This design comes from an exercise in tuning for small area, a short achievable clock period and few clock cycles on the open sky130 flow, not from production work. RTL that was checked went through simulation tests only; none was proved equivalent to the original. Some runs may be left out. An edit can pass the tests and still lose a function that they never use. For runs 2 and 3, only the layout was checked, not whether the RTL still works.

`flow/run.sh`:
```
#!/bin/bash
# synth_recipe.tcl (not shown) runs the flow's synth.tcl, then flattens the netlist and writes it again
# the make line also repeats each setting of config.mk as NAME=value (left out here)
make -C /OpenROAD-flow-scripts/flow DESIGN_CONFIG=/design/flow/config.mk WORK_HOME=/design/flow/orfs CLKGATE_MAP_FILE= SYNTH_SCRIPT=/design/flow/synth_recipe.tcl finish
```
`flow/config.mk`:
```
export PLATFORM = sky130hd
export DESIGN_NAME = cpu
export DESIGN_NICKNAME = cpu
export VERILOG_FILES = /design/flow/design.v
export SDC_FILE = /design/flow/constraint.sdc
export NUM_CORES = 4
export LEC_CHECK = 0
export CAP_MARGIN = 20
export CORE_MARGIN = 2
export CORE_UTILIZATION = 40
export SLEW_MARGIN = 20
export SYNTH_MEMORY_MAX_BITS = 16384
```
`flow/constraint.sdc`:
```
create_clock -name core_clock -period 12.0 [get_ports {Clk}]
set_input_delay 2.4000 -clock core_clock [delete_from_list [all_inputs] [get_ports {Clk}]]
set_output_delay 2.4000 -clock core_clock [all_outputs]
set_load 0.01 [all_outputs]
```
`flow/design.v`:
```
module ALU(A,B,OP,C, opcode);
	input signed [16-1:0]A;
	input signed [16-1:0]B;
	input [3:0]OP;
	output reg signed [16-1:0]C;					   
	input [3:0] opcode;
	always @ (A or B or OP) begin
		if(OP == 4'b0000) begin C = A + B; end               
		else if(OP == 4'b0001) begin                         
			C = A - B;
		end
		else if (OP == 4'b0010) begin C <= ~(A & B); end
		else if (OP == 4'b0011) begin C <= ~(A | B); end
		else if (OP == 4'b0100) begin C <= A ~^ B; end
		else if (OP == 4'b0101) begin C <= (A & B); end              
		else if (OP == 4'b0110) begin C <= (A | B); end              
		else if (OP == 4'b0111) begin C <= (A ^ B); end
		else if (OP == 4'b1000) begin C <= A; end
		else if (OP == 4'b1001) begin C <= ~A; end                   
		else if (OP == 4'b1010) begin C <= {A[15], A[15:1]}; end     
		else if (OP == 4'b1011) begin C <= A >>> 1; end
		else if (OP == 4'b1100) begin C <= ~(A) + 1; end             
		else if (OP == 4'b1101) begin C <= A << 1; end               
		else if (OP == 4'b1110) begin C <= A <<< 1; end
		else begin C <= {B[7:0], 8'h00}; end      
	end
endmodule
module br_resolve_unit (
	readData1,
	readData2,
	instruction,
	bcond
);
	input signed [16-1:0] readData1;
	input signed [16-1:0] readData2;
	input [16-1:0] instruction;
	output bcond;
	wire [3:0] opcode = instruction[15:12];
	wire equal = ((readData1 - readData2) == 0) ? 1 : 0;
	wire greater = (readData1 > 0) ? 1 : 0;
	wire less = (readData1 < 0) ? 1 : 0;
	wire BNE_taken = (opcode == 4'd0 && !equal) ? 1 : 0;
	wire BEQ_taken = (opcode == 4'd1 && equal) ? 1 : 0;
	wire BGZ_taken = (opcode == 4'd2 && greater) ? 1 : 0;
	wire BLZ_taken = (opcode == 4'd3 && less) ? 1 : 0;
	assign bcond = (BNE_taken || BEQ_taken || BGZ_taken || BLZ_taken) ? 1 : 0;
endmodule					
module control_unit (instruction, signal);
	input [16-1:0] instruction;
	output reg [16-1:0] signal;
	always @ (*)
	begin
		signal = 0;
		if(instruction[15:12] == 4'd15)        
		begin
			case(instruction[5:0])
				6'd0: signal = 16'h0810;    
				6'd1: signal = 16'h0811;	
				6'd7: signal = 16'h081a;
				6'd6: signal = 16'h081d;
				6'd3: signal = 16'h0816;
				6'd4: signal = 16'h0819;
				6'd5: signal = 16'h081c;
				6'd2: signal = 16'h0815;
				6'd28: signal = 16'h0001;
				6'd29: signal = 16'h2000;
				6'd25: signal = 16'h3400;
				6'd26: signal = 16'h5410;
			endcase
		end
		else
		begin
			case(instruction[15:12])
				4'd4: signal = 16'h0030;
				4'd8: signal = 16'h0060;
				4'd7: signal = 16'h01b0;
				4'd0: signal = 16'h0201;
				4'd1: signal = 16'h0201;
				4'd2: signal = 16'h0201;
				4'd3: signal = 16'h0201;
				4'd9: signal = 16'h0400;
				4'd6: signal = 16'h103f;
				4'd5: signal = 16'h0036;
				4'd10: signal = 16'h4410;
			endcase
		end
	end
endmodule					
module forwarding_unit (
	EX_MEM_RegWrite, 
	EX_MEM_rd, 
	MEM_WB_RegWrite, 
	MEM_WB_rd, 
	ID_EX_rs, 
	ID_EX_rt, 
	f_A, 
	f_B
);
	input EX_MEM_RegWrite;
	input [1:0] EX_MEM_rd;
	input MEM_WB_RegWrite;
	input [1:0] MEM_WB_rd;
	input [1:0] ID_EX_rs;
	input [1:0] ID_EX_rt;
	output [1:0] f_A;
	output [1:0] f_B;
	wire EX_rs_hazard;
	wire EX_rt_hazard;
	wire MEM_rs_hazard;
	wire MEM_rt_hazard;
	assign EX_rs_hazard = (EX_MEM_RegWrite && (EX_MEM_rd == ID_EX_rs));
	assign EX_rt_hazard = (EX_MEM_RegWrite && (EX_MEM_rd == ID_EX_rt));
	assign MEM_rs_hazard = (MEM_WB_RegWrite && (MEM_WB_rd == ID_EX_rs)) && (!EX_rs_hazard);
	assign MEM_rt_hazard = (MEM_WB_RegWrite && (MEM_WB_rd == ID_EX_rt)) && (!EX_rt_hazard);
	assign f_A = EX_rs_hazard ? 2'b10 : (MEM_rs_hazard ? 2'b01 : 2'b00);
	assign f_B = EX_rt_hazard ? 2'b10 : (MEM_rt_hazard ? 2'b01 : 2'b00);
endmodule					
module ID_forwarding_unit (
	EX_MEM_RegWrite, 
	EX_MEM_rd, 
	MEM_WB_RegWrite, 
	MEM_WB_rd, 
	IF_ID_rs, 
	IF_ID_rt, 
	f_A, 
	f_B
);
	input EX_MEM_RegWrite;
	input [1:0] EX_MEM_rd;
	input MEM_WB_RegWrite;
	input [1:0] MEM_WB_rd;
	input [1:0] IF_ID_rs;
	input [1:0] IF_ID_rt;
	output [1:0] f_A;
	output [1:0] f_B;
	wire EX_rs_hazard;
	wire EX_rt_hazard;
	wire MEM_rs_hazard;
	wire MEM_rt_hazard;
	assign EX_rs_hazard = (EX_MEM_RegWrite && (EX_MEM_rd == IF_ID_rs));
	assign EX_rt_hazard = (EX_MEM_RegWrite && (EX_MEM_rd == IF_ID_rt));
	assign MEM_rs_hazard = (MEM_WB_RegWrite && (MEM_WB_rd == IF_ID_rs)) && (!EX_rs_hazard);
	assign MEM_rt_hazard = (MEM_WB_RegWrite && (MEM_WB_rd == IF_ID_rt)) && (!EX_rt_hazard);
	assign f_A = EX_rs_hazard ? 2'b10 : (MEM_rs_hazard ? 2'b01 : 2'b00);
	assign f_B = EX_rt_hazard ? 2'b10 : (MEM_rt_hazard ? 2'b01 : 2'b00);
endmodule					
module hazard_detection_unit (
	ID_EX_signal, 
	ID_EX_rd,
	EX_MEM_signal,
	EX_MEM_rd,  
	IF_ID_rs, 
	IF_ID_rt, 
	IF_ID_signal,
	stall
);
	input [16-1:0] ID_EX_signal;
	input [1:0] ID_EX_rd;
	input [16-1:0] EX_MEM_signal;
	input [1:0] EX_MEM_rd;
	input [1:0] IF_ID_rs;
	input [1:0] IF_ID_rt;
	input [16-1:0] IF_ID_signal;
	output stall;
	wire ID_EX_MemRead = ID_EX_signal[8];
	wire IF_ID_isBR = IF_ID_signal[9];
	wire IF_ID_isJPR = (IF_ID_signal[15:12] == 3);
	wire IF_ID_isJRL = (IF_ID_signal[15:12] == 5);
	wire IF_ID_isRegJMP = IF_ID_isJPR || IF_ID_isJRL;
	wire ID_EX_isNOP = !ID_EX_signal[4];
	wire EX_MEM_isNOP = !EX_MEM_signal[4];
	wire EX_MEM_MemRead = EX_MEM_signal[8];
	wire br_jmp_stall = ID_EX_isNOP ? 0 : ((IF_ID_isBR || IF_ID_isRegJMP) ? ((ID_EX_rd == IF_ID_rs || ID_EX_rd == IF_ID_rt) ? 1 : 0) : 0);
	wire br_jmp_mem_stall = EX_MEM_isNOP ? 0 : (((IF_ID_isBR || IF_ID_isRegJMP) && EX_MEM_MemRead) ? ((EX_MEM_rd == IF_ID_rs || EX_MEM_rd == IF_ID_rt) ? 1 : 0) : 0);
	wire alu_stall = ID_EX_isNOP ? 0 : (ID_EX_MemRead ? ((ID_EX_rd == IF_ID_rs || ID_EX_rd == IF_ID_rt) ? 1 : 0) : 0);
	assign stall = br_jmp_stall || br_jmp_mem_stall || alu_stall;
endmodule					
module register_file (r1, r2, rd, writeData, regWrite, readData1, readData2, clk, reset_n);
	input [1:0] r1;
	input [1:0] r2;
	input [1:0] rd;
	input [16-1:0] writeData;
	input regWrite;
	output [16-1:0] readData1;
	output [16-1:0] readData2;
	input clk;
	input reset_n;
	reg [16-1:0] registers[0:3];
	assign readData1 = (regWrite && rd == r1) ? writeData : registers[r1];
	assign readData2 = (regWrite && rd == r2) ? writeData : registers[r2];
	always @(posedge clk)
	begin
		if(!reset_n)
		begin
			registers[0] <= 0;
			registers[1] <= 0;
			registers[2] <= 0;
			registers[3] <= 0;
		end
		else if(regWrite) registers[rd] <= writeData;
	end
endmodule
module i_cache(IF_PC, i_cache_result, clk, reset_n, outside_hit, readM1, address1, data1);
	input [16-1:0] IF_PC;
	input clk;
	input reset_n;
	output outside_hit;
	output [16-1:0] i_cache_result;
	output readM1;
	output [16-1:0] address1;
	input [64-1:0] data1;
	assign readM1 = 1;
	reg [128-1:0] data_bank [0:2-1];
	reg [32-1:0] tag_bank [0:2-1];
	reg [16-1:0] i;
	wire [12:0] IF_PC_tag = IF_PC[16-1:16-13];
	wire [0:0] IF_PC_idx = IF_PC[16-14:16-14];
	wire [1:0] IF_PC_bo = IF_PC[16-15:0];
	wire hit_1 = (IF_PC_tag == tag_bank[IF_PC_idx][32-1:32-13]) && (tag_bank[IF_PC_idx][32-14] == 1);
	wire hit_2 = (IF_PC_tag == tag_bank[IF_PC_idx][32-17:32-29]) && (tag_bank[IF_PC_idx][32-30] == 1);
	wire hit = hit_1 | hit_2;
	wire [16-1:0] hit_result = hit ? (hit_1 
		? (IF_PC_bo==0 ? data_bank[IF_PC_idx][127:112] : (IF_PC_bo==1 ? data_bank[IF_PC_idx][111:96]: (IF_PC_bo == 2 ? data_bank[IF_PC_idx][95:80]: data_bank[IF_PC_idx][79:64])))	 
		: (IF_PC_bo==0 ? data_bank[IF_PC_idx][63:48] : (IF_PC_bo==1 ? data_bank[IF_PC_idx][47:32]: (IF_PC_bo == 2 ? data_bank[IF_PC_idx][31:16]: data_bank[IF_PC_idx][15:0])))		 
		): 0;	 
	reg [3:0] miss_cnt;
	assign i_cache_result = (hit==1 && miss_cnt==0) ? hit_result :0 ;
	assign outside_hit = (hit==1 && miss_cnt==0) ? 1 :0 ;
	assign address1 = (miss_cnt) ? IF_PC - (IF_PC % 4) : 0;
	reg [16-1:0] i_cache_miss_cnt;
	always @ (posedge clk) begin
		if(!reset_n) begin
			for(i = 0; i < 2; i = i + 1) begin
				data_bank[i] <= 64'h0000000000000000;
				tag_bank[i] <=  32'h00000000;
				miss_cnt <= 0;
			end
			i_cache_miss_cnt <= 0;
		end
		else begin
			if(miss_cnt==1) begin
				i_cache_miss_cnt = i_cache_miss_cnt+1;
			end
			if(!hit || (miss_cnt != 0)) begin
				begin	 
					if(tag_bank[IF_PC_idx][32-16] == 0) begin
						if(tag_bank[IF_PC_idx][32-15] == 1) begin  
						end 
						else if(miss_cnt == 3) begin 
							data_bank[IF_PC_idx][128-1 : 128-64] <= data1;
						end
						if (miss_cnt==4) begin	 
							tag_bank[IF_PC_idx][32-1:32-13] <= IF_PC_tag;
							tag_bank[IF_PC_idx][32-14] <= 1;	 
							tag_bank[IF_PC_idx][32-15] <= 0;	 
							tag_bank[IF_PC_idx][32-16] <= 1;	 
							tag_bank[IF_PC_idx][32-32] <= 0;
							miss_cnt <= 0;
						end
						else begin
							miss_cnt <= miss_cnt +1;
						end
					end
					else begin
						if(tag_bank[IF_PC_idx][32-15] == 1) begin  
						end 
						else if(miss_cnt == 3) begin 
							data_bank[IF_PC_idx][128-65 : 128-128] <= data1;
						end
						if (miss_cnt==4) begin	
							tag_bank[IF_PC_idx][32-17:3] <= IF_PC_tag;
							tag_bank[IF_PC_idx][2] <= 1;	 
							tag_bank[IF_PC_idx][1] <= 0;	 
							tag_bank[IF_PC_idx][0] <= 1;	 
							tag_bank[IF_PC_idx][32-16] <= 0;	 
							miss_cnt <= 0;
						end
						else begin
							miss_cnt <= miss_cnt +1;
						end
					end 
				end
			end
		end
	end
endmodule
module d_cache(d_cache_result, clk, reset_n, outside_hit, 
	DP_readM2, DP_writeM2, DP_address2, DP_data2, readM2, writeM2, address2, data2_in, data2_out);
	output [16-1:0] d_cache_result;	 
	input clk;
	input reset_n;
	output outside_hit;
	input DP_readM2;
	input DP_writeM2;
	input [16-1:0] DP_address2;
	input [16-1:0] DP_data2;
	output readM2;
	output writeM2;
	output [16-1:0] address2;
	input [64-1:0] data2_in;
	output [64-1:0] data2_out;
	reg [128-1:0] data_bank [0:2-1];
	reg [32-1:0] tag_bank [0:2-1];
	reg [16-1:0] i;
	wire [12:0] addr_tag = DP_address2[16-1:16-13];
	wire [0:0] addr_idx = DP_address2[16-14:16-14];
	wire [1:0] addr_bo = DP_address2[16-15:0];
	wire hit_1 = (addr_tag == tag_bank[addr_idx][32-1:32-13]) && (tag_bank[addr_idx][32-14] == 1);
	wire hit_2 = (addr_tag == tag_bank[addr_idx][32-17:32-29]) && (tag_bank[addr_idx][32-30] == 1);
	wire hit = (!DP_readM2 && !DP_writeM2) ? 1 : (hit_1 | hit_2);
	reg [3:0] miss_cnt;
	wire [16-1:0] hit_result = hit ? (hit_1 
		? (addr_bo==0 ? data_bank[addr_idx][127:112] : (addr_bo==1 ? data_bank[addr_idx][111:96]: (addr_bo == 2 ? data_bank[addr_idx][95:80]: data_bank[addr_idx][79:64])))	 
		: (addr_bo==0 ? data_bank[addr_idx][63:48] : (addr_bo==1 ? data_bank[addr_idx][47:32]: (addr_bo == 2 ? data_bank[addr_idx][31:16]: data_bank[addr_idx][15:0])))		 
		): 0;	 
	assign d_cache_result = (hit==1 && miss_cnt==0) ? hit_result :0 ;
	assign outside_hit = (hit==1 && miss_cnt==0) ? 1 :0 ;
	wire victim_first = (tag_bank[addr_idx][32-16] == 0);
	wire victim_dirty = victim_first ? tag_bank[addr_idx][32-15] : tag_bank[addr_idx][1];
	wire [12:0] victim_tag = victim_first ? tag_bank[addr_idx][32-1:32-13] : tag_bank[addr_idx][32-17:3];
	assign address2 = (miss_cnt) ? ((victim_dirty == 1 && miss_cnt==1) ? {victim_tag, addr_idx, 2'b00} : DP_address2 - (DP_address2 % 4)) : 0;
	assign writeM2 = (miss_cnt==1) ? victim_dirty : 0;
	assign readM2 = (miss_cnt==2) ? 1 : 0;
	assign data2_out = victim_first ? data_bank[addr_idx][128-1 : 128-64]
		: data_bank[addr_idx][128-65 : 128-128];
	always @ (posedge clk) begin
		if(!reset_n) begin
			for(i = 0; i < 2; i = i + 1) begin
				data_bank[i] <= 128'h0;
				tag_bank[i] <= 32'h00000000;
			end
			miss_cnt <= 0;
		end
		else begin
			if(!hit || (miss_cnt != 0)) begin
				if(victim_first) begin
					if(miss_cnt == 4) begin 
						data_bank[addr_idx][128-1 : 128-64] <= data2_in;
					end
					else if(miss_cnt == 5) begin	 
						if(DP_writeM2) begin
							if(addr_bo==0) data_bank[addr_idx][128-1:128-16] <= DP_data2;
							if(addr_bo==1) data_bank[addr_idx][128-17:128-32] <= DP_data2;
							if(addr_bo==2) data_bank[addr_idx][128-33:128-48] <= DP_data2;
							if(addr_bo==3) data_bank[addr_idx][128-49:128-64] <= DP_data2;
						end
					end
					if (miss_cnt==6) begin	
						tag_bank[addr_idx][32-1:32-13] <= addr_tag;
						tag_bank[addr_idx][32-14] <= 1;	 
						tag_bank[addr_idx][32-15] <= DP_writeM2;	 
						tag_bank[addr_idx][32-16] <= 1;	 
						tag_bank[addr_idx][32-32] <= 0;
						miss_cnt <= 0;
					end
					else begin
						miss_cnt <= miss_cnt +1;
					end
				end
				else begin
					if(miss_cnt == 4) begin 
						data_bank[addr_idx][128-65 : 128-128] <= data2_in;
					end
					else if(miss_cnt == 5) begin
						if(DP_writeM2) begin
							if(addr_bo==0) data_bank[addr_idx][128-65:128-80] <= DP_data2;
							if(addr_bo==1) data_bank[addr_idx][128-81:128-96] <= DP_data2;
							if(addr_bo==2) data_bank[addr_idx][128-97:128-112] <= DP_data2;
							if(addr_bo==3) data_bank[addr_idx][128-113:128-128] <= DP_data2;
						end
					end
					if (miss_cnt==6) begin
						tag_bank[addr_idx][32-17:3] <= addr_tag;
						tag_bank[addr_idx][2] <= 1;	 
						tag_bank[addr_idx][1] <= DP_writeM2;	 
						tag_bank[addr_idx][0] <= 1;	 
						tag_bank[addr_idx][32-16] <= 0;	 
						miss_cnt <= 0;
					end
					else begin
						miss_cnt <= miss_cnt +1;
					end
				end 
			end
			else if(hit) begin   
				if(DP_writeM2) begin
					if(hit_1) begin
						if(addr_bo==0) data_bank[addr_idx][128-1:128-16] <= DP_data2;
						if(addr_bo==1) data_bank[addr_idx][128-17:128-32] <= DP_data2;
						if(addr_bo==2) data_bank[addr_idx][128-33:128-48] <= DP_data2;
						if(addr_bo==3) data_bank[addr_idx][128-49:128-64] <= DP_data2;
						tag_bank[addr_idx][32-15] <= 1;
					end
					else if(hit_2) begin
						if(addr_bo==0) data_bank[addr_idx][128-65:128-80] <= DP_data2;
						if(addr_bo==1) data_bank[addr_idx][128-81:128-96] <= DP_data2;
						if(addr_bo==2) data_bank[addr_idx][128-97:128-112] <= DP_data2;
						if(addr_bo==3) data_bank[addr_idx][128-113:128-128] <= DP_data2;
						tag_bank[addr_idx][1] <= 1;
					end
				end
			end
		end
	end
endmodule
module data_path (
	clk,
	reset_n,
	data1,
	readM2,
	writeM2,
	address2,
	wdata2,
	rdata2,
	output_reg,
	instruction,
	PC,
	nextPC,
	signal,
	is_halted,
	num_inst,
	hit,
	d_hit
);
	input clk;
	input reset_n;
	output readM2;
	output writeM2;
	output [16-1:0] address2;
	input [16-1:0] data1;
	output [16-1:0] wdata2;
	input [16-1:0] rdata2;
	output wire [16-1:0] output_reg;
	output [16-1:0] instruction;
	input [16-1:0] PC;
	output [16-1:0] nextPC;
	input [16-1:0] signal;
	output is_halted;
	output [16-1:0] num_inst;
	input hit;
	input d_hit;
	reg [16-1:0] num_inst_counter;
	assign num_inst = num_inst_counter;
	reg [16-1:0] IF_ID_ins;
	reg [16-1:0] IF_ID_nextPC;
	reg [16-1:0] IF_ID_PC;
	assign instruction = IF_ID_ins;
	wire IF_ID_isJAL = signal[15:12] == 4;
	wire IF_ID_isJPR = signal[15:12] == 3;
	wire IF_ID_isJRL = signal[15:12] == 5;
	wire [1:0] rs = IF_ID_ins[11:10];
	wire [1:0] rt = (IF_ID_isJAL || IF_ID_isJRL) ? 2 : IF_ID_ins[9:8];
	wire hazard_stall;
	wire [1:0] rd;
	wire isBR = signal[9];
	wire [16-1:0] writeData;
	wire [16-1:0] readData1;
	wire [16-1:0] readData2;
	reg [16-1:0] ID_EX_ins;
	reg [16-1:0] ID_EX_signal;
	reg [16-1:0] ID_EX_readData1;
	reg [16-1:0] ID_EX_readData2;
	reg [16-1:0] ID_EX_sign_extended;
	reg [1:0] ID_EX_rs;
	reg [1:0] ID_EX_rt;
	reg [1:0] ID_EX_rd;
	reg [16-1:0] ID_EX_nextPC;   		 
	wire [16-1:0] forward_readData1;     
	wire [16-1:0] forward_readData2;     
	wire [1:0] ID_f_A;                           
	wire [1:0] ID_f_B;                           
	wire [16-1:0] sign_extended = { {8{IF_ID_ins[7]}}, IF_ID_ins[7:0] };
	wire [16-1:0] jmp_target = (IF_ID_isJRL || IF_ID_isJPR) ? forward_readData1 : {PC[15:12], IF_ID_ins[11:0]};
	wire [16-1:0] br_target = IF_ID_PC + IF_ID_ins[7:0] + 1;
	wire regFileWrite;
	wire bcond;
	br_resolve_unit BR_RES (forward_readData1, forward_readData2, IF_ID_ins, bcond);
	register_file regFile (rs, rt, rd, writeData, regFileWrite, readData1, readData2, clk, reset_n);
	wire [3:0] OP = ID_EX_signal[3:0];
	wire [3:0] isLHI = ID_EX_signal[15:12] == 1;
	wire [3:0] ID_EX_isJAL = ID_EX_signal[15:12] == 4;
	wire [3:0] ID_EX_isJRL = ID_EX_signal[15:12] == 5;
	wire [3:0] opcode = ID_EX_ins[15:12];
	wire ALUSrc = ID_EX_signal[5];
	wire [16-1:0] forwardA;
	wire [16-1:0] A = (isLHI == 4'b0001) ? 0 : forwardA;         
	wire [16-1:0] forwardB;
	wire [16-1:0] B = ALUSrc ? ID_EX_sign_extended : forwardB;
	wire [16-1:0] ALUOut;
	ALU alu(A, B, OP, ALUOut, opcode);
	wire RegDst = ID_EX_signal[11];
	reg [16-1:0] EX_MEM_rs;
	reg [16-1:0] EX_MEM_rt;
	reg [16-1:0] EX_MEM_ALUout;
	reg [1:0] EX_MEM_rd;
	reg [16-1:0] EX_MEM_ins;
	reg [16-1:0] EX_MEM_sig;
	wire MemRead = EX_MEM_sig[8];
	wire MemWrite = EX_MEM_sig[6];
	assign wdata2 = MemWrite ? EX_MEM_rt : 0;
	wire [16-1:0] data2 = MemRead ? rdata2 : wdata2;
	assign readM2 = MemRead ? 1 : 0;
	assign writeM2 = MemWrite ? 1 : 0;
	reg [16-1:0] MEM_WB_ins;
	reg [16-1:0] MEM_WB_sig;
	reg [16-1:0] MEM_WB_data;
	reg [16-1:0] MEM_WB_ALUout;
	reg [16-1:0] MEM_WB_rs;
	reg [16-1:0] MEM_WB_rt;
	reg [1:0] MEM_WB_rd;
	assign address2 = EX_MEM_ALUout;
	wire MemtoReg = MEM_WB_sig[7];
	wire RegWrite = MEM_WB_sig[4];
	reg [16-1:0] WWD_output;
	assign writeData = MemtoReg ? MEM_WB_data : MEM_WB_ALUout;
	assign regFileWrite = RegWrite;
	assign output_reg = WWD_output;
	assign rd = MEM_WB_rd;
	wire [1:0] f_A;
	wire [1:0] f_B;
	forwarding_unit FOW (EX_MEM_sig[4], EX_MEM_rd, MEM_WB_sig[4], MEM_WB_rd, ID_EX_rs, ID_EX_rt, f_A, f_B);
	ID_forwarding_unit ID_FOW (EX_MEM_sig[4], EX_MEM_rd, MEM_WB_sig[4], MEM_WB_rd, rs, rt, ID_f_A, ID_f_B);
	assign forwardA = (f_A == 2'b10) ? EX_MEM_ALUout : ((f_A == 2'b01) ? writeData : ID_EX_readData1);
	assign forwardB = (f_B == 2'b10) ? EX_MEM_ALUout : ((f_B == 2'b01) ? writeData : ID_EX_readData2);
	assign forward_readData1 = (ID_f_A == 2'b10) ? EX_MEM_ALUout : ((ID_f_A == 2'b01) ? writeData : readData1);
	assign forward_readData2 = (ID_f_B == 2'b10) ? EX_MEM_ALUout : ((ID_f_B == 2'b01) ? writeData : readData2);
	wire isJMP = signal[10];
	hazard_detection_unit HAZ(ID_EX_signal, RegDst ? ID_EX_rd : ID_EX_rt, EX_MEM_sig, EX_MEM_rd, rs, rt, signal, hazard_stall);
	wire IF_mem_stall = !hit;
	wire MEM_mem_stall = !d_hit;
	wire MEM_access = ID_EX_signal[6] || ID_EX_signal[8];
	wire stall = hazard_stall || IF_mem_stall || MEM_mem_stall;
	assign is_halted = (MEM_WB_sig[15:12] == 2);
	wire [16-1:0] btb_result;
	wire take;
	assign btb_result = PC + 1;
	assign take = 1'b0;
	wire prediction_fail = isBR ? (bcond ? PC != br_target : PC != IF_ID_PC + 1) : (isJMP ? PC!=jmp_target : 0);
	wire flush = prediction_fail;
	wire [16-1:0] right_br_target = bcond ? br_target : IF_ID_PC + 1;
	wire [16-1:0] predict_PC = isJMP ? btb_result : ((take && isBR) ? btb_result : PC + 1);
	assign nextPC = stall || MEM_mem_stall ? PC : ((isBR) ? (!prediction_fail ? predict_PC : right_br_target) : (isJMP ? (!prediction_fail ? predict_PC : jmp_target) : predict_PC));
	always @ (posedge clk) begin
		if(!reset_n) begin
			IF_ID_ins <= 16'hf00f;
			IF_ID_nextPC <= 0;
		end
		else begin
			if(!MEM_mem_stall) begin
				if(flush && !stall) IF_ID_ins <= 16'hf00f;
				if (!stall && !flush) begin 
					IF_ID_ins <= data1;
					IF_ID_nextPC <= nextPC;
					IF_ID_PC <= PC;
				end
			end
		end
	end
	always @ (posedge clk) begin
		if(!reset_n) begin
			ID_EX_ins <= 16'hf00f;
			ID_EX_signal <= 16'b0;
		end
		else begin
			if(!MEM_mem_stall) begin
				if(!stall) begin
					ID_EX_ins <= IF_ID_ins;
					ID_EX_signal <= signal;
					ID_EX_readData1 <= readData1;
					ID_EX_readData2 <= readData2;
					ID_EX_sign_extended <= sign_extended;
					ID_EX_rs <= rs;
					ID_EX_rt <= rt;
					ID_EX_rd <= IF_ID_ins[7:6];
					ID_EX_nextPC <= IF_ID_PC + 1;
				end
				if(stall) begin
					ID_EX_ins <= 16'hf00f;
					ID_EX_signal <= 16'b0;
				end
			end
		end
	end
	always @ (posedge clk) begin
		if(!reset_n) begin
			EX_MEM_ins <= 16'hf00f;
			EX_MEM_sig <= 16'b0;
		end
		else if(!MEM_mem_stall) begin
			EX_MEM_rs <= forwardA;
			EX_MEM_rt <= forwardB;
			EX_MEM_rd <= RegDst ? ID_EX_rd : ID_EX_rt;
			EX_MEM_ALUout <= (ID_EX_isJAL || ID_EX_isJRL)  ? ID_EX_nextPC : ALUOut;
			EX_MEM_ins <= ID_EX_ins;
			EX_MEM_sig <= ID_EX_signal;
		end
	end
	reg [16-1:0] WWD_reg;
	always @ (posedge clk) begin
		if(!reset_n) begin
			MEM_WB_ins <= 16'hf00f;
			MEM_WB_sig <= 16'b0;
		end
		else if(!MEM_mem_stall) begin
			MEM_WB_ins <= EX_MEM_ins;
			MEM_WB_sig <= EX_MEM_sig;
			MEM_WB_rs <= EX_MEM_rs;
			MEM_WB_rt <= EX_MEM_rt;
			MEM_WB_rd <= EX_MEM_rd;
			MEM_WB_ALUout <= EX_MEM_ALUout;
			MEM_WB_data <= data2;
			WWD_reg <= MEM_WB_rs;
		end
	end
	always @ (posedge clk) begin
		if(!reset_n) begin
			num_inst_counter <= 0;
		end
		else if(MEM_WB_sig && !MEM_mem_stall) begin 
			num_inst_counter <= num_inst_counter + 1;
			WWD_output <= MEM_WB_rs;
		end
	end
endmodule
module cpu(Clk, Reset_N, readM1, address1, data1, readM2, writeM2, address2, data2_in, data2_out, num_inst, output_port, is_halted);
	input Clk;
	wire Clk;
	input Reset_N;
	wire Reset_N;
	output readM1;
	wire readM1;
	output [16-1:0] address1;
	wire [16-1:0] address1;
	output readM2;
	wire readM2;
	output writeM2;
	wire writeM2;
	output [16-1:0] address2;
	wire [16-1:0] address2;
	input [64-1:0] data1;
	wire [64-1:0] data1;
	input [64-1:0] data2_in;
	wire [64-1:0] data2_in;
	output [64-1:0] data2_out;
	wire [64-1:0] data2_out;
	output [16-1:0] num_inst;
	wire [16-1:0] num_inst;
	output [16-1:0] output_port;
	wire [16-1:0] output_port;
	output is_halted;
	wire is_halted;
	wire [16-1:0] output_reg;
	wire [16-1:0] instruction;
	reg [16-1:0] PC;
	wire [16-1:0] nextPC;
	wire [16-1:0] signal;
	assign output_port = output_reg;
	wire [16-1:0] i_cache_result;
	wire hit;
	i_cache INS_CACHE (PC, i_cache_result, Clk, Reset_N, hit, readM1, address1, data1);
	wire [16-1:0] d_cache_result;
	wire d_hit;
	wire DP_readM2;
	wire DP_writeM2;
	wire [16-1:0] DP_address2;
	wire [16-1:0] DP_wdata2;
	d_cache DATA_CACHE(d_cache_result, Clk, Reset_N, d_hit,
		DP_readM2, DP_writeM2, DP_address2, DP_wdata2, readM2, writeM2, address2, data2_in, data2_out);
	data_path DP (
		Clk,
		Reset_N,
		i_cache_result,
		DP_readM2,
		DP_writeM2,
		DP_address2,
		DP_wdata2,
		d_cache_result,
		output_reg,
		instruction,
		PC,
		nextPC,
		signal,
		is_halted,
		num_inst,
		hit,
		d_hit
	);
	control_unit CON (instruction, signal);
	always @ (posedge Clk) begin
		if(!Reset_N) begin
			PC <= 0;
		end
		else begin
			PC <= nextPC;
		end
	end
endmodule
```
### Signal wires by layer, run 1

Drawn at 1.5 px/um. Only two layers are drawn.
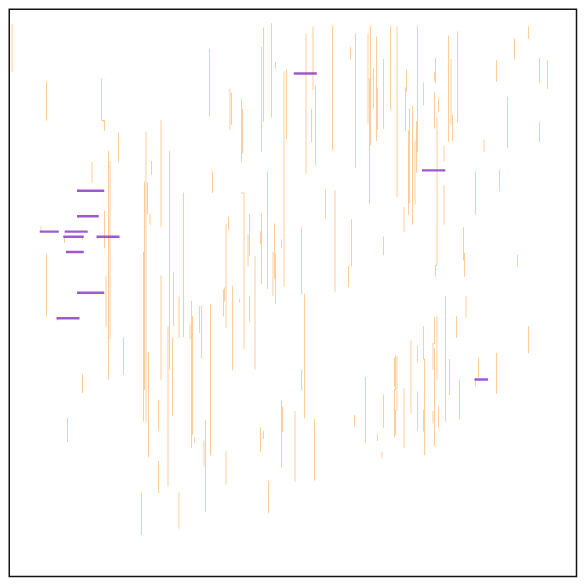
[M4] orange | wire length: 6,750 um
[M5] purple | wire length: 156 um

### Routing congestion, run 1

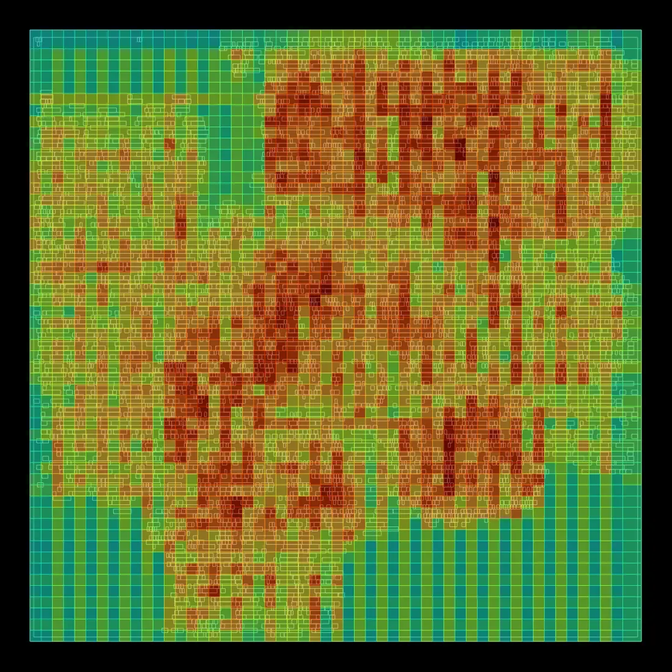
GRT Total Usage: 26.11%
met2 usage in global routing: 40.93%
M3 GR Usage: 6.041%

==> run_results.csv, run 1 <==
group,metric,value,unit
status,status,"finished clean",
worst_setup_path,path_class,"flop to flop",
finish,final_common_cell,"edfxtp_1",
cts,postCtsSetupBuffers,0,
cts,path_clk_slew,60,ps
worst_hold_path,hp-start,"DP.EX_MEM_rs[12]",
logic_synthesis,netlist_top_cells_count,"edfxtp_1 (880), nor2_1 (624), and2_1 (365)",
worst_setup_path,slowest_stage,"nand3_1",
worst_setup_path,max_stage_delay,740,ps
drt,wl_met3,18.26,mm
worst_hold_path,hold_depth,0,
drt,met2WireLength,86.21,mm
drt,drtIter0Drc,4747,
floorplanning,core-area,0.1378,sq mm
floorplanning,io_pins,262,
placement,dp_cells,6858,
worst_setup_path,critPathRequiredTime,12630,ps
drt,vias,42060,
worst_setup_path,cp.arrival,11140,ps
drt,wl_met1,77.99,mm
sta,drv_slew,0,
finish,fin_cells,7073,
cts,cts_buffers,113,
drt,vias_per_cell,5.947,
floorplanning,die_x,377.2,um
logic_synthesis,synthArstFlopShare,0,%
logic_synthesis,seq_area_frac_synth,52.06,%
cts,h-tree-depth,3,
logic_synthesis,syn_area,0.05572,sq mm
drt,drtAntennaViolNets,0,
cts,cts-root-buf,"clkbuf_16",
finish,layout_common_cells,"edfxtp_1 (880), nor2_1 (622), and2_1 (363)",
drt,firstDrtPassIters,9,
worst_setup_path,rr_startpoint,"DP.IF_ID_ins[12]",
global_route,top_usage_layer,"met2",
finish,antenna_cells,0,
logic_synthesis,avgSynthCellArea,11.04,sq um
logic_synthesis,synth_top_flop_cell,"edfxtp_1",
sta,period_minus_slack,10500,ps
placement,routabilityCongestion,0.9615,
cts,cts_hold_buf,0,
logic_synthesis,ys_seq_elements,1009,
logic_synthesis,syn_inst,5047,
logic_synthesis,synthTopCellsByArea,"edfxtp_1 (47%), mux2i_1 (6.4%), mux4_2 (5.6%)",
worst_setup_path,cp_max_fo,30,
sta,hold_violations,0,
finish,area_growth,14.80,%
global_route,use_met1,35.42,%
global_route,grt_start_max_net_pins,165,
worst_setup_path,regToRegSetupSlack,1500,ps
sta,fin_crit_sh,87.53,%
sta,tns,0,ps
cts,cts_tree,"built",
worst_setup_path,crit_buf_inv,1,
logic_synthesis,yosys_warnings,7,
logic_synthesis,synth_most_common_cell,"edfxtp_1",
cts,cts_sinks,1009,
floorplanning,fp-row-count,136,
finish,drive_gt1_share,10.89,%
worst_setup_path,crit_path_start_kind,"flop",
global_route,grt_pass1_wl,275.3,mm
drt,top_layer_used,"met5",
sta,layout_setup_ws,1497,ps
placement,hpwl,130.1,mm
floorplanning,dieArea,0.1423,sq mm
placement,place_area,0.06016,sq mm
logic_synthesis,synth_top_area_share,47.42,%
cts,cts_resized,0,
cts,clk-insertion-delay-late,770,ps
worst_setup_path,critical_path_depth,31,
### Zoomed window, run 1

Region (270, 82) to (295, 107) um. Cells in gray, sequential cells in the stronger gray; small squares are vias.
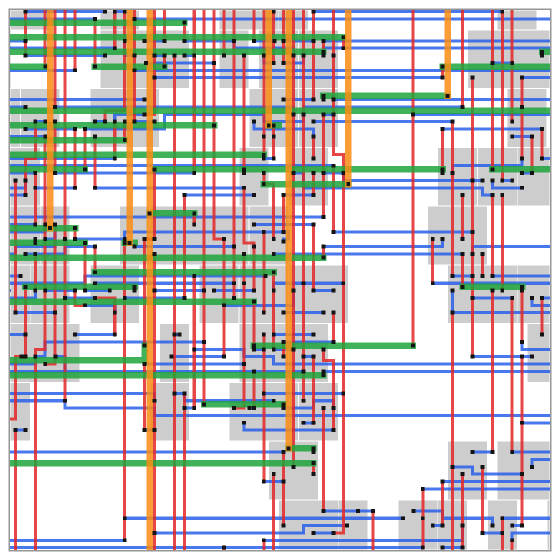
[M3] green
[M4] orange
[M1] blue
[M2] red
most frequent: a21oi_1 (9), o21ai_0 (8), nand2_1 (4)
sequential cells in the window: 0
cells with their middle in the window: 47

### Where the registers sit, run 1

Drawn at 1 px/um. Other sequential cells in the stronger gray, the rest of the logic in the fainter gray.
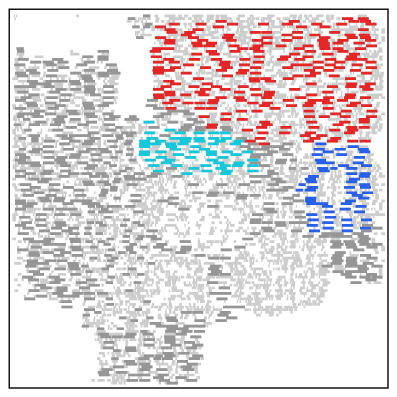
[`DATA_CACHE.data_bank`] red | sequential cells: 256
[`DP.regFile.registers`] cyan | sequential cells: 64
[`DATA_CACHE.tag_bank`] blue | sequential cells: 62 | where: east
Seq/total area: 45.36%
Util after Layout: 46.41%
FF+latch area: 0.02902 sq mm

## run 1: cell type report
type                            count  area (sq um)
Timing Repair Buffer              386          3572
Inverter                          101         380.4
Clock buffer                      145          2998
Multi-Input combinational cell   3569         24970
Clock inverter                     69         783.3
Sequential cell                  1009         29020
Tap cell                         1794          2245
Fill cell                       12650         73860
## run 1: worst min-delay path by stage
stage	end	slack, ps
global route	DP.MEM_WB_rs[6]	420
detailed placement	DP.MEM_WB_rs[1]	400
floorplan	DP.ID_EX_signal[2]	400
finish	DP.MEM_WB_rs[12]	420
CTS	DP.MEM_WB_rs[2]	420
global placement	DP.MEM_WB_rs[1]	410
## run 1: per-stage QoR
step                hold slack (ps)  util, %
floorplan                     399.1        -
global placement              406.0    43.65
detailed placement            404.5    43.65
CTS                           419.3    46.39
global route                  424.3    46.41
finish                        418.1    46.41
## run 1: kinds of logic (layout without fill, tap and decap cells)
| group | count (synthesis) | in the layout | synth area share [%] |
|---|---|---|---|
| AO/OA/AOI/OAI | 913 | 913 | 10.46 |
| XOR/XNOR | 185 | 185 | 2.968 |
| adder cells (fa/ha/maj) | 89 | 89 | 2.039 |
| buffers and inverters | 472 | 701 | 3.413 |
| flip-flops | 1009 | 1009 | 52.06 |
| multiplexers | 543 | 543 | 12.98 |
| other | 2 | 5 | 0.01348 |
| AND/OR/NAND/NOR | 1834 | 1834 | 16.06 |
## run 1: sequential cells by signal, indices dropped and copies added, names as in the netlist, 16 cells and up, named ones only
register	count
DATA_CACHE.data_bank	256
DATA_CACHE.tag_bank	62
DP.EX_MEM_ALUout	16
DP.EX_MEM_rs	16
DP.EX_MEM_rt	16
DP.ID_EX_nextPC	16
DP.ID_EX_readData1	16
DP.ID_EX_readData2	16
DP.IF_ID_PC	16
DP.IF_ID_ins	16
DP.MEM_WB_ALUout	16
DP.MEM_WB_data	16
DP.MEM_WB_rs	16
DP.WWD_output	16
DP.num_inst_counter	16
DP.regFile.registers	64
INS_CACHE.data_bank	256
INS_CACHE.tag_bank	58
PC	16
## run 1: worst register-to-register path, delay by kind of cell, from the launching register on
family / cells / cell delay [ps]
AOI/OAI and AO/OA: 10 / 2920
xor gates and xnor gates: 1 / 230
adders and majority gates: 2 / 710
buffers and inverters: 1 / 360
DFF: 1 / 440
muxes: 5 / 1580
and+or+nand+nor: 12 / 4150
### Metal 3, run 1

Drawn at 1.5 px/um.
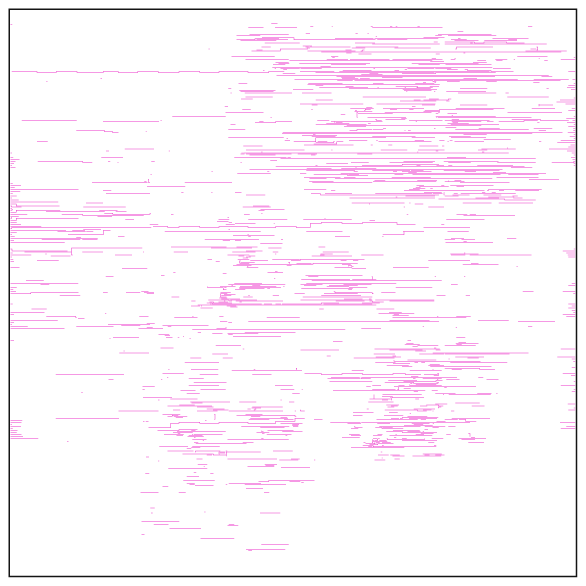

--- run 2 (changed files replaced; the others as in run 1) ---
==> flow/design.v <==
module cpu(Clk, Reset_N, readM1, address1, data1, readM2, writeM2, address2, data2_in, data2_out, num_inst, output_port, is_halted);
	input Clk;
	input Reset_N;
	output readM1;
	output [16-1:0] address1;
	input [64-1:0] data1;
	output readM2;
	output writeM2;
	output [16-1:0] address2;
	input [64-1:0] data2_in;
	output [64-1:0] data2_out;
	output [16-1:0] num_inst;
	output [16-1:0] output_port;
	output is_halted;
	reg [15:0] pc;               
	reg [63:0] s0, s1;
	reg vs0, vs1;                
	reg pa0, pa1;                
	reg pb0, pb1;                
	reg [13:0] ra;               
	reg rqv, rqs;                
	assign readM1 = rqv;
	assign address1 = {ra, 2'b00};
	wire cur = pc[2];
	wire [13:0] cl = pc[15:2];
	wire [13:0] cl1 = cl + 14'd1;
	wire [13:0] cl2 = cl + 14'd2;
	wire vcur = cur ? vs1 : vs0;
	wire acur = cur ? pb1 : pb0;
	wire [63:0] scur = cur ? s1 : s0;
	reg [15:0] wbuf, warr;
	always @(*) begin
		case (pc[1:0])
			2'd0: begin wbuf = scur[63:48]; warr = data1[63:48]; end
			2'd1: begin wbuf = scur[47:32]; warr = data1[47:32]; end
			2'd2: begin wbuf = scur[31:16]; warr = data1[31:16]; end
			default: begin wbuf = scur[15:0]; warr = data1[15:0]; end
		endcase
	end
	wire f_have = vcur || acur;
	wire [15:0] fw = vcur ? wbuf : warr;
	wire f_jmp = vcur && ((wbuf[15:12] == 4'd9) || (wbuf[15:12] == 4'd10));
	wire [15:0] f_jtgt = {pc[15:12], wbuf[11:0]};
	wire f_jsame = (wbuf[11:2] == cl[9:0]);
	wire f_jnext = (wbuf[11:2] == cl1[9:0]) && (cl1[13:10] == pc[15:12]);
	reg [15:0] ir;
	reg xv;
	reg xpd;                     
	reg [15:0] xl;               
	reg m1v, m1w, m1ld, m1st, m1hlt;
	reg [1:0] m1rd, m1rs, m1rt;
	reg [15:0] m1res;
	reg m2v, m2w, m2ld, m2st, m2hlt;
	reg [1:0] m2rd, m2rs, m2rt;
	reg [15:0] m2res;
	reg m3v, m3w, m3ld, m3st, m3hlt;
	reg [1:0] m3rd, m3rs, m3rt;
	reg [15:0] m3res;
	reg [15:0] R0, R1, R2, R3;
	wire [3:0] op = ir[15:12];
	wire [5:0] fn = ir[5:0];
	wire [1:0] rs = ir[11:10];
	wire [1:0] rt = ir[9:8];
	wire isR = (op == 4'd15);
	wire d_add = isR && fn == 6'd0;
	wire d_sub = isR && fn == 6'd1;
	wire d_and = isR && fn == 6'd2;
	wire d_orr = isR && fn == 6'd3;
	wire d_not = isR && fn == 6'd4;
	wire d_tcp = isR && fn == 6'd5;
	wire d_shl = isR && fn == 6'd6;
	wire d_shr = isR && fn == 6'd7;
	wire d_jpr = isR && fn == 6'd25;
	wire d_jrl = isR && fn == 6'd26;
	wire d_wwd = isR && fn == 6'd28;
	wire d_hlt = isR && fn == 6'd29;
	wire d_adi = (op == 4'd4);
	wire d_ori = (op == 4'd5);
	wire d_lhi = (op == 4'd6);
	wire d_lwd = (op == 4'd7);
	wire d_swd = (op == 4'd8);
	wire d_bne = (op == 4'd0);
	wire d_beq = (op == 4'd1);
	wire d_bgz = (op == 4'd2);
	wire d_blz = (op == 4'd3);
	wire d_jmp = (op == 4'd9);
	wire d_jal = (op == 4'd10);
	wire d_alu2 = d_add || d_sub || d_and || d_orr;
	wire d_alu1 = d_not || d_tcp || d_shl || d_shr;
	wire d_br = d_bne || d_beq || d_bgz || d_blz;
	wire d_jr = d_jpr || d_jrl;
	wire d_defined = d_alu2 || d_alu1 || d_jr || d_wwd || d_hlt || d_adi || d_ori || d_lhi
		|| d_lwd || d_swd || d_br || d_jmp || d_jal;
	wire d_wr = d_alu2 || d_alu1 || d_jrl || d_adi || d_ori || d_lhi || d_lwd || d_jal;
	wire [1:0] d_rd = (d_jal || d_jrl) ? 2'd2 : (isR ? ir[7:6] : rt);
	wire use_rs = d_alu2 || d_alu1 || d_jr || d_adi || d_ori || d_lwd || d_swd || d_br;
	wire use_rt = d_alu2 || d_bne || d_beq;
	wire d_mem = d_lwd || d_swd;
	reg [15:0] rfa, rfb;
	always @(*) begin
		case (rs)
			2'd0: rfa = R0; 2'd1: rfa = R1; 2'd2: rfa = R2; default: rfa = R3;
		endcase
		case (rt)
			2'd0: rfb = R0; 2'd1: rfb = R1; 2'd2: rfb = R2; default: rfb = R3;
		endcase
	end
	wire [15:0] A = (m1w && m1rd == rs) ? m1res : (m2w && m2rd == rs) ? m2res : (m3w && m3rd == rs) ? m3res : rfa;
	wire [15:0] B = (m1w && m1rd == rt) ? m1res : (m2w && m2rd == rt) ? m2res : (m3w && m3rd == rt) ? m3res : rfb;
	wire haz_rs = (m1ld && m1rd == rs) || (m2ld && m2rd == rs) || (m3ld && m3rd == rs);
	wire haz_rt = (m1ld && m1rd == rt) || (m2ld && m2rd == rt) || (m3ld && m3rd == rt);
	wire st_busy = m1st || m2st || m3st;
	wire x_stall = xv && ((use_rs && haz_rs) || (use_rt && haz_rt) || (d_mem && st_busy));
	wire x_go = xv && !x_stall;
	wire [15:0] simm = {{8{ir[7]}}, ir[7:0]};
	wire addimm = d_adi || d_lwd || d_swd;
	wire [15:0] ax = d_tcp ? 16'd0 : A;
	wire [15:0] ay = d_sub ? ~B : (d_tcp ? ~A : (addimm ? simm : B));
	wire [15:0] sum = ax + ay + {15'd0, (d_sub || d_tcp)};
	reg [15:0] res;
	always @(*) begin
		if (d_add || d_sub || d_tcp || addimm) res = sum;
		else if (d_and) res = A & B;
		else if (d_orr) res = A | B;
		else if (d_ori) res = A | simm;
		else if (d_not) res = ~A;
		else if (d_shl) res = {A[14:0], 1'b0};
		else if (d_shr) res = {A[15], A[15:1]};
		else if (d_lhi) res = {ir[7:0], 8'd0};
		else res = xl;       
	end
	wire eq = (A == B);
	wire taken = (d_bne && !eq) || (d_beq && eq) || (d_bgz && !A[15] && (A != 16'd0)) || (d_blz && A[15]);
	wire d_jx = (d_jmp || d_jal) && !xpd;
	wire x_redir = x_go && (taken || d_jr || d_jx);
	wire [9:0] boff = {8'd0, xl[1:0]} + {2'd0, ir[7:0]};
	wire [3:0] xtop = (xl[11:0] == 12'd0) ? xl[15:12] - 4'd1 : xl[15:12];
	wire [15:0] x_rtgt = d_jr ? A : {xtop, ir[11:0]};
	wire x_rsame = (x_rtgt[15:2] == cl);
	wire x_rnext = (x_rtgt[15:2] == cl1);
	wire [15:0] x_tgt = d_br ? (xl + {8'd0, ir[7:0]}) : x_rtgt;
	wire x_same = d_br ? (boff[9:2] == 8'd0) : x_rsame;
	wire x_next = d_br ? (boff[9:2] == 8'd1) : x_rnext;
	wire f_go = f_have && !x_stall;        
	wire f_redir = f_go && f_jmp;
	wire [15:0] pc_inc = pc + 16'd1;
	reg [15:0] pc_n;
	reg k_shift, k_miss;
	always @(*) begin
		pc_n = pc;
		k_shift = 1'b0;
		k_miss = 1'b0;
		if (x_redir) begin
			pc_n = x_tgt;
			k_shift = !x_same && x_next;
			k_miss = !x_same && !x_next;
		end else if (f_redir) begin
			pc_n = f_jtgt;
			k_shift = !f_jsame && f_jnext;
			k_miss = !f_jsame && !f_jnext;
		end else if (f_go) begin
			pc_n = pc_inc;
			k_shift = (pc[1:0] == 2'd3);
		end
	end
	wire cancel0 = k_miss || (k_shift && !cur);
	wire cancel1 = k_miss || (k_shift && cur);
	wire nvs0 = !cancel0 && (vs0 || pb0);
	wire nvs1 = !cancel1 && (vs1 || pb1);
	wire npa0 = !cancel0 && rqv && !rqs;
	wire npa1 = !cancel1 && rqv && rqs;
	wire npb0 = !cancel0 && pa0;
	wire npb1 = !cancel1 && pa1;
	wire ncur = k_shift ? !cur : cur;
	wire need_c = ncur ? !(nvs1 || npa1 || npb1) : !(nvs0 || npa0 || npb0);
	wire need_n = ncur ? !(nvs0 || npa0 || npb0) : !(nvs1 || npa1 || npb1);
	always @(posedge Clk) begin
		if (!Reset_N) begin
			pc <= 16'd0;
			vs0 <= 1'b0; vs1 <= 1'b0;
			pa0 <= 1'b0; pa1 <= 1'b0;
			pb0 <= 1'b0; pb1 <= 1'b0;
			ra <= 14'd0;
			rqv <= 1'b1;
			rqs <= 1'b0;
		end else begin
			pc <= pc_n;
			vs0 <= nvs0; vs1 <= nvs1;
			pa0 <= npa0; pa1 <= npa1;
			pb0 <= npb0; pb1 <= npb1;
			if (k_miss) begin
				ra <= pc_n[15:2];
				rqs <= pc_n[2];
				rqv <= 1'b1;
			end else if (need_c) begin
				ra <= k_shift ? cl1 : cl;
				rqs <= ncur;
				rqv <= 1'b1;
			end else begin
				ra <= k_shift ? cl2 : cl1;
				rqs <= !ncur;
				rqv <= need_n;
			end
		end
		if (pb0) s0 <= data1;
		if (pb1) s1 <= data1;
	end
	always @(posedge Clk) begin
		if (!Reset_N) begin
			xv <= 1'b0;
		end else if (x_redir) begin
			xv <= 1'b0;
		end else if (!x_stall) begin
			xv <= f_have;
			xpd <= f_jmp;
			ir <= fw;
			xl <= pc_inc;
		end
	end
	always @(posedge Clk) begin
		if (!Reset_N) begin
			m1v <= 1'b0; m1w <= 1'b0; m1ld <= 1'b0; m1st <= 1'b0; m1hlt <= 1'b0;
			m2v <= 1'b0; m2w <= 1'b0; m2ld <= 1'b0; m2st <= 1'b0; m2hlt <= 1'b0;
			m3v <= 1'b0; m3w <= 1'b0; m3ld <= 1'b0; m3st <= 1'b0; m3hlt <= 1'b0;
		end else begin
			m1v <= x_go && d_defined;
			m1w <= x_go && d_wr;
			m1ld <= x_go && d_lwd;
			m1st <= x_go && d_swd;
			m1hlt <= x_go && d_hlt;
			m2v <= m1v; m2w <= m1w; m2ld <= m1ld; m2st <= m1st; m2hlt <= m1hlt;
			m3v <= m2v; m3w <= m2w; m3ld <= m2ld; m3st <= m2st; m3hlt <= m2hlt;
		end
		m1rd <= d_rd; m1rs <= rs; m1rt <= rt; m1res <= res;
		m2rd <= m1rd; m2rs <= m1rs; m2rt <= m1rt; m2res <= m1res;
		m3rd <= m2rd; m3rs <= m2rs; m3rt <= m2rt; m3res <= m2res;
	end
	reg [63:0] sline;
	reg [13:0] saddr;
	reg swr;
	assign readM2 = m1ld || m1st;
	assign writeM2 = swr;
	assign address2 = swr ? {saddr, 2'b00} : m1res;
	assign data2_out = sline;
	reg [15:0] ldw;
	always @(*) begin
		case (m3res[1:0])
			2'd0: ldw = data2_in[63:48];
			2'd1: ldw = data2_in[47:32];
			2'd2: ldw = data2_in[31:16];
			default: ldw = data2_in[15:0];
		endcase
	end
	reg [15:0] rf_rs3, rf_rt3;
	always @(*) begin
		case (m3rs)
			2'd0: rf_rs3 = R0; 2'd1: rf_rs3 = R1; 2'd2: rf_rs3 = R2; default: rf_rs3 = R3;
		endcase
		case (m3rt)
			2'd0: rf_rt3 = R0; 2'd1: rf_rt3 = R1; 2'd2: rf_rt3 = R2; default: rf_rt3 = R3;
		endcase
	end
	wire [15:0] wd = m3ld ? ldw : m3res;
	always @(posedge Clk) begin
		if (!Reset_N) begin
			R0 <= 16'd0; R1 <= 16'd0; R2 <= 16'd0; R3 <= 16'd0;
		end else if (m3w) begin
			case (m3rd)
				2'd0: R0 <= wd;
				2'd1: R1 <= wd;
				2'd2: R2 <= wd;
				default: R3 <= wd;
			endcase
		end
	end
	always @(posedge Clk) begin
		if (!Reset_N) begin
			swr <= 1'b0;
		end else begin
			swr <= m3st;
		end
		saddr <= m3res[15:2];
		sline[63:48] <= (m3res[1:0] == 2'd0) ? rf_rt3 : data2_in[63:48];
		sline[47:32] <= (m3res[1:0] == 2'd1) ? rf_rt3 : data2_in[47:32];
		sline[31:16] <= (m3res[1:0] == 2'd2) ? rf_rt3 : data2_in[31:16];
		sline[15:0]  <= (m3res[1:0] == 2'd3) ? rf_rt3 : data2_in[15:0];
	end
	reg [15:0] ninst;
	reg [15:0] outp;
	always @(posedge Clk) begin
		if (!Reset_N) begin
			ninst <= 16'd0;
		end else if (m3v) begin
			ninst <= ninst + 16'd1;
			outp <= rf_rs3;
		end
	end
	assign num_inst = ninst;
	assign output_port = outp;
	assign is_halted = m3v && m3hlt;
endmodule
==> flow/config.mk <==
export PLATFORM = sky130hd
export DESIGN_NAME = cpu
export DESIGN_NICKNAME = cpu
export VERILOG_FILES = /design/flow/design.v
export SDC_FILE = /design/flow/constraint.sdc
export NUM_CORES = 4
export LEC_CHECK = 0
export ABC_CLOCK_PERIOD_IN_PS = 3000
export CAP_MARGIN = 20
export CORE_MARGIN = 2
export CORE_UTILIZATION = 40
export SLEW_MARGIN = 20
export SYNTH_MEMORY_MAX_BITS = 16384
### Metal 3, run 2

Drawn at 2 px/um.
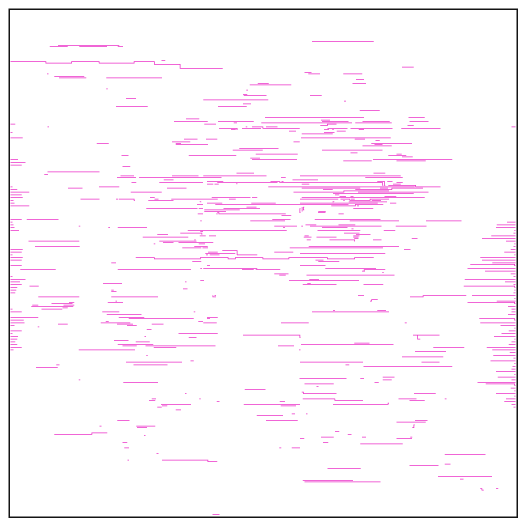
longest straight run: 72.9 um
share of all routed wire: 6.3%
Post-Route WL: 87.24 mm
M3 GR Usage: 3.773%

==> run 2 against run 1 <==
Net effect: clock skew is 65 ps lower; non-clock buffer count decreased by 81; final cell count fell by 51%; global-route usage rose by 0.73 points; first-iteration DRC count down 61%; highest routed layer unchanged.
==> run_results.csv, run 2 <==
group,metric,value,unit
finish,drive_gt1_share,12.94,%
logic_synthesis,synth_top_area_share,22.47,%
logic_synthesis,synthSimpleGateAreaFrac,12.33,%
worst_setup_path,crit_buf_inv,4,
global_route,met2_usage,45.42,%
worst_setup_path,cp.arrival,7690,ps
finish,area_growth,19.46,%
floorplanning,io_pins,262,
finish,final_common_cell,"dfxtp_1",
sta,hold_violations,0,
cts,cts_resized,0,
logic_synthesis,yosys_warnings,1,
cts,h-tree-depth,2,
finish,multi_input_area,0.01286,sq mm
placement,routabilityCongestion,0.9399,
drt,drtAntennaViolNets,0,
drt,vias,20600,
logic_synthesis,synthArstFlopShare,0,%
sta,tns,0,ps
worst_setup_path,critPathRequiredTime,12540,ps
cts,clk-insertion-delay-late,610,ps
worst_setup_path,crit_path_start_kind,"flop",
sta,drv_slew,0,
logic_synthesis,netlist_top_cells_count,"dfxtp_1 (279), nor2_1 (223), edfxtp_1 (177)",
global_route,grtUsageTotal,26.84,%
cts,cts_sinks,456,
logic_synthesis,synth_adder_area_share,3.513,%
logic_synthesis,syn_inst,2396,
worst_setup_path,max_stage_delay,850,ps
finish,top_regs,"s0: 64 flops, s1: 64 flops, sline: 64 flops",
floorplanning,dieArea,0.06416,sq mm
cts,cts_buffers,51,
worst_setup_path,path_class,"flop to flop",
worst_setup_path,cp_max_fo,38,
worst_setup_path,slowest_stage,"dfxtp_1",
sta,layout_setup_ws,4844,ps
placement,hpwl,63.26,mm
floorplanning,fp-row-count,91,
drt,vias_per_cell,5.985,
logic_synthesis,synth_top_flop_cell,"dfxtp_1",
finish,fill_cells,5700,
logic_synthesis,synth_most_common_cell,"dfxtp_1",
cts,cts-root-buf,"clkbuf_16",
cts,cts_hold_buf,0,
finish,regArea,0.01090,sq mm
global_route,grt_start_max_net_pins,91,
logic_synthesis,synthXorXnorAreaFrac,4.490,%
cts,path_clk_slew,60,ps
logic_synthesis,avgSynthCellArea,10.38,sq um
sta,period_minus_slack,7156,ps
logic_synthesis,syn_area,0.02486,sq mm
status,status,"finished clean",
cts,cts_tree,"built",
global_route,use_met1,35.08,%
logic_synthesis,seq_area_frac_synth,43.85,%
cts,postCtsSetupBuffers,0,
logic_synthesis,synth_top_family_by_area,"compound AO/OA/AOI/OAI gates",
logic_synthesis,synth_compound_area_share,17.19,%
floorplanning,die_x,253.3,um
logic_synthesis,synth.area.mux_share,14.07,%
logic_synthesis,ys_seq_elements,456,
global_route,top_usage_layer,"met2",
### Zoomed window, run 2

Region (177, 51) to (202, 76) um. Cells in gray, sequential cells in the stronger gray; small squares are vias.
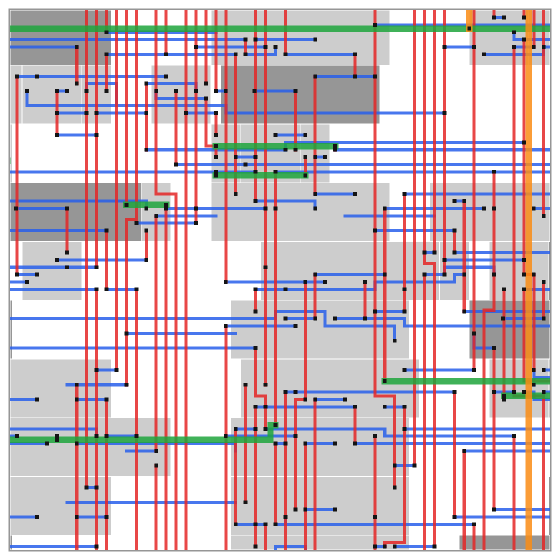
[M3] green
[M2] red
[M4] orange
[M1] blue
sequential cells in the window: 4
most frequent: mux4_2 (11), a211oi_1 (7), nor2_1 (5)
cells with their middle in the window: 27
netlist names of flops here include: `R2` (2)

==> run 2: cell types whose count changed after synthesis, moves of 211 or more <==
cell	before	now
and2_1	365	37
nor2_1	624	223
edfxtp_1	880	177
nand2_1	345	134
mux2i_1	356	60
==> run 2: layout make-up <==
cell class,instances,area share (%)
multi-input combinational,1670,43.32
sequential,456,36.72
timing repair buffer,305,9.918
clock buffer,68,4.647
tap,837,3.527
inverter,80,1.011
clock inverter,26,0.8553
==> run 2: path summary, 6_finish.rpt <==
kind | start | end | slack (ps) | cells past startpoint
max | m3w | ra[8] | 4840 | 23
min | m2rt[1] | m3rt[1] | 310 | 0
max reg2reg | m3w | ra[8] | 4840 | 23
min reg2reg | m2rt[1] | m3rt[1] | 310 | 0
==> run 2: layer usage <==
layer | wire length, um | part of all wire (%) | vias to the layer above
met1 | 36430 | 42 | 10220
met5 | 12 | 0.014 | -
met2 | 42050 | 48 | 847
li1 | - | - | 9377
met4 | 3230 | 3.7 | 2
met3 | 5518 | 6.3 | 155
==> run 2: through the flow <==
step                instance area (sq um)  instances  hold WS, ps  util (%)
floorplan                           24860       2397        309.6         -
global placement                    28050       3347        310.5     45.53
detailed placement                  28050       3347        312.1     45.53
CTS                                 29680       3441        325.5     48.19
global route                        29700       3442        311.7     48.21
finish                              29700       3442        310.6     48.21
==> run 2: logic make-up (layout without fill, tap and decap cells) <==
family,count (synthesis),count (layout)
buf+inv,271,479
compound gates,601,601
xor+xnor,124,124
fa+ha+maj,68,68
simple gates,640,640
mux,235,235
flops,456,456
other cells,1,2
### Routing congestion, run 2

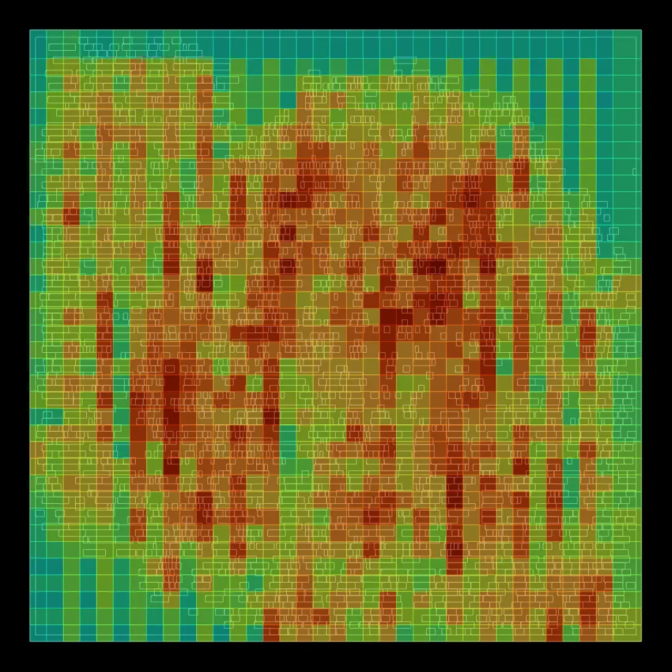

--- run 3 (diff from run 2) ---
--- a/flow/config.mk
+++ b/flow/config.mk
@@ -11,2 +11,3 @@
 export CORE_UTILIZATION = 40
+export SETUP_SLACK_MARGIN = 5
 export SLEW_MARGIN = 20
### Routing congestion, run 3

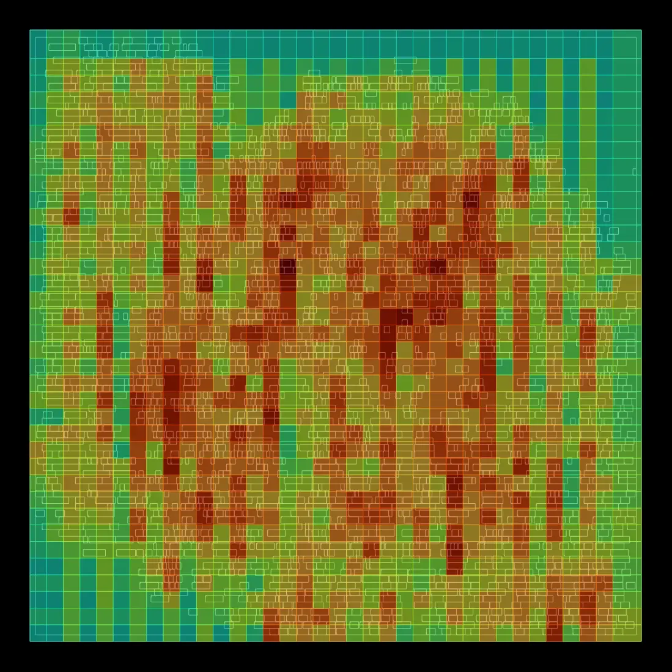
M1 GR Usage: 35.13%
gr busiest metal: met2

==> run 3 against run 2 <==
Net effect: still clean; die area unchanged; synthesized area is the same; critical path depth up 2; critical path type unchanged.
==> run_results.csv, run 3 <==
group,metric,value,unit
sta,fin_crit_sh,54.67,%
drt,firstDrtPassIters,6,
cts,cts-root-buf,"clkbuf_16",
logic_synthesis,synth_top_family_by_area,"compound AO/OA/AOI/OAI gates",
logic_synthesis,ys_seq_elements,456,
sta,period_minus_slack,6561,ps
logic_synthesis,synth_most_common_cell,"dfxtp_1",
floorplanning,core-area,0.06160,sq mm
floorplanning,die_x,253.3,um
worst_setup_path,path_class,"flop to flop",
logic_synthesis,netlist_top_cells_count,"dfxtp_1 (279), nor2_1 (223), edfxtp_1 (177)",
sta,tns,0,ps
logic_synthesis,synth_compound_area_share,17.19,%
drt,vias_per_cell,5.963,
logic_synthesis,synthArstFlopShare,0,%
floorplanning,dieArea,0.06416,sq mm
finish,final_common_cell,"dfxtp_1",
global_route,met2_usage,45.38,%
worst_setup_path,cp.arrival,7100,ps
status,status,"finished clean",
cts,h-tree-depth,2,
floorplanning,io_pins,262,
global_route,grt_start_max_net_pins,91,
logic_synthesis,yosys_warnings,1,
logic_synthesis,synth_top_flop_cell,"dfxtp_1",
sta,hold_ws,309.8,ps
logic_synthesis,avgSynthCellArea,10.38,sq um
cts,clk-insertion-delay-late,610,ps
cts,path_clk_slew,60,ps
logic_synthesis,synth.area.mux_share,14.07,%
cts,cts_hold_buf,0,
placement,hpwl,63.26,mm
worst_setup_path,crit_path_start_kind,"flop",
drt,vias,20540,
cts,cts_buffers,51,
drt,drtIter0Drc,1897,
worst_setup_path,critPathRequiredTime,12540,ps
logic_synthesis,synthXorXnorAreaFrac,4.490,%
finish,layout_common_cells,"dfxtp_1 (273), clkdlybuf4s50_1 (259), nor2_1 (219)",
floorplanning,fp-row-count,91,
global_route,grt_util_met3,3.865,%
worst_setup_path,cp_max_fo,38,
logic_synthesis,synthSimpleGateAreaFrac,12.33,%
logic_synthesis,synth_adder_area_share,3.513,%
finish,antenna_cells,0,
worst_setup_path,max_stage_delay,490,ps
placement,routabilityCongestion,0.9399,
cts,cts_tree,"built",
sta,layout_setup_ws,5439,ps
### Signal wires by layer, run 3

Drawn at 2 px/um. Only two layers are drawn.
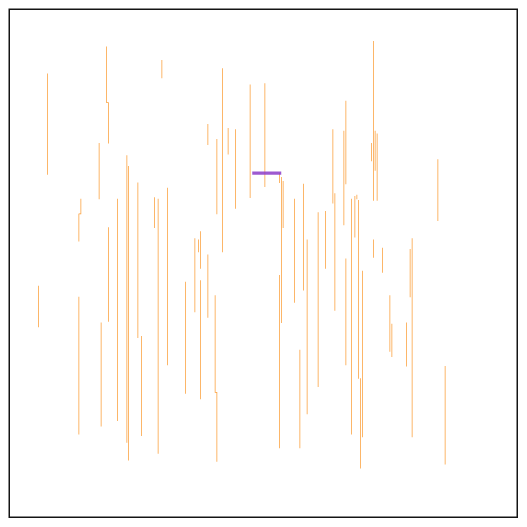
[M4] orange | wire length: 3,260 um
[M5] purple | wire length: 12.9 um

==> run 3: cell count changes in the layout (fill, tap and decap cells not counted), moves of 2 or more <==
cell,change
nor2_2,+3
dfxtp_2,+3
xnor2_2,-2
xor2_2,-2
buf_6,+4
xnor2_4,+2
dfxtp_1,-3
nor2_1,-3
xor2_4,+2
==> run 3: stage by stage <==
stage          cell area, sq um  utilization, %  std cells
3_5_place_dp              28050           45.53       3347
2_1_floorplan             24860               -       2397
4_1_cts                   29700           48.21       3442
3_3_place_gp              28050           45.53       3347
6_report                  29800           48.38       3444
5_1_grt                   29800           48.38       3444
==> run 3: cell type report <==
class	instances	area [sq um]
fillers	5696	31800
multi-input cells	1670	12940
flip-flops and latches	456	10910
repair buffers	307	2968
clock buffers	68	1380
well taps	837	1047
inverters	80	300.3
clock inverters	26	254.0
==> run 3: final timing paths <==
check	start	to	slack, ps	cells past startpoint
worst max-delay path	ir[11]	ra[8]	5440	25
worst max register to register	ir[11]	ra[8]	5440	25
worst min register to register	m2rt[1]	m3rt[1]	310	0
worst min-delay path	m2rt[1]	m3rt[1]	310	0
==> run 3: metal layers <==
layer	vias up	share of wire (%)
met2	802	48
li1	9396	-
met1	10190	42
met5	-	0.014
met3	150	6.2
met4	2	3.7
==> run 3: critical path: cells and delay by family, from the launching register on <==
family          cells  cell delay (ps)
fa+ha+maj           2              550
xor+xnor            2              670
flops               1              360
simple gates       10             2540
mux                 1              160
compound gates      7             1520
buf+inv             3              650
==> run 3: cell families after synthesis <==
logic type | count (synthesis)
xor gates and xnor gates | 124
other | 1
buffers and inverters | 271
and+or+nand+nor | 640
DFF | 456
AOI/OAI and AO/OA | 601
adders and majority gates | 68
muxes | 235
==> run 3: repair_timing <==
item / in CTS / in global routing
cloned: 0 / 0
setup endpoints to repair: 12 / 13
buffers inserted: 1 / 2
resized for setup: 1 / 18
### Zoomed window, run 3

Region (177, 51) to (202, 76) um. Cells in gray, sequential cells in the stronger gray; small squares are vias.
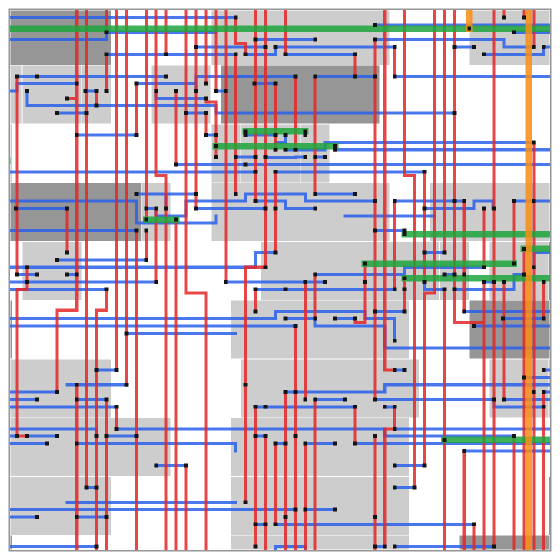

--- run 4 (changed files replaced; the others as in run 3) ---
removed: flow/run.sh
==> flow/design.v <==
module cpu(Clk, Reset_N, readM1, address1, data1, readM2, writeM2, address2, data2_in, data2_out, num_inst, output_port, is_halted);
	input Clk;
	input Reset_N;
	output readM1;
	output [16-1:0] address1;
	input [64-1:0] data1;
	output readM2;
	output writeM2;
	output [16-1:0] address2;
	input [64-1:0] data2_in;
	output [64-1:0] data2_out;
	output [16-1:0] num_inst;
	output [16-1:0] output_port;
	output is_halted;
	reg [15:0] pc;               
	reg [63:0] s0, s1;           
	reg vs0, vs1;                
	reg pa0, pa1;                
	reg pb0, pb1;                
	reg [13:0] ra;               
	reg rqv, rqs;                
	reg xv;                      
	reg [15:0] ir;
	reg [15:0] xl;               
	reg [3:0] xtop;              
	reg xdef, xwr, xld, xst, xhlt, xmem;
	reg [1:0] xrd;
	reg xbne, xbeq, xbgz, xblz, xjr, xjx, xlnk;
	reg xurs, xurt;              
	reg xadd, xsub, xtcp, xaddi, xand, xorr, xori, xnot, xshl, xshr, xlhi;
	reg fa1, fa2, fa3;           
	reg fb1, fb2, fb3;           
	reg la1, la2, la3;           
	reg lb1, lb2, lb3;           
	reg m1v, m1w, m1ld, m1st, m1hlt, m1mem;
	reg [1:0] m1rd, m1rs, m1rt;
	reg [15:0] m1res;
	reg m2v, m2w, m2ld, m2st, m2hlt;
	reg [1:0] m2rd, m2rs, m2rt;
	reg [15:0] m2res;
	reg m3v, m3w, m3ld, m3st, m3hlt;
	reg [1:0] m3rd, m3rs, m3rt;
	reg [15:0] m3res;
	reg [15:0] R0, R1, R2, R3;
	reg [63:0] sline;            
	reg [15:0] a2;               
	reg swr;
	reg [15:0] ninst;
	reg [15:0] outp;
	assign readM1 = rqv;
	assign address1 = {ra, 2'b00};
	wire cur = pc[2];
	wire [13:0] cl = pc[15:2];
	wire [13:0] cl1 = cl + 14'd1;
	wire [13:0] cl2 = cl + 14'd2;
	wire vcur = cur ? vs1 : vs0;
	wire acur = cur ? pb1 : pb0;
	reg [15:0] wbuf, warr;
	always @(*) begin
		case (pc[2:0])
			3'd0: wbuf = s0[63:48];
			3'd1: wbuf = s0[47:32];
			3'd2: wbuf = s0[31:16];
			3'd3: wbuf = s0[15:0];
			3'd4: wbuf = s1[63:48];
			3'd5: wbuf = s1[47:32];
			3'd6: wbuf = s1[31:16];
			default: wbuf = s1[15:0];
		endcase
		case (pc[1:0])
			2'd0: warr = data1[63:48];
			2'd1: warr = data1[47:32];
			2'd2: warr = data1[31:16];
			default: warr = data1[15:0];
		endcase
	end
	wire f_have = vcur || acur;
	wire [15:0] fw = vcur ? wbuf : warr;
	wire f_jmp = vcur && ((wbuf[15:12] == 4'd9) || (wbuf[15:12] == 4'd10));
	wire [15:0] f_jtgt = {pc[15:12], wbuf[11:0]};
	wire f_jsame = (wbuf[11:2] == cl[9:0]);
	wire f_jnext = (wbuf[11:2] == cl1[9:0]) && (cl1[13:10] == pc[15:12]);
	wire [3:0] f_op = fw[15:12];
	wire [5:0] f_fn = fw[5:0];
	wire [1:0] f_rs = fw[11:10];
	wire [1:0] f_rt = fw[9:8];
	wire f_isR = (f_op == 4'd15);
	wire f_add = f_isR && f_fn == 6'd0;
	wire f_sub = f_isR && f_fn == 6'd1;
	wire f_and = f_isR && f_fn == 6'd2;
	wire f_orr = f_isR && f_fn == 6'd3;
	wire f_not = f_isR && f_fn == 6'd4;
	wire f_tcp = f_isR && f_fn == 6'd5;
	wire f_shl = f_isR && f_fn == 6'd6;
	wire f_shr = f_isR && f_fn == 6'd7;
	wire f_jpr = f_isR && f_fn == 6'd25;
	wire f_jrl = f_isR && f_fn == 6'd26;
	wire f_wwd = f_isR && f_fn == 6'd28;
	wire f_hlt = f_isR && f_fn == 6'd29;
	wire f_adi = (f_op == 4'd4);
	wire f_ori = (f_op == 4'd5);
	wire f_lhi = (f_op == 4'd6);
	wire f_lwd = (f_op == 4'd7);
	wire f_swd = (f_op == 4'd8);
	wire f_bne = (f_op == 4'd0);
	wire f_beq = (f_op == 4'd1);
	wire f_bgz = (f_op == 4'd2);
	wire f_blz = (f_op == 4'd3);
	wire f_jmpop = (f_op == 4'd9);
	wire f_jal = (f_op == 4'd10);
	wire f_alu2 = f_add || f_sub || f_and || f_orr;
	wire f_alu1 = f_not || f_tcp || f_shl || f_shr;
	wire f_br = f_bne || f_beq || f_bgz || f_blz;
	wire f_jr = f_jpr || f_jrl;
	wire f_def = f_alu2 || f_alu1 || f_jr || f_wwd || f_hlt || f_adi || f_ori || f_lhi
		|| f_lwd || f_swd || f_br || f_jmpop || f_jal;
	wire f_wr = f_alu2 || f_alu1 || f_jrl || f_adi || f_ori || f_lhi || f_lwd || f_jal;
	wire [1:0] f_rd = (f_jal || f_jrl) ? 2'd2 : (f_isR ? fw[7:6] : f_rt);
	wire f_urs = f_alu2 || f_alu1 || f_jr || f_adi || f_ori || f_lwd || f_swd || f_br;
	wire f_urt = f_alu2 || f_bne || f_beq;
	wire [1:0] rs = ir[11:10];
	wire [1:0] rt = ir[9:8];
	reg [15:0] rfa, rfb;
	always @(*) begin
		case (rs)
			2'd0: rfa = R0; 2'd1: rfa = R1; 2'd2: rfa = R2; default: rfa = R3;
		endcase
		case (rt)
			2'd0: rfb = R0; 2'd1: rfb = R1; 2'd2: rfb = R2; default: rfb = R3;
		endcase
	end
	wire fa0 = !(fa1 || fa2 || fa3);
	wire fb0 = !(fb1 || fb2 || fb3);
	wire [15:0] A = ({16{fa1}} & m1res) | ({16{fa2}} & m2res) | ({16{fa3}} & m3res) | ({16{fa0}} & rfa);
	wire [15:0] B = ({16{fb1}} & m1res) | ({16{fb2}} & m2res) | ({16{fb3}} & m3res) | ({16{fb0}} & rfb);
	wire st_busy = m1st || m2st || m3st;
	wire x_stall = xv && ((xurs && (la1 || la2 || la3)) || (xurt && (lb1 || lb2 || lb3)) || (xmem && st_busy));
	wire x_go = xv && !x_stall;
	wire [15:0] simm = {{8{ir[7]}}, ir[7:0]};
	wire [15:0] ax = xtcp ? 16'd0 : A;
	wire [15:0] ay = xsub ? ~B : (xtcp ? ~A : (xaddi ? simm : B));
	wire [15:0] sum = ax + ay + {15'd0, (xsub || xtcp)};
	wire [15:0] res = ({16{xadd || xsub || xtcp || xaddi}} & sum)
		| ({16{xand}} & (A & B))
		| ({16{xorr}} & (A | B))
		| ({16{xori}} & (A | simm))
		| ({16{xnot}} & ~A)
		| ({16{xshl}} & {A[14:0], 1'b0})
		| ({16{xshr}} & {A[15], A[15:1]})
		| ({16{xlhi}} & {ir[7:0], 8'd0})
		| ({16{xlnk}} & xl);             
	wire eq = (A == B);
	wire taken = (xbne && !eq) || (xbeq && eq) || (xbgz && !A[15] && (A != 16'd0)) || (xblz && A[15]);
	wire xbr = xbne || xbeq || xbgz || xblz;
	wire x_redir = x_go && (taken || xjr || xjx);
	wire [2:0] blo = {1'b0, xl[1:0]} + {1'b0, ir[1:0]};
	wire bhi0 = (ir[7:2] == 6'd0);
	wire bhi1 = (ir[7:2] == 6'd1);
	wire b_same = bhi0 && !blo[2];
	wire b_next = (bhi0 && blo[2]) || (bhi1 && !blo[2]);
	wire [15:0] b_tgt = xl + {8'd0, ir[7:0]};
	wire [15:0] j_tgt = xjr ? A : {xtop, ir[11:0]};
	wire j_same = xjr ? (A[15:2] == cl) : ({xtop, ir[11:2]} == cl);
	wire j_next = xjr ? (A[15:2] == cl1) : ({xtop, ir[11:2]} == cl1);
	wire [15:0] x_tgt = xbr ? b_tgt : j_tgt;
	wire x_same = xbr ? b_same : j_same;
	wire x_next = xbr ? b_next : j_next;
	wire x_shift = !x_same && x_next;
	wire x_miss = !x_same && !x_next;
	wire f_go = f_have && !x_stall;        
	wire f_redir = f_go && f_jmp;
	wire [15:0] pc_inc = pc + 16'd1;
	wire n_shift = f_redir ? (!f_jsame && f_jnext) : (f_go && pc[1:0] == 2'd3);
	wire n_miss = f_redir && !f_jsame && !f_jnext;
	wire [15:0] n_pc = f_redir ? f_jtgt : (f_go ? pc_inc : pc);
	wire k_shift = x_redir ? x_shift : n_shift;
	wire k_miss = x_redir ? x_miss : n_miss;
	wire [15:0] pc_n = x_redir ? x_tgt : n_pc;
	wire keep0 = vs0 || pb0 || pa0 || (rqv && !rqs);
	wire keep1 = vs1 || pb1 || pa1 || (rqv && rqs);
	wire need_stay = cur ? !keep1 : !keep0;        
	wire need_shift = cur ? !keep0 : !keep1;       
	wire [13:0] ra_stay = need_stay ? cl : cl1;
	wire stay_rqv = need_stay || need_shift;
	wire rqs_stay = need_stay ? cur : !cur;
	wire [13:0] ra_shift = need_shift ? cl1 : cl2;
	wire rqs_shift = !cur;
	always @(posedge Clk) begin
		if (!Reset_N) begin
			pc <= 16'd0;
			vs0 <= 1'b0; vs1 <= 1'b0;
			pa0 <= 1'b0; pa1 <= 1'b0;
			pb0 <= 1'b0; pb1 <= 1'b0;
			ra <= 14'd0;
			rqv <= 1'b1;
			rqs <= 1'b0;
		end else begin
			pc <= pc_n;
			if (k_miss) begin
				vs0 <= 1'b0; vs1 <= 1'b0;
				pa0 <= 1'b0; pa1 <= 1'b0;
				pb0 <= 1'b0; pb1 <= 1'b0;
			end else if (k_shift) begin
				if (cur) begin
					vs1 <= 1'b0; pa1 <= 1'b0; pb1 <= 1'b0;
					vs0 <= vs0 || pb0; pa0 <= rqv && !rqs; pb0 <= pa0;
				end else begin
					vs0 <= 1'b0; pa0 <= 1'b0; pb0 <= 1'b0;
					vs1 <= vs1 || pb1; pa1 <= rqv && rqs; pb1 <= pa1;
				end
			end else begin
				vs0 <= vs0 || pb0; pa0 <= rqv && !rqs; pb0 <= pa0;
				vs1 <= vs1 || pb1; pa1 <= rqv && rqs; pb1 <= pa1;
			end
			if (x_redir) begin
				ra <= x_tgt[15:2];
				rqs <= x_tgt[2];
				rqv <= 1'b1;
			end else if (n_miss) begin
				ra <= f_jtgt[15:2];
				rqs <= f_jtgt[2];
				rqv <= 1'b1;
			end else if (n_shift) begin
				ra <= ra_shift;
				rqs <= need_shift ? !cur : cur;
				rqv <= 1'b1;
			end else begin
				ra <= ra_stay;
				rqs <= rqs_stay;
				rqv <= stay_rqv;
			end
		end
		if (pb0) s0 <= data1;
		if (pb1) s1 <= data1;
	end
	wire nx1w = xv && xwr;       
	always @(posedge Clk) begin
		if (!Reset_N) begin
			xv <= 1'b0;
		end else if (x_redir) begin
			xv <= 1'b0;
		end else if (!x_stall) begin
			xv <= f_have;
		end
		if (!x_stall) begin
			ir <= fw;
			xl <= pc_inc;
			xtop <= pc[15:12];
			xdef <= f_def; xwr <= f_wr; xld <= f_lwd; xst <= f_swd; xhlt <= f_hlt;
			xmem <= f_lwd || f_swd;
			xrd <= f_rd;
			xbne <= f_bne; xbeq <= f_beq; xbgz <= f_bgz; xblz <= f_blz;
			xjr <= f_jr;
			xlnk <= f_jal || f_jrl;
			xjx <= (f_jmpop || f_jal) && !f_jmp;
			xurs <= f_urs; xurt <= f_urt;
			xadd <= f_add; xsub <= f_sub; xtcp <= f_tcp; xaddi <= f_adi || f_lwd || f_swd;
			xand <= f_and; xorr <= f_orr; xori <= f_ori; xnot <= f_not;
			xshl <= f_shl; xshr <= f_shr; xlhi <= f_lhi;
			fa1 <= nx1w && xrd == f_rs;
			fa2 <= !(nx1w && xrd == f_rs) && m1w && m1rd == f_rs;
			fa3 <= !(nx1w && xrd == f_rs) && !(m1w && m1rd == f_rs) && m2w && m2rd == f_rs;
			fb1 <= nx1w && xrd == f_rt;
			fb2 <= !(nx1w && xrd == f_rt) && m1w && m1rd == f_rt;
			fb3 <= !(nx1w && xrd == f_rt) && !(m1w && m1rd == f_rt) && m2w && m2rd == f_rt;
			la1 <= xv && xld && xrd == f_rs;
			la2 <= m1ld && m1rd == f_rs;
			la3 <= m2ld && m2rd == f_rs;
			lb1 <= xv && xld && xrd == f_rt;
			lb2 <= m1ld && m1rd == f_rt;
			lb3 <= m2ld && m2rd == f_rt;
		end else begin
			fa1 <= 1'b0; fa2 <= fa1; fa3 <= fa2;
			fb1 <= 1'b0; fb2 <= fb1; fb3 <= fb2;
			la1 <= 1'b0; la2 <= la1; la3 <= la2;
			lb1 <= 1'b0; lb2 <= lb1; lb3 <= lb2;
		end
	end
	always @(posedge Clk) begin
		if (!Reset_N) begin
			m1v <= 1'b0; m1w <= 1'b0; m1ld <= 1'b0; m1st <= 1'b0; m1hlt <= 1'b0; m1mem <= 1'b0;
			m2v <= 1'b0; m2w <= 1'b0; m2ld <= 1'b0; m2st <= 1'b0; m2hlt <= 1'b0;
			m3v <= 1'b0; m3w <= 1'b0; m3ld <= 1'b0; m3st <= 1'b0; m3hlt <= 1'b0;
		end else begin
			m1v <= x_go && xdef;
			m1w <= x_go && xwr;
			m1ld <= x_go && xld;
			m1st <= x_go && xst;
			m1hlt <= x_go && xhlt;
			m1mem <= x_go && xmem;
			m2v <= m1v; m2w <= m1w; m2ld <= m1ld; m2st <= m1st; m2hlt <= m1hlt;
			m3v <= m2v; m3w <= m2w; m3ld <= m2ld; m3st <= m2st; m3hlt <= m2hlt;
		end
		m1rd <= xrd; m1rs <= rs; m1rt <= rt; m1res <= res;
		m2rd <= m1rd; m2rs <= m1rs; m2rt <= m1rt; m2res <= m1res;
		m3rd <= m2rd; m3rs <= m2rs; m3rt <= m2rt; m3res <= m2res;
	end
	assign readM2 = m1mem;
	assign writeM2 = swr;
	assign address2 = a2;
	assign data2_out = sline;
	reg [15:0] ldw;
	always @(*) begin
		case (m3res[1:0])
			2'd0: ldw = data2_in[63:48];
			2'd1: ldw = data2_in[47:32];
			2'd2: ldw = data2_in[31:16];
			default: ldw = data2_in[15:0];
		endcase
	end
	reg [15:0] rf_rs3, rf_rt3;
	always @(*) begin
		case (m3rs)
			2'd0: rf_rs3 = R0; 2'd1: rf_rs3 = R1; 2'd2: rf_rs3 = R2; default: rf_rs3 = R3;
		endcase
		case (m3rt)
			2'd0: rf_rt3 = R0; 2'd1: rf_rt3 = R1; 2'd2: rf_rt3 = R2; default: rf_rt3 = R3;
		endcase
	end
	wire [15:0] wd = m3ld ? ldw : m3res;
	always @(posedge Clk) begin
		if (!Reset_N) begin
			R0 <= 16'd0; R1 <= 16'd0; R2 <= 16'd0; R3 <= 16'd0;
		end else if (m3w) begin
			case (m3rd)
				2'd0: R0 <= wd;
				2'd1: R1 <= wd;
				2'd2: R2 <= wd;
				default: R3 <= wd;
			endcase
		end
	end
	always @(posedge Clk) begin
		if (!Reset_N) begin
			swr <= 1'b0;
		end else begin
			swr <= m3st;
		end
		a2 <= m3st ? {m3res[15:2], 2'b00} : sum;
		sline[63:48] <= (m3res[1:0] == 2'd0) ? rf_rt3 : data2_in[63:48];
		sline[47:32] <= (m3res[1:0] == 2'd1) ? rf_rt3 : data2_in[47:32];
		sline[31:16] <= (m3res[1:0] == 2'd2) ? rf_rt3 : data2_in[31:16];
		sline[15:0]  <= (m3res[1:0] == 2'd3) ? rf_rt3 : data2_in[15:0];
	end
	always @(posedge Clk) begin
		if (!Reset_N) begin
			ninst <= 16'd0;
		end else if (m3v) begin
			ninst <= ninst + 16'd1;
			outp <= rf_rs3;
		end
	end
	assign num_inst = ninst;
	assign output_port = outp;
	assign is_halted = m3hlt;
endmodule
==> flow/flow/run.sh <==
#!/bin/bash
# The standard layout, with timing repair aimed at a shorter period than
# the clock constraint (the constraint itself is unchanged).
bash standard.sh SETUP_SLACK_MARGIN=9.5 finish > standard.log 2>&1
==> flow/standard.sh <==
#!/bin/bash
# synth_recipe.tcl (not shown) runs the flow's synth.tcl, then flattens the netlist and writes it again
# the make line also repeats each setting of config.mk as NAME=value (left out here)
make -C /OpenROAD-flow-scripts/flow DESIGN_CONFIG=/design/flow/config.mk WORK_HOME=/design/flow/orfs CLKGATE_MAP_FILE= SYNTH_SCRIPT=/design/flow/synth_recipe.tcl "${@:-finish}"
### Zoomed window, run 4

Region (180, 52) to (205, 77) um. Cells in gray, sequential cells in the stronger gray; small squares are vias.
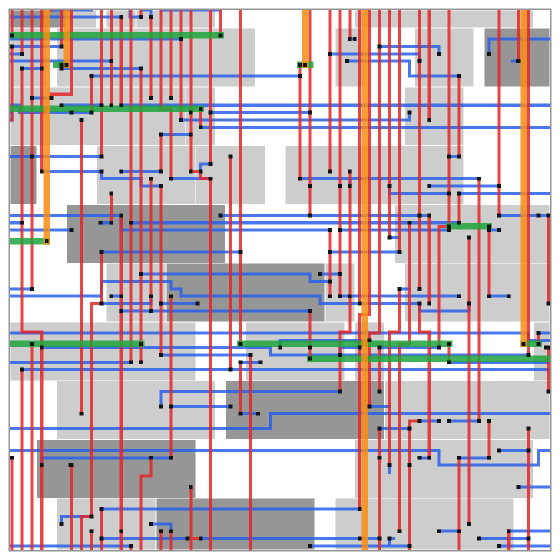
[M4] orange
[M1] blue
[M3] green
[M2] red
most frequent: mux4_2 (7), dfxtp_1 (5)
netlist names of flops here include: `R1` (2), `R3` (2)
cells with their middle in the window: 27
sequential cells in the window: 5

==> run 4 against run 3 <==
Net effect: clock skew up 11 ps; non-clock buffer count up 271; utilization up 9.8 points; maximum frequency rose by 60%; highest routed layer is now met4; sequential cell count increased by 41; final cell count increased by 11%.
==> run_results.csv, run 4 <==
group,metric,value,unit
worst_setup_path,critPathRequiredTime,12380,ps
logic_synthesis,syn_inst,2450,
finish,final_common_cell,"buf_6",
worst_setup_path,r2r-end,"a2[13]",
finish,area_growth,44.11,%
finish,fill_cells,5256,
worst_setup_path,rr_startpoint,"ir[11]",
sta,layout_setup_ws,7901,ps
floorplanning,core-area,0.06308,sq mm
worst_setup_path,crit_buf_inv,3,
cts,cts_sinks,497,
drt,wl,100.4,mm
worst_setup_path,crit_path_start_kind,"input pin",
cts,path_clk_slew,60,ps
worst_hold_path,hp-start,"m2rs[0]",
finish,layout_common_cells,"buf_6 (252), nor2_1 (222), buf_4 (204), edfxtp_1 (204), dfxtp_1 (168)",
logic_synthesis,netlist_top_cells_count,"dfxtp_1 (293), nor2_1 (264), edfxtp_1 (204)",
worst_setup_path,max_stage_delay,650,ps
worst_setup_path,regToRegSetupSlack,7930,ps
worst_setup_path,reg2reg_depth,18,
floorplanning,dieArea,0.06573,sq mm
logic_synthesis,synth_most_common_cell,"dfxtp_1",
status,status,"finished clean",
cts,cts-root-buf,"clkbuf_16",
worst_hold_path,holdPathEnd,"m3rs[0]",
sta,tns,0,ps
logic_synthesis,synthArstFlopShare,0,%
drt,vias,23180,
sta,drv_slew,0,
logic_synthesis,synth_top_flop_cell,"dfxtp_1",
floorplanning,die_x,256.4,um
logic_synthesis,yosys_warnings,1,
worst_hold_path,hold_depth,0,
cts,clk-insertion-delay-late,630,ps
finish,drive_gt1_share,46.11,%
drt,firstDrtPassIters,9,
global_route,grt_start_max_net_pins,68,
cts,cts_tree,"built",
finish,final_area,0.03672,sq mm
drt,vias_per_cell,6.074,
logic_synthesis,seq_area_frac_synth,47.07,%
sta,hold_ws,320.1,ps
placement,hpwl,63.65,mm
sta,period_minus_slack,4099,ps
Testbench counts for the RTL of run 4, summed over its fixed seeds: cycles 9,944.
### Placement by cell class, run 4

Drawn at 2 px/um. Fill, decap, tap and diode cells in gray.
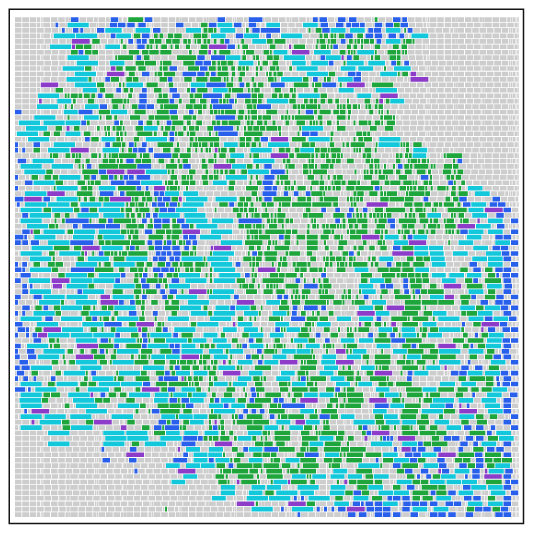
[clock drivers and dummy loads] purple | cells: 104 | share of their area: 5.1%
[sequential cells] cyan | cells: 497 | share of their area: 34%
[remaining logic cells] green | cells: 1,790 | share of their area: 44%
[remaining buffers and delay cells] blue | cells: 578 | share of their area: 17%

[run 4: repair_timing]
action / in CTS / in global routing
pin swaps: 174 / 151
endpoints found under the setup margin: 447 / 421
cloned: 19 / 4
buffers inserted: 174 / 89
resized for setup: 1518 / 260
[run 4: logic make-up after synthesis]
| group | after synthesis | synth area share, % |
|---|---|---|
| AO/OA/AOI/OAI | 591 | 16.17 |
| other | 1 | 0.01472 |
| adder cells (fa/ha/maj) | 67 | 3.374 |
| buffers and inverters | 261 | 4.086 |
| flip-flops | 497 | 47.07 |
| AND/OR/NAND/NOR | 692 | 12.54 |
| multiplexers | 227 | 12.78 |
| XOR/XNOR | 114 | 3.973 |
[run 4: layout make-up]
cell class	instances	area, sq um	area share, %
multi-input combinational	1694	15130	41.21
sequential	497	12190	33.19
timing repair buffer	578	5941	16.18
clock buffer	76	1568	4.270
tap	846	1059	2.883
inverter	88	400.4	1.090
clock inverter	28	260.3	0.7088
timing repair inverter	8	167.7	0.4566
antenna	2	5.005	0.01363
[run 4: layer usage]
layer	global-route usage, %	vias up	wire, um
li1	-	10100	-
met1	37.06	11510	39570
met2	47.19	1277	46880
met3	5.565	296	8645
met4	13.39	0	5346
met5	0	-	0
[run 4: how the worst max path moves through the flow]
| stage | startpoint | to | cells past startpoint |
|---|---|---|---|
| floorplan | data1[28] | xurs | 8 |
| global placement | data1[31] | xurs | 9 |
| detailed placement | data1[31] | xurs | 9 |
| CTS | data1[31] | xurs | 10 |
| global route | ir[11] | a2[14] | 18 |
| finish | data1[31] | xdef | 11 |
[run 4: metrics by stage]
stage,utilization (%),std cells
floorplan,-,2451
global placement,46.63,3425
detailed placement,46.64,3425
CTS,55.12,3722
global route,58.20,3815
finish,58.21,3817
### Routing congestion, run 4

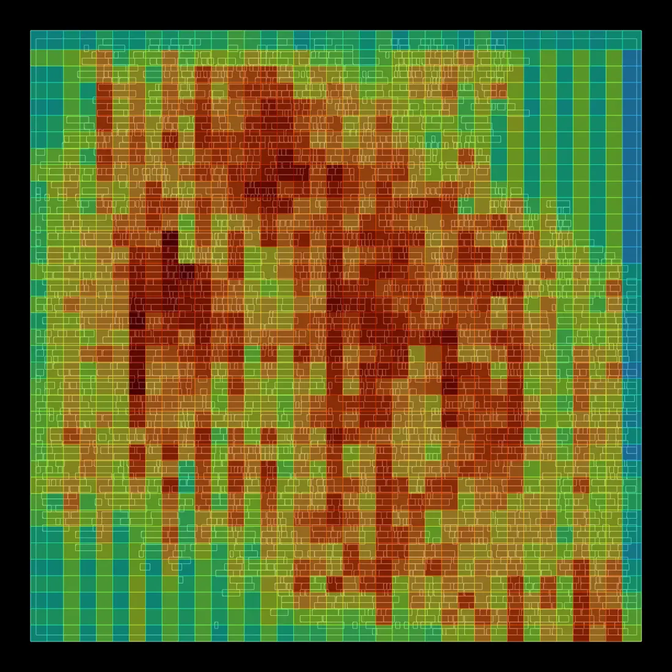

--- run 5 (diff from run 4) ---
==> flow/flow/run.sh (replaced) <==
#!/bin/bash
# The standard layout, with timing repair aimed at a shorter period than
# the clock constraint (the constraint itself is unchanged).
bash standard.sh SETUP_SLACK_MARGIN=8.5 finish > standard.log 2>&1
--- a/flow/config.mk
+++ b/flow/config.mk
@@ -7,3 +7,3 @@
 export LEC_CHECK = 0
-export ABC_CLOCK_PERIOD_IN_PS = 3000
+export ABC_CLOCK_PERIOD_IN_PS = 2000
 export CAP_MARGIN = 20
### Routing congestion, run 5

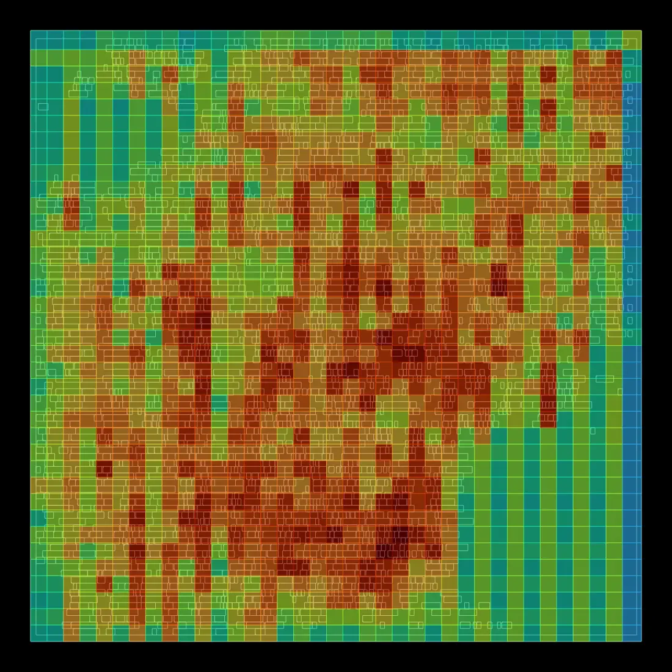
M3 GR Usage: 4.261%
M1 GR Usage: 35.39%
Util after Layout: 54.50%

==> run 5 against run 4 <==
Net effect: clock skew increased by 8.0 ps; wire length decreased by 7.9%; first-iteration DRC count increased by 12%; utilization decreased by 3.7 points; register-to-register slack improved by 40 ps; sequential cell count unchanged; synthesized cell count unchanged; via count decreased by 3.3%; final cell count decreased by 2.0%; critical path type unchanged.
==> run_results.csv, run 5 <==
group,metric,value,unit
logic_synthesis,syn_area,0.02548,sq mm
sta,period_minus_slack,4047,ps
placement,hpwl,61.44,mm
drt,vias,22430,
worst_setup_path,cp_max_fo,3,
drt,firstDrtPassIters,8,
placement,place_area,0.02894,sq mm
logic_synthesis,avgSynthCellArea,10.40,sq um
worst_setup_path,reg2reg_depth,17,
logic_synthesis,syn_inst,2450,
sta,layout_setup_ws,7953,ps
global_route,grt_pass1_wl,138.7,mm
worst_setup_path,path_class,"input pin to flop",
drt,vias_per_cell,5.997,
finish,top_regs,"s0: 64 flops, s1: 64 flops, sline: 64 flops",
worst_setup_path,regToRegSetupSlack,7970,ps
floorplanning,core-area,0.06308,sq mm
status,status,"finished clean",
drt,drtIter0Drc,2741,
logic_synthesis,ys_seq_elements,497,
sta,clock_skew,38.75,ps
finish,layout_common_cells,"dfxtp_1 (244), nor2_1 (228), edfxtp_1 (204)",
placement,routabilityCongestion,0.9663,
logic_synthesis,yosys_warnings,1,
worst_hold_path,hold_depth,0,
worst_setup_path,critPathRequiredTime,12350,ps
finish,area_growth,34.93,%
floorplanning,io_pins,262,
cts,cts_buffers,54,
logic_synthesis,synth_top_area_share,24.04,%
sta,fin_crit_sh,33.72,%
global_route,grtUsageTotal,27.00,%
drt,wl,92.50,mm
logic_synthesis,seq_area_frac_synth,47.07,%
logic_synthesis,synth_top_flop_cell,"dfxtp_1",
cts,path_clk_slew,60,ps
cts,cts_tree,"built",
floorplanning,fp-row-count,92,
cts,cts_hold_buf,0,
worst_setup_path,cp.arrival,4390,ps
cts,clk-insertion-delay-late,640,ps
finish,drive_gt1_share,35.26,%
drt,drtAntennaViolNets,0,
logic_synthesis,synthTopCellsByArea,"edfxtp_1 (24%), dfxtp_1 (23%), mux4_2 (6.1%)",
sta,hold_violations,0,
worst_setup_path,crit_path_start_kind,"input pin",
sta,tns,0,ps
cts,h-tree-depth,2,
### Metal 3, run 5

Drawn at 2 px/um.
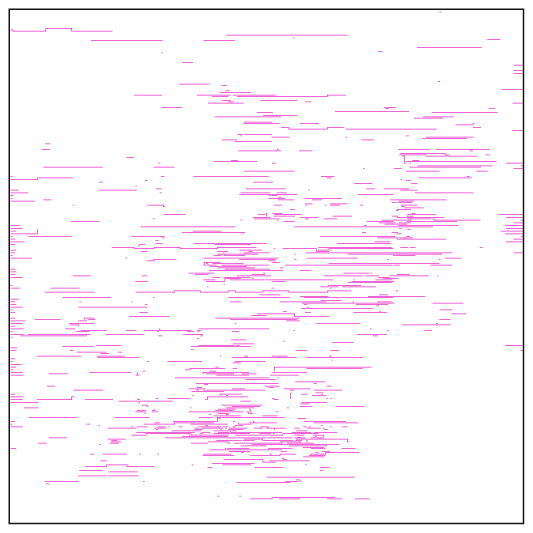
nets with wire on the layer: 412
longest straight run: 73.1 um
share of all routed wire: 8.0%
wire length on this layer: 7,410 um
main direction: horizontal

## run 5: cell count changes in the layout (fill, tap and decap cells not counted), sizes merged, moves of 2 or more
cell and change:
clkdlybuf4s50 +78, bufinv +3, dlymetal6s2s -7, clkinvlp +2, buf -144, clkbuf -14, clkinv -3, dlygate4sd2 +7
## run 5: path summary, 6_finish.rpt
| kind | start | to |
|---|---|---|
| worst max-delay path | data1[28] | xurs |
| worst min-delay path | m1rt[1] | m2rt[1] |
| worst max register to register | pc[0] | ra[4] |
| worst min register to register | m1rt[1] | m2rt[1] |
## run 5: routing by layer
metal	share of wire (%)	GRT usage [%]
met5	0.025	0
met4	4.7	11.93
met3	8.0	4.261
met2	47	44.17
met1	40	35.39
## run 5: cell families (layout without fill, tap and decap cells)
logic type                 after synthesis  in the layout  synth area share (%)
DFF                                    497            497                 47.07
other                                    1              3               0.01472
buffers and inverters                  261            702                 4.086
AOI/OAI and AO/OA                      591            591                 16.17
and+or+nand+nor                        692            693                 12.54
adders and majority gates               67             67                 3.374
xor gates and xnor gates               114            114                 3.973
muxes                                  227            227                 12.78
## run 5: area by class of cell
type | count | area, sq um
Inverter | 88 | 366.6
Clock buffer | 64 | 1439
Fill cell | 5500 | 28700
Sequential cell | 497 | 12080
Antenna cell | 1 | 2.502
Timing Repair inverter | 2 | 15.01
Clock inverter | 37 | 401.6
Tap cell | 846 | 1059
Timing Repair Buffer | 511 | 4737
Multi-Input combinational cell | 1694 | 14280
## run 5: timing repair
item	4_1_cts	5_1_grt
cloned	15	2
gates resized for setup	1069	172
setup endpoints to repair	326	151
setup buffers	146	50
pin swaps	119	101
## run 5: critical path: stages
cell and delay (ps):
buf_6 90, a222oi_1 510, o21ai_2 120, mux2i_4 210, nor4_4 80, and2_4 160, nand4b_1 150, buf_4 160
a21oi_4 40, or4_4 470
## run 5: stage by stage
step                      hold slack (ps)  cells
after floorplan                     309.6   2451
after global placement              311.3   3425
after detailed placement            314.6   3425
after CTS                           314.1   3687
after global routing                329.7   3739
final                               315.2   3740
### Signal wires by layer, run 5

Drawn at 2 px/um. Only two layers are drawn.
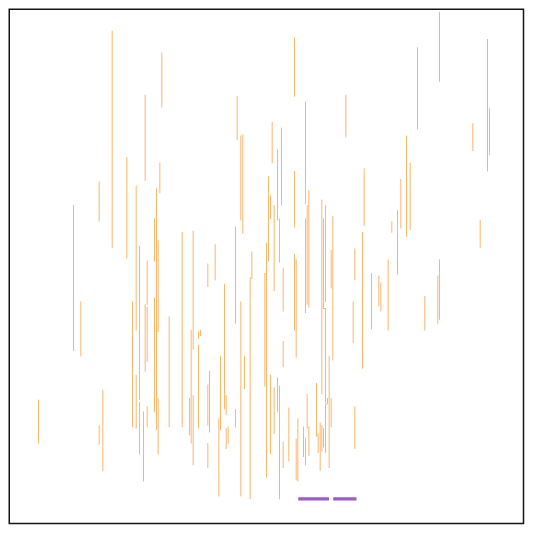

--- run 6 (diff from run 5) ---
--- a/flow/config.mk
+++ b/flow/config.mk
@@ -7,6 +7,6 @@
 export LEC_CHECK = 0
-export ABC_CLOCK_PERIOD_IN_PS = 2000
+export ABC_CLOCK_PERIOD_IN_PS = 3000
 export CAP_MARGIN = 20
 export CORE_MARGIN = 2
-export CORE_UTILIZATION = 40
+export CORE_UTILIZATION = 60
 export SETUP_SLACK_MARGIN = 5
### Signal wires by layer, run 6

Drawn at 3 px/um. Only two layers are drawn.
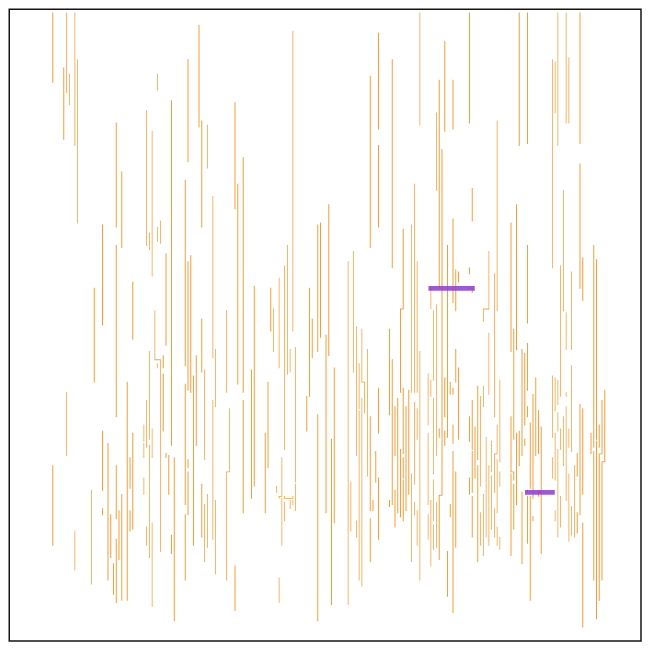
[M4] orange | wire length: 7,880 um
[M5] purple | wire length: 22.1 um
routed vias: 24,110
Post-Route WL: 98.37 mm
WL per Instance: 28.42 um

==> run 6 against run 5 <==
Net effect: final area shrank 0.66%; still clean on timing, DRC and antenna; utilization grew 27 points; largest cell class unchanged; setup slack lost 190 ps; sequential share of layout area grew 0.23 points; maximum frequency shrank 4.6%; final cell count shrank 7.5%; non-clock buffer count grew 31; highest routed layer unchanged.
==> run_results.csv, run 6 <==
group,metric,value,unit
placement,dp_cells,3123,
placement,pre_cts_slack,6733,ps
finish,drive_gt1_share,35.52,%
run,cap_viol_max_count,0,
logic_synthesis,yosys.area.top_type,"edfxtp_1",
global_route,met2_usage,67.79,%
placement,port_buffers,259,
sta,hold_ws,327.9,ps
logic_synthesis,synth_top_area_share,24.04,%
logic_synthesis,yosys_warnings,1,
finish,fill_cells,2406,
floorplanning,die_x,210.1,um
worst_setup_path,end_kind,"flop",
drt,drtIter0Drc,4088,
drt,met2WireLength,45.93,mm
logic_synthesis,avgSynthCellArea,10.40,sq um
cts,cts_buffer_depth,3,
placement,routabilityCongestion,1.022,
global_route,grtUsageTotal,42.04,%
cts,path_clk_slew,60,ps
cts,h-tree-depth,2,
logic_synthesis,synth_top_flop_cell,"dfxtp_1",
finish,area_growth,34.04,%
logic_synthesis,seq_area_frac_synth,47.07,%
worst_setup_path,critPathRequiredTime,12550,ps
sta,fmax,235.8,MHz
worst_hold_path,min_path_type,"flop to flop",
drt,vias_per_cell,6.965,
worst_setup_path,cp.arrival,4790,ps
global_route,grt_start_max_net_pins,95,
sta,clock_skew,23.60,ps
floorplanning,io_pins,262,
cts,cts-root-buf,"clkbuf_16",
global_route,antenna_found_initial,2,
sta,slew_headroom,33.53,%
global_route,grt_util_met3,10.91,%
cts,clk-insertion-delay-late,640,ps
logic_synthesis,synth_edf_count,204,
logic_synthesis,synthTopCellsByArea,"edfxtp_1 (24%), dfxtp_1 (23%), mux4_2 (6.1%)",
finish,top_regs,"s0: 64 flops, s1: 64 flops, sline: 64 flops",
worst_setup_path,crit_path_start_kind,"flop",
worst_setup_path,cp_max_fo,8,
drt,top_layer_used,"met5",
logic_synthesis,syn_area,0.02548,sq mm
finish,layout_common_cells,"dfxtp_1 (248), nor2_1 (234), edfxtp_1 (204)",
global_route,grt_pass1_vias,22900,
logic_synthesis,synth_most_common_cell,"dfxtp_1",
global_route,use_met1,50.12,%
global_route,overflow,0,
sta,finalSetupViolCount,0,
sta,rsz0062_at_grt,"yes",
floorplanning,dieArea,0.04413,sq mm
drt,wl_met1,32.96,mm
floorplanning,start_util,60.74,%
drt,wl_met3,11.57,mm
finish,nets,3074,
logic_synthesis,ys_types,93,
finish,final_common_cell,"dfxtp_1",
sta,layout_setup_ws,7759,ps
cts,cts_sinks,497,
sta,worst_pin_slew,995.7,ps
worst_setup_path,regToRegSetupSlack,7760,ps
global_route,top_usage_layer,"met2",
drt,drtAntennaViolNets,0,
finish,fin_cells,3461,
floorplanning,die_y,210.1,um
drt,drc,0,
cts,cts_buffers,52,
worst_setup_path,path_class,"flop to flop",
drt,firstDrtPassIters,14,
placement,hpwl,59.88,mm
logic_synthesis,netlist_top_cells_count,"dfxtp_1 (293), nor2_1 (264), edfxtp_1 (204)",
cts,cts_tree,"built",
logic_synthesis,ys_seq_elements,497,
sta,drv_slew,0,
logic_synthesis,synthArstFlopShare,0,%
sta,hold_violations,0,
sta,tns,0,ps
global_route,grt_pass1_wl,139.8,mm
sta,period_minus_slack,4241,ps
logic_synthesis,syn_inst,2450,
status,status,"finished clean",
finish,antenna_cells,0,
placement,place_area,0.02859,sq mm
sta,fin_crit_sh,35.34,%
cts,cts_hold_buf,0,
### Placement by cell class, run 6

Drawn at 2 px/um. Fill, decap, tap and diode cells in gray.
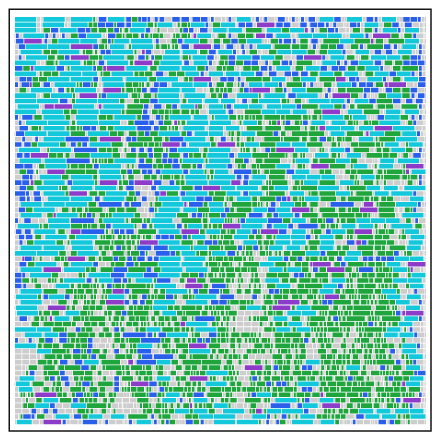
[remaining logic cells] green | cells: 1,785 | share of their area: 44%
[clock drivers and dummy loads] purple | cells: 98 | share of their area: 5.1%
[sequential cells] cyan | cells: 497 | share of their area: 36%
[remaining buffers and delay cells] blue | cells: 542 | share of their area: 15%
row count: 75
core footprint: 0.04195 sq mm
Final Cell Area: 0.03415 sq mm
Seq/total area: 35.35%
Util after Layout: 81.41%

run 6: cell types whose count changed in the layout (fill, tap and decap cells not counted), sizes merged, moves of 2 or more:
cell / before / now
buf: 398 / 428
dlygate4sd2: 15 / 9
clkbuf: 69 / 74
dlymetal6s2s: 1 / 4
bufbuf: 6 / 8
bufinv: 6 / 4
clkdlybuf4s15: 6 / 4
clkdlybuf4s50: 80 / 82
clkinv: 23 / 21
clkinvlp: 9 / 7
run 6: cell families (layout without fill, tap and decap cells):
group                    count (synthesis)  after routing  share of synthesized area (%)
AND/OR/NAND/NOR                        692            693                          12.54
AO/OA/AOI/OAI                          591            592                          16.17
flip-flops                             497            497                          47.07
buffers and inverters                  261            730                          4.086
multiplexers                           227            227                          12.78
XOR/XNOR                               114            114                          3.973
adder cells (fa/ha/maj)                 67             67                          3.374
other                                    1              2                        0.01472
run 6: layout make-up:
class / instances / area [sq um] / area share (%)
clock buffer: 67 / 1428 / 4.180
clock inverter: 31 / 295.3 / 0.8647
inverter: 88 / 366.6 / 1.073
multi-input combinational: 1695 / 14380 / 42.10
sequential: 497 / 12070 / 35.35
tap: 539 / 674.4 / 1.975
timing repair buffer: 542 / 4921 / 14.41
timing repair inverter: 2 / 16.27 / 0.04763
run 6: path summary, 6_finish.rpt:
kind,start,depth (start not counted),endpoint
worst max register to register,ir[11],18,ra[6]
worst min register to register,m1rt[0],0,m2rt[0]
worst max-delay path,ir[11],18,ra[6]
worst min-delay path,m1rt[0],0,m2rt[0]
run 6: what timing repair did:
action,CTS,global route
gates resized for setup,1004,213
buffers inserted,158,64
gates cloned,17,1
pin swaps,154,126
setup endpoints to repair,324,153
run 6: critical path: stages (launching register included):
cell	delay (ps)
edfxtp_1	430
buf_12	160
buf_6	120
buf_6	120
buf_6	130
mux4_2	480
buf_6	150
or4_4	410
o21ai_2	150
nand4_1	150
o211ai_1	450
a41o_2	380
buf_12	140
buf_12	120
clkinvlp_4	120
buf_12	170
nor3_4	100
nand4_1	130
a41oi_2	220
### Metal 3, run 6

Drawn at 3 px/um.
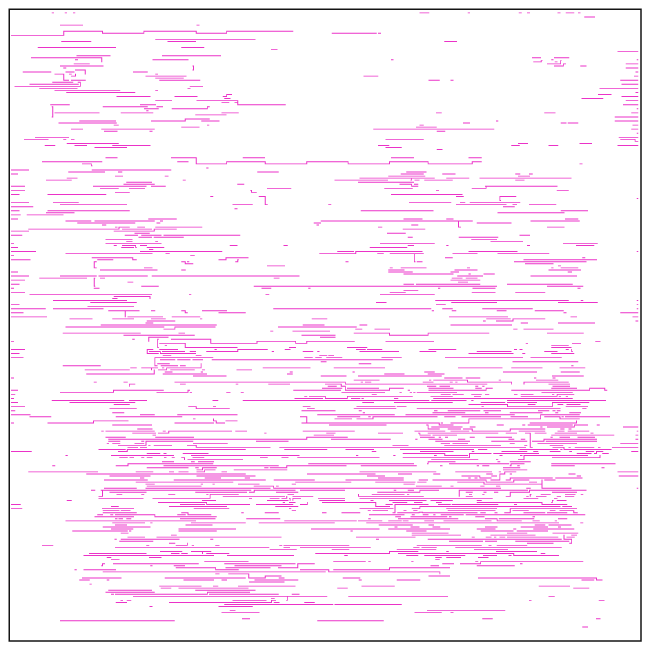

--- run 7 (diff from run 6) ---
--- a/flow/config.mk
+++ b/flow/config.mk
@@ -10,3 +10,3 @@
 export CORE_MARGIN = 2
-export CORE_UTILIZATION = 60
+export CORE_UTILIZATION = 40
 export SETUP_SLACK_MARGIN = 5
@@ -14 +14,2 @@
 export SYNTH_MEMORY_MAX_BITS = 16384
+export TNS_END_PERCENT = 10
### Metal 3, run 7

Drawn at 2 px/um.
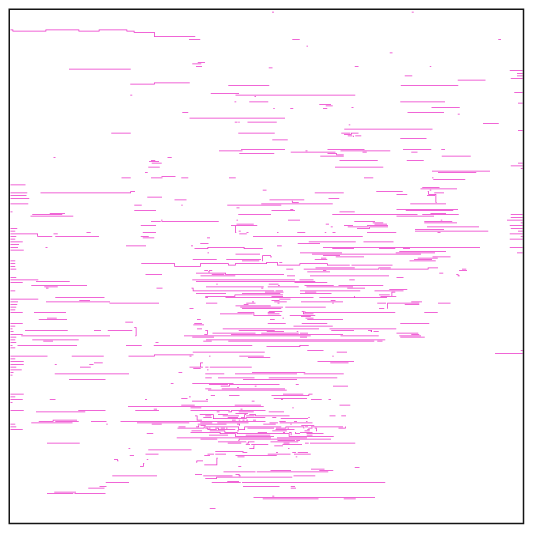
main direction: horizontal
wire length on this layer: 7,130 um
nets with wire on the layer: 392
share of all routed wire: 7.9%
longest straight run: 89.2 um
routed vias: 22,230
Post-Route WL: 89.88 mm
M3 GR Usage: 4.705%

==> run 7 against run 6 <==
Net effect: still clean; via count shrank 7.8%; non-clock buffer count down 67; final cell count increased by 7.1%; register-to-register slack better by 90 ps; setup slack better by 93 ps; maximum frequency rose by 2.2%; synthesized cell count unchanged.
==> run_results.csv, run 7 <==
group,metric,value,unit
status,status,"finished clean",
global_route,antenna_found_initial,6,
finish,dominant_cells,"multi-input combinational cells",
floorplanning,die_y,256.4,um
logic_synthesis,seq_area_frac_synth,47.07,%
sta,finalSetupViolCount,0,
placement,pre_cts_slack,6812,ps
sta,layout_setup_ws,7852,ps
finish,final_common_cell,"dfxtp_1",
cts,cts_buffer_depth,3,
floorplanning,die_x,256.4,um
placement,port_buffers,259,
cts,h-tree-depth,2,
finish,top_regs,"s0: 64 flops, s1: 64 flops, sline: 64 flops",
cts,cts_buffers,55,
global_route,grt_start_max_net_pins,83,
global_route,grtUsageTotal,26.20,%
finish,multi_input_area_share,41.11,%
finish,clock_buffers,73,
worst_setup_path,r2r-end,"m1res[12]",
finish,buffers,475,
logic_synthesis,synth_most_common_cell,"dfxtp_1",
worst_setup_path,rr_startpoint,"ir[9]",
sta,rsz0062_at_grt,"yes",
cts,path_clk_slew,60,ps
sta,slew_headroom,22.41,%
logic_synthesis,synth_top_area_share,24.04,%
finish,antenna_cells,3,
placement,routabilityCongestion,0.9397,
finish,fill_cells,5550,
drt,vias_per_cell,5.995,
logic_synthesis,synthArstFlopShare,0,%
logic_synthesis,ys_seq_elements,497,
sta,clock_skew,41.21,ps
worst_setup_path,crit_chain,"buf_12 > mux4_2 > inv_2 > o21ai_4 > mux2i_1 > o21ai_2 > o21ai_2 > fa_2 > fa_2 > inv_2 > a21oi_2 > o21bai_1 > a21o_1 > a21o_1 > a21oi_2 > o211ai_1 > buf_4 > buf_4 > nand2_4 > xor2_4 > o21ai_0",
sta,drv_slew,0,
finish,seq_share,35.41,%
worst_setup_path,crit_path_start_kind,"flop",
worst_setup_path,critPathRequiredTime,12460,ps
finish,drive_gt1_share,26.65,%
floorplanning,taps,846,
finish,area_growth,33.25,%
worst_setup_path,end_kind,"flop",
logic_synthesis,ys_types,93,
floorplanning,io_pins,262,
worst_setup_path,path_class,"flop to flop",
drt,drc,0,
cts,cts_tree,"built",
worst_setup_path,crit_end,"m1res[12]",
floorplanning,fp-row-count,92,
sta,fmax,241.1,MHz
logic_synthesis,syn_area,0.02548,sq mm
finish,final_area,0.03395,sq mm
sta,fin_crit_sh,34.57,%
placement,place_area,0.02890,sq mm
drt,drtAntennaViolNets,0,
worst_setup_path,regToRegSetupSlack,7850,ps
worst_setup_path,reg2reg_depth,21,
floorplanning,dieArea,0.06573,sq mm
worst_setup_path,cp.arrival,4610,ps
sta,hold_violations,0,
drt,drtIter0Drc,2367,
global_route,overflow,0,
worst_hold_path,min_path_type,"flop to flop",
finish,layout_common_cells,"dfxtp_1 (278), nor2_1 (242), clkdlybuf4s50_1 (212)",
finish,regArea,0.01202,sq mm
logic_synthesis,netlist_top_cells_count,"dfxtp_1 (293), nor2_1 (264), edfxtp_1 (204)",
sta,tns,0,ps
finish,multi_input_gates,1694,
finish,clk_share,5.381,%
sta,hold_ws,315.7,ps
cts,cts-root-buf,"clkbuf_16",
logic_synthesis,yosys.area.top_type,"edfxtp_1",
worst_setup_path,cp_max_fo,5,
global_route,grt_pass1_wl,134.2,mm
global_route,grt_pass1_vias,21900,
finish,nets,3008,
run,cap_viol_max_count,0,
floorplanning,start_util,40.39,%
drt,firstDrtPassIters,13,
finish,inverters,89,
finish,multi_input_area,0.01396,sq mm
logic_synthesis,yosys_warnings,1,
worst_setup_path,slowest_stage,"edfxtp_1",
finish,design.seq.count,497,
cts,cts_sinks,497,
sta,worst_pin_slew,1155,ps
logic_synthesis,synth_edf_count,204,
worst_setup_path,max_stage_delay,420,ps
sta,period_minus_slack,4148,ps
floorplanning,core-area,0.06308,sq mm
logic_synthesis,synthTopCellsByArea,"edfxtp_1 (24%), dfxtp_1 (23%), mux4_2 (6.1%)",
finish,buf_share,13.90,%
worst_setup_path,setup.worst_path.start,"ir[9]",
logic_synthesis,syn_inst,2450,
placement,hpwl,59.60,mm
cts,clk-insertion-delay-late,640,ps
logic_synthesis,avgSynthCellArea,10.40,sq um
logic_synthesis,synth_top_flop_cell,"dfxtp_1",
### Routing congestion, run 7

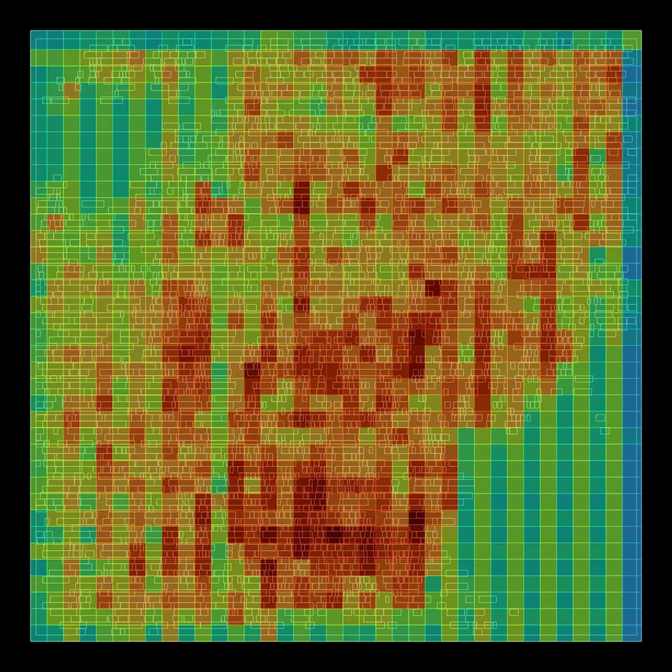
Util after Layout: 53.82%
M1 GR Usage: 34.16%
WL per Instance: 24.24 um

==> run 7: cell count changes in the layout (fill, tap and decap cells not counted), moves of 12 or more <==
cell | previous run | this run
nor2_4 | 15 | 3
buf_2 | 117 | 9
o21ai_1 | 30 | 16
buf_4 | 202 | 154
dfxtp_1 | 248 | 278
clkdlybuf4s50_1 | 82 | 212
dfxtp_2 | 35 | 10
buf_6 | 78 | 41
==> run 7: metal layers <==
| metal | up-vias | GRT usage (%) | wire length [um] |
|---|---|---|---|
| met5 | - | 0 | 28 |
| met4 | 4 | 9.964 | 3683 |
| met3 | 250 | 4.705 | 7133 |
| met2 | 1092 | 43.39 | 42810 |
| met1 | 10960 | 34.16 | 36230 |
| li1 | 9923 | - | - |
==> run 7: critical path: cells and delay by family, from the launching register on <==
kind            cells  cell delay [ps]
xor+xnor            1              170
mux                 2              470
flops               1              420
buf+inv             5              580
simple gates        1               50
compound gates     10             1470
fa+ha+maj           2              810
==> run 7: what timing repair did <==
item	in CTS	in global routing
setup buffers	120	44
gates resized for setup	320	177
endpoints found under the hold margin	0	0
hold buffers	0	0
endpoints found under the setup margin	343	333
pin swaps	106	108
cloned	11	1
==> run 7: cells by family after synthesis <==
kind of cell	Yosys count	synth area share, %
DFF	497	47.07
xor gates and xnor gates	114	3.973
buffers and inverters	261	4.086
adders and majority gates	67	3.374
muxes	227	12.78
and+or+nand+nor	692	12.54
AOI/OAI and AO/OA	591	16.17
other	1	0.01472
==> run 7: worst min path at each step <==
stage	slack, ps	endpoint	cells past startpoint	start
6_report	320	m3rs[0]	0	m2rs[0]
5_1_grt	330	m3rt[1]	0	m2rt[1]
4_1_cts	330	m2rs[0]	0	m1rs[0]
3_5_place_dp	310	m2rs[0]	0	m1rs[0]
3_3_place_gp	310	m3rs[0]	0	m2rs[0]
2_1_floorplan	310	m2rs[0]	0	m1rs[0]
==> run 7: metrics by stage <==
step | cells
final | 3708
after global placement | 3425
after CTS | 3660
after global routing | 3707
after detailed placement | 3425
after floorplan | 2451
### Placement by cell class, run 7

Drawn at 2 px/um. Fill, decap, tap and diode cells in gray.
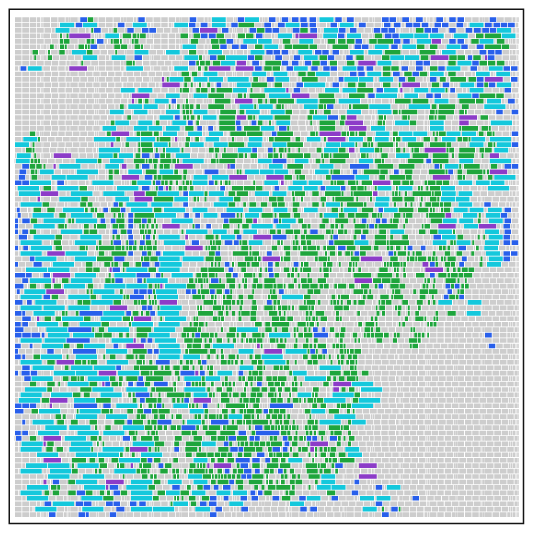

--- run 8 (diff from run 7) ---
--- a/flow/config.mk
+++ b/flow/config.mk
@@ -14,2 +14 @@
 export SYNTH_MEMORY_MAX_BITS = 16384
-export TNS_END_PERCENT = 10
### Placement by cell class, run 8

Drawn at 2 px/um. Fill, decap, tap and diode cells in gray.
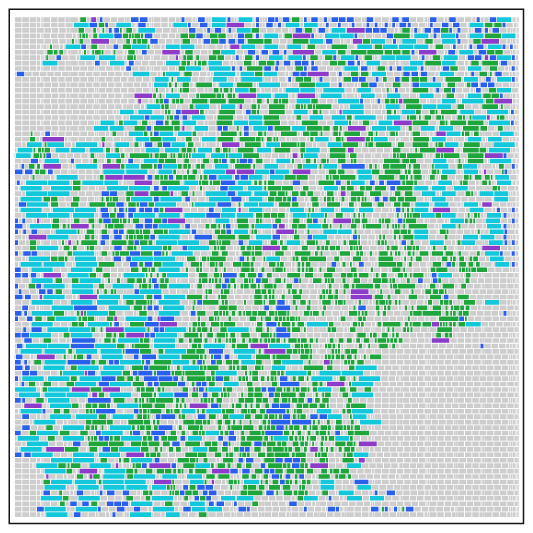
[remaining buffers and delay cells] blue | cells: 511 | share of their area: 14%
[remaining logic cells] green | cells: 1,784 | share of their area: 44%
[sequential cells] cyan | cells: 497 | share of their area: 36%
[clock drivers and dummy loads] purple | cells: 101 | share of their area: 5.5%
Final Cell Area: 0.03438 sq mm
Seq/total area: 35.13%
Util after Layout: 54.50%
row count: 92
core footprint: 0.06308 sq mm

==> run 8 against run 7 <==
Net effect: die area is the same; critical path type is now input pin to flop; global-route usage increased by 0.80 points; sequential cell count did not move; non-clock buffer count grew 36; first-iteration DRC count grew 16%; clock-buffer cell count fell by 9; utilization rose by 0.68 points; sequential share of layout area decreased by 0.29 points; final area up 1.3%.
==> run_results.csv, run 8 <==
group,metric,value,unit
status,status,"finished clean",
drt,drtAntennaViolNets,0,
worst_setup_path,rr_startpoint,"pc[0]",
worst_setup_path,cp.arrival,4390,ps
cts,cts_buffers,54,
global_route,overflow,0,
logic_synthesis,avgSynthCellArea,10.40,sq um
cts,cts-root-buf,"clkbuf_16",
floorplanning,dieArea,0.06573,sq mm
finish,nets,3044,
worst_setup_path,critPathRequiredTime,12350,ps
finish,drive_gt1_share,35.26,%
sta,period_minus_slack,4047,ps
placement,port_buffers,259,
finish,top_regs,"s0: 64 flops, s1: 64 flops, sline: 64 flops",
sta,clock_skew,38.75,ps
sta,drv_slew,0,
global_route,grt_util_met3,4.261,%
logic_synthesis,synthTopCellsByArea,"edfxtp_1 (24%), dfxtp_1 (23%), mux4_2 (6.1%)",
logic_synthesis,netlist_top_cells_count,"dfxtp_1 (293), nor2_1 (264), edfxtp_1 (204)",
cts,cts_tree,"built",
worst_setup_path,path_class,"input pin to flop",
logic_synthesis,synth_top_area_share,24.04,%
worst_setup_path,cp_max_fo,3,
logic_synthesis,synthArstFlopShare,0,%
global_route,grt_pass1_vias,22300,
global_route,use_met1,35.39,%
global_route,grtUsageTotal,27.00,%
global_route,grt_pass1_wl,138.7,mm
logic_synthesis,seq_area_frac_synth,47.07,%
global_route,antenna_found_initial,2,
floorplanning,die_x,256.4,um
drt,wl,92.50,mm
logic_synthesis,syn_inst,2450,
cts,cts_hold_buf,0,
drt,firstDrtPassIters,8,
worst_setup_path,setup.worst_path.start,"data1[28]",
drt,drtIter0Drc,2741,
sta,rsz0062_at_grt,"yes",
cts,clk-insertion-delay-late,640,ps
drt,vias,22430,
logic_synthesis,syn_area,0.02548,sq mm
global_route,grt_start_max_net_pins,87,
finish,layout_common_cells,"dfxtp_1 (244), nor2_1 (228), edfxtp_1 (204)",
worst_setup_path,crit_path_start_kind,"input pin",
cts,cts_sinks,497,
cts,path_clk_slew,60,ps
cts,h-tree-depth,2,
### Logic cells by family, run 8

Drawn at 2 px/um.
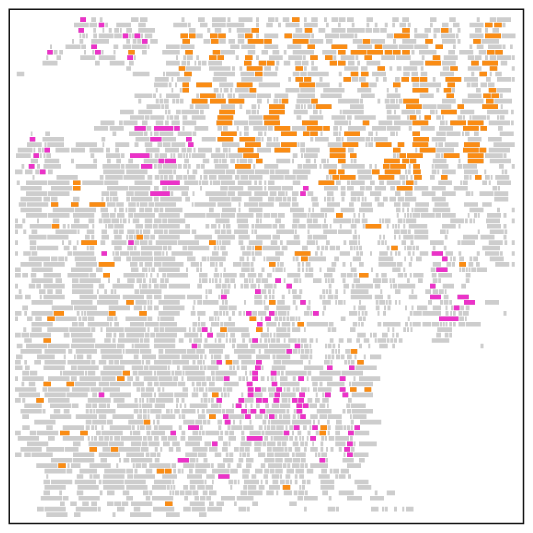
[mux cells] orange | cells: 227 | most used: mux2_2 | where: all over the die
[xor and xnor cells] magenta | cells: 114 | most used: xnor2_1
most common cell after layout, fill and taps aside: dfxtp_1
Non-Filler Instances: 3,740
multi-input logic portion of the cell area: 41.55%

-- run 8: kinds of logic after synthesis --
family	Yosys count	synth area share (%)
buf+inv	261	4.086
xor+xnor	114	3.973
simple gates	692	12.54
flops	497	47.07
other cells	1	0.01472
fa+ha+maj	67	3.374
mux	227	12.78
compound gates	591	16.17
-- run 8: cell type report --
cell class                      count  area, sq um
Multi-Input combinational cell   1694        14280
Timing Repair Buffer              511         4737
Sequential cell                   497        12080
Clock inverter                     37        401.6
Tap cell                          846         1059
Antenna cell                        1        2.502
Fill cell                        5500        28700
Timing Repair inverter              2        15.01
Clock buffer                       64         1439
Inverter                           88        366.6
-- run 8: per-layer routing --
| layer | vias to the layer above | wire length, um |
|---|---|---|
| met5 | - | 23 |
| met4 | 4 | 4376 |
| met3 | 268 | 7409 |
| met2 | 1146 | 43720 |
| met1 | 11040 | 36970 |
| li1 | 9973 | - |
-- run 8: worst paths after layout --
kind	endpoint	slack, ps	cells past startpoint
max	xurs	7950	10
min reg2reg	m2rt[1]	320	0
min	m2rt[1]	320	0
max reg2reg	ra[4]	7970	17
-- run 8: per-stage QoR --
| step | setup WS [ps] | instance area (sq um) | utilization (%) |
|---|---|---|---|
| final | 7953 | 34380 | 54.50 |
| after global routing | 7854 | 34380 | 54.49 |
| after CTS | 7951 | 33250 | 52.70 |
| after detailed placement | 6855 | 28940 | 45.88 |
| after global placement | 6903 | 28940 | 45.88 |
| after floorplan | 7690 | 25760 | - |
-- run 8: timing repair --
item	in CTS	in global routing
buffers inserted	146	50
pin swaps	119	101
endpoints found under the setup margin	326	151
resized for setup	1069	172
gates cloned	15	2
-- run 8: critical path, stage by stage --
cell      delay, ps
buf_6            90
a222oi_1        510
o21ai_2         120
mux2i_4         210
nor4_4           80
and2_4          160
nand4b_1        150
buf_4           160
a21oi_4          40
or4_4           470

separate check: timing with driven ports:
The results above use ideal ports. As a check the final layouts listed here were re-extracted and re-timed, cells and wires unchanged. Step 1: set_driving_cell puts a clkbuf_16 on Clk and a buf_2 on each other input, an assumption about the parent block. Step 2 also shifts input and output timing later by t, the mid clock arrival at the registers, as if the neighbouring blocks saw the same clock. a / b / c = no drivers / after step 1 / after step 2; a / b = the first two.
| run | t, ns | setup slack, ns | hold WS [ns] | worst setup path at the end | worst slew at a driven data input, ns |
|---|---|---|---|---|---|
| run 1 | 0.810 | 1.497 / 1.497 / 1.497 | 0.418 / 0.418 / 0.418 | register to register | 0.14 |
| run 2 | 0.665 | 4.844 / 4.844 / 4.844 | 0.311 / 0.311 / 0.311 | register to register | 0.06 |
| run 3 | 0.664 | 5.439 / 5.439 / 5.439 | 0.310 / 0.310 / 0.310 | register to register | 0.06 |
| run 4 | 0.682 | 7.901 / 7.929 / 7.251 | 0.320 / 0.320 / 0.320 | input to register | 0.07 |
| run 5 | 0.683 | 7.953 / 7.973 / 7.300 | 0.315 / 0.315 / 0.315 | input to register | 0.06 |
| run 6 | 0.686 | 7.759 / 7.759 / 7.277 | 0.328 / 0.328 / 0.328 | input to register | 0.11 |
| run 7 | 0.677 | 7.852 / 7.852 / 7.421 | 0.316 / 0.316 / 0.316 | input to register | 0.06 |
| run 8 | 0.683 | 7.953 / 7.973 / 7.300 | 0.315 / 0.315 / 0.315 | input to register | 0.06 |
After both steps setup and hold are still met in every run listed.
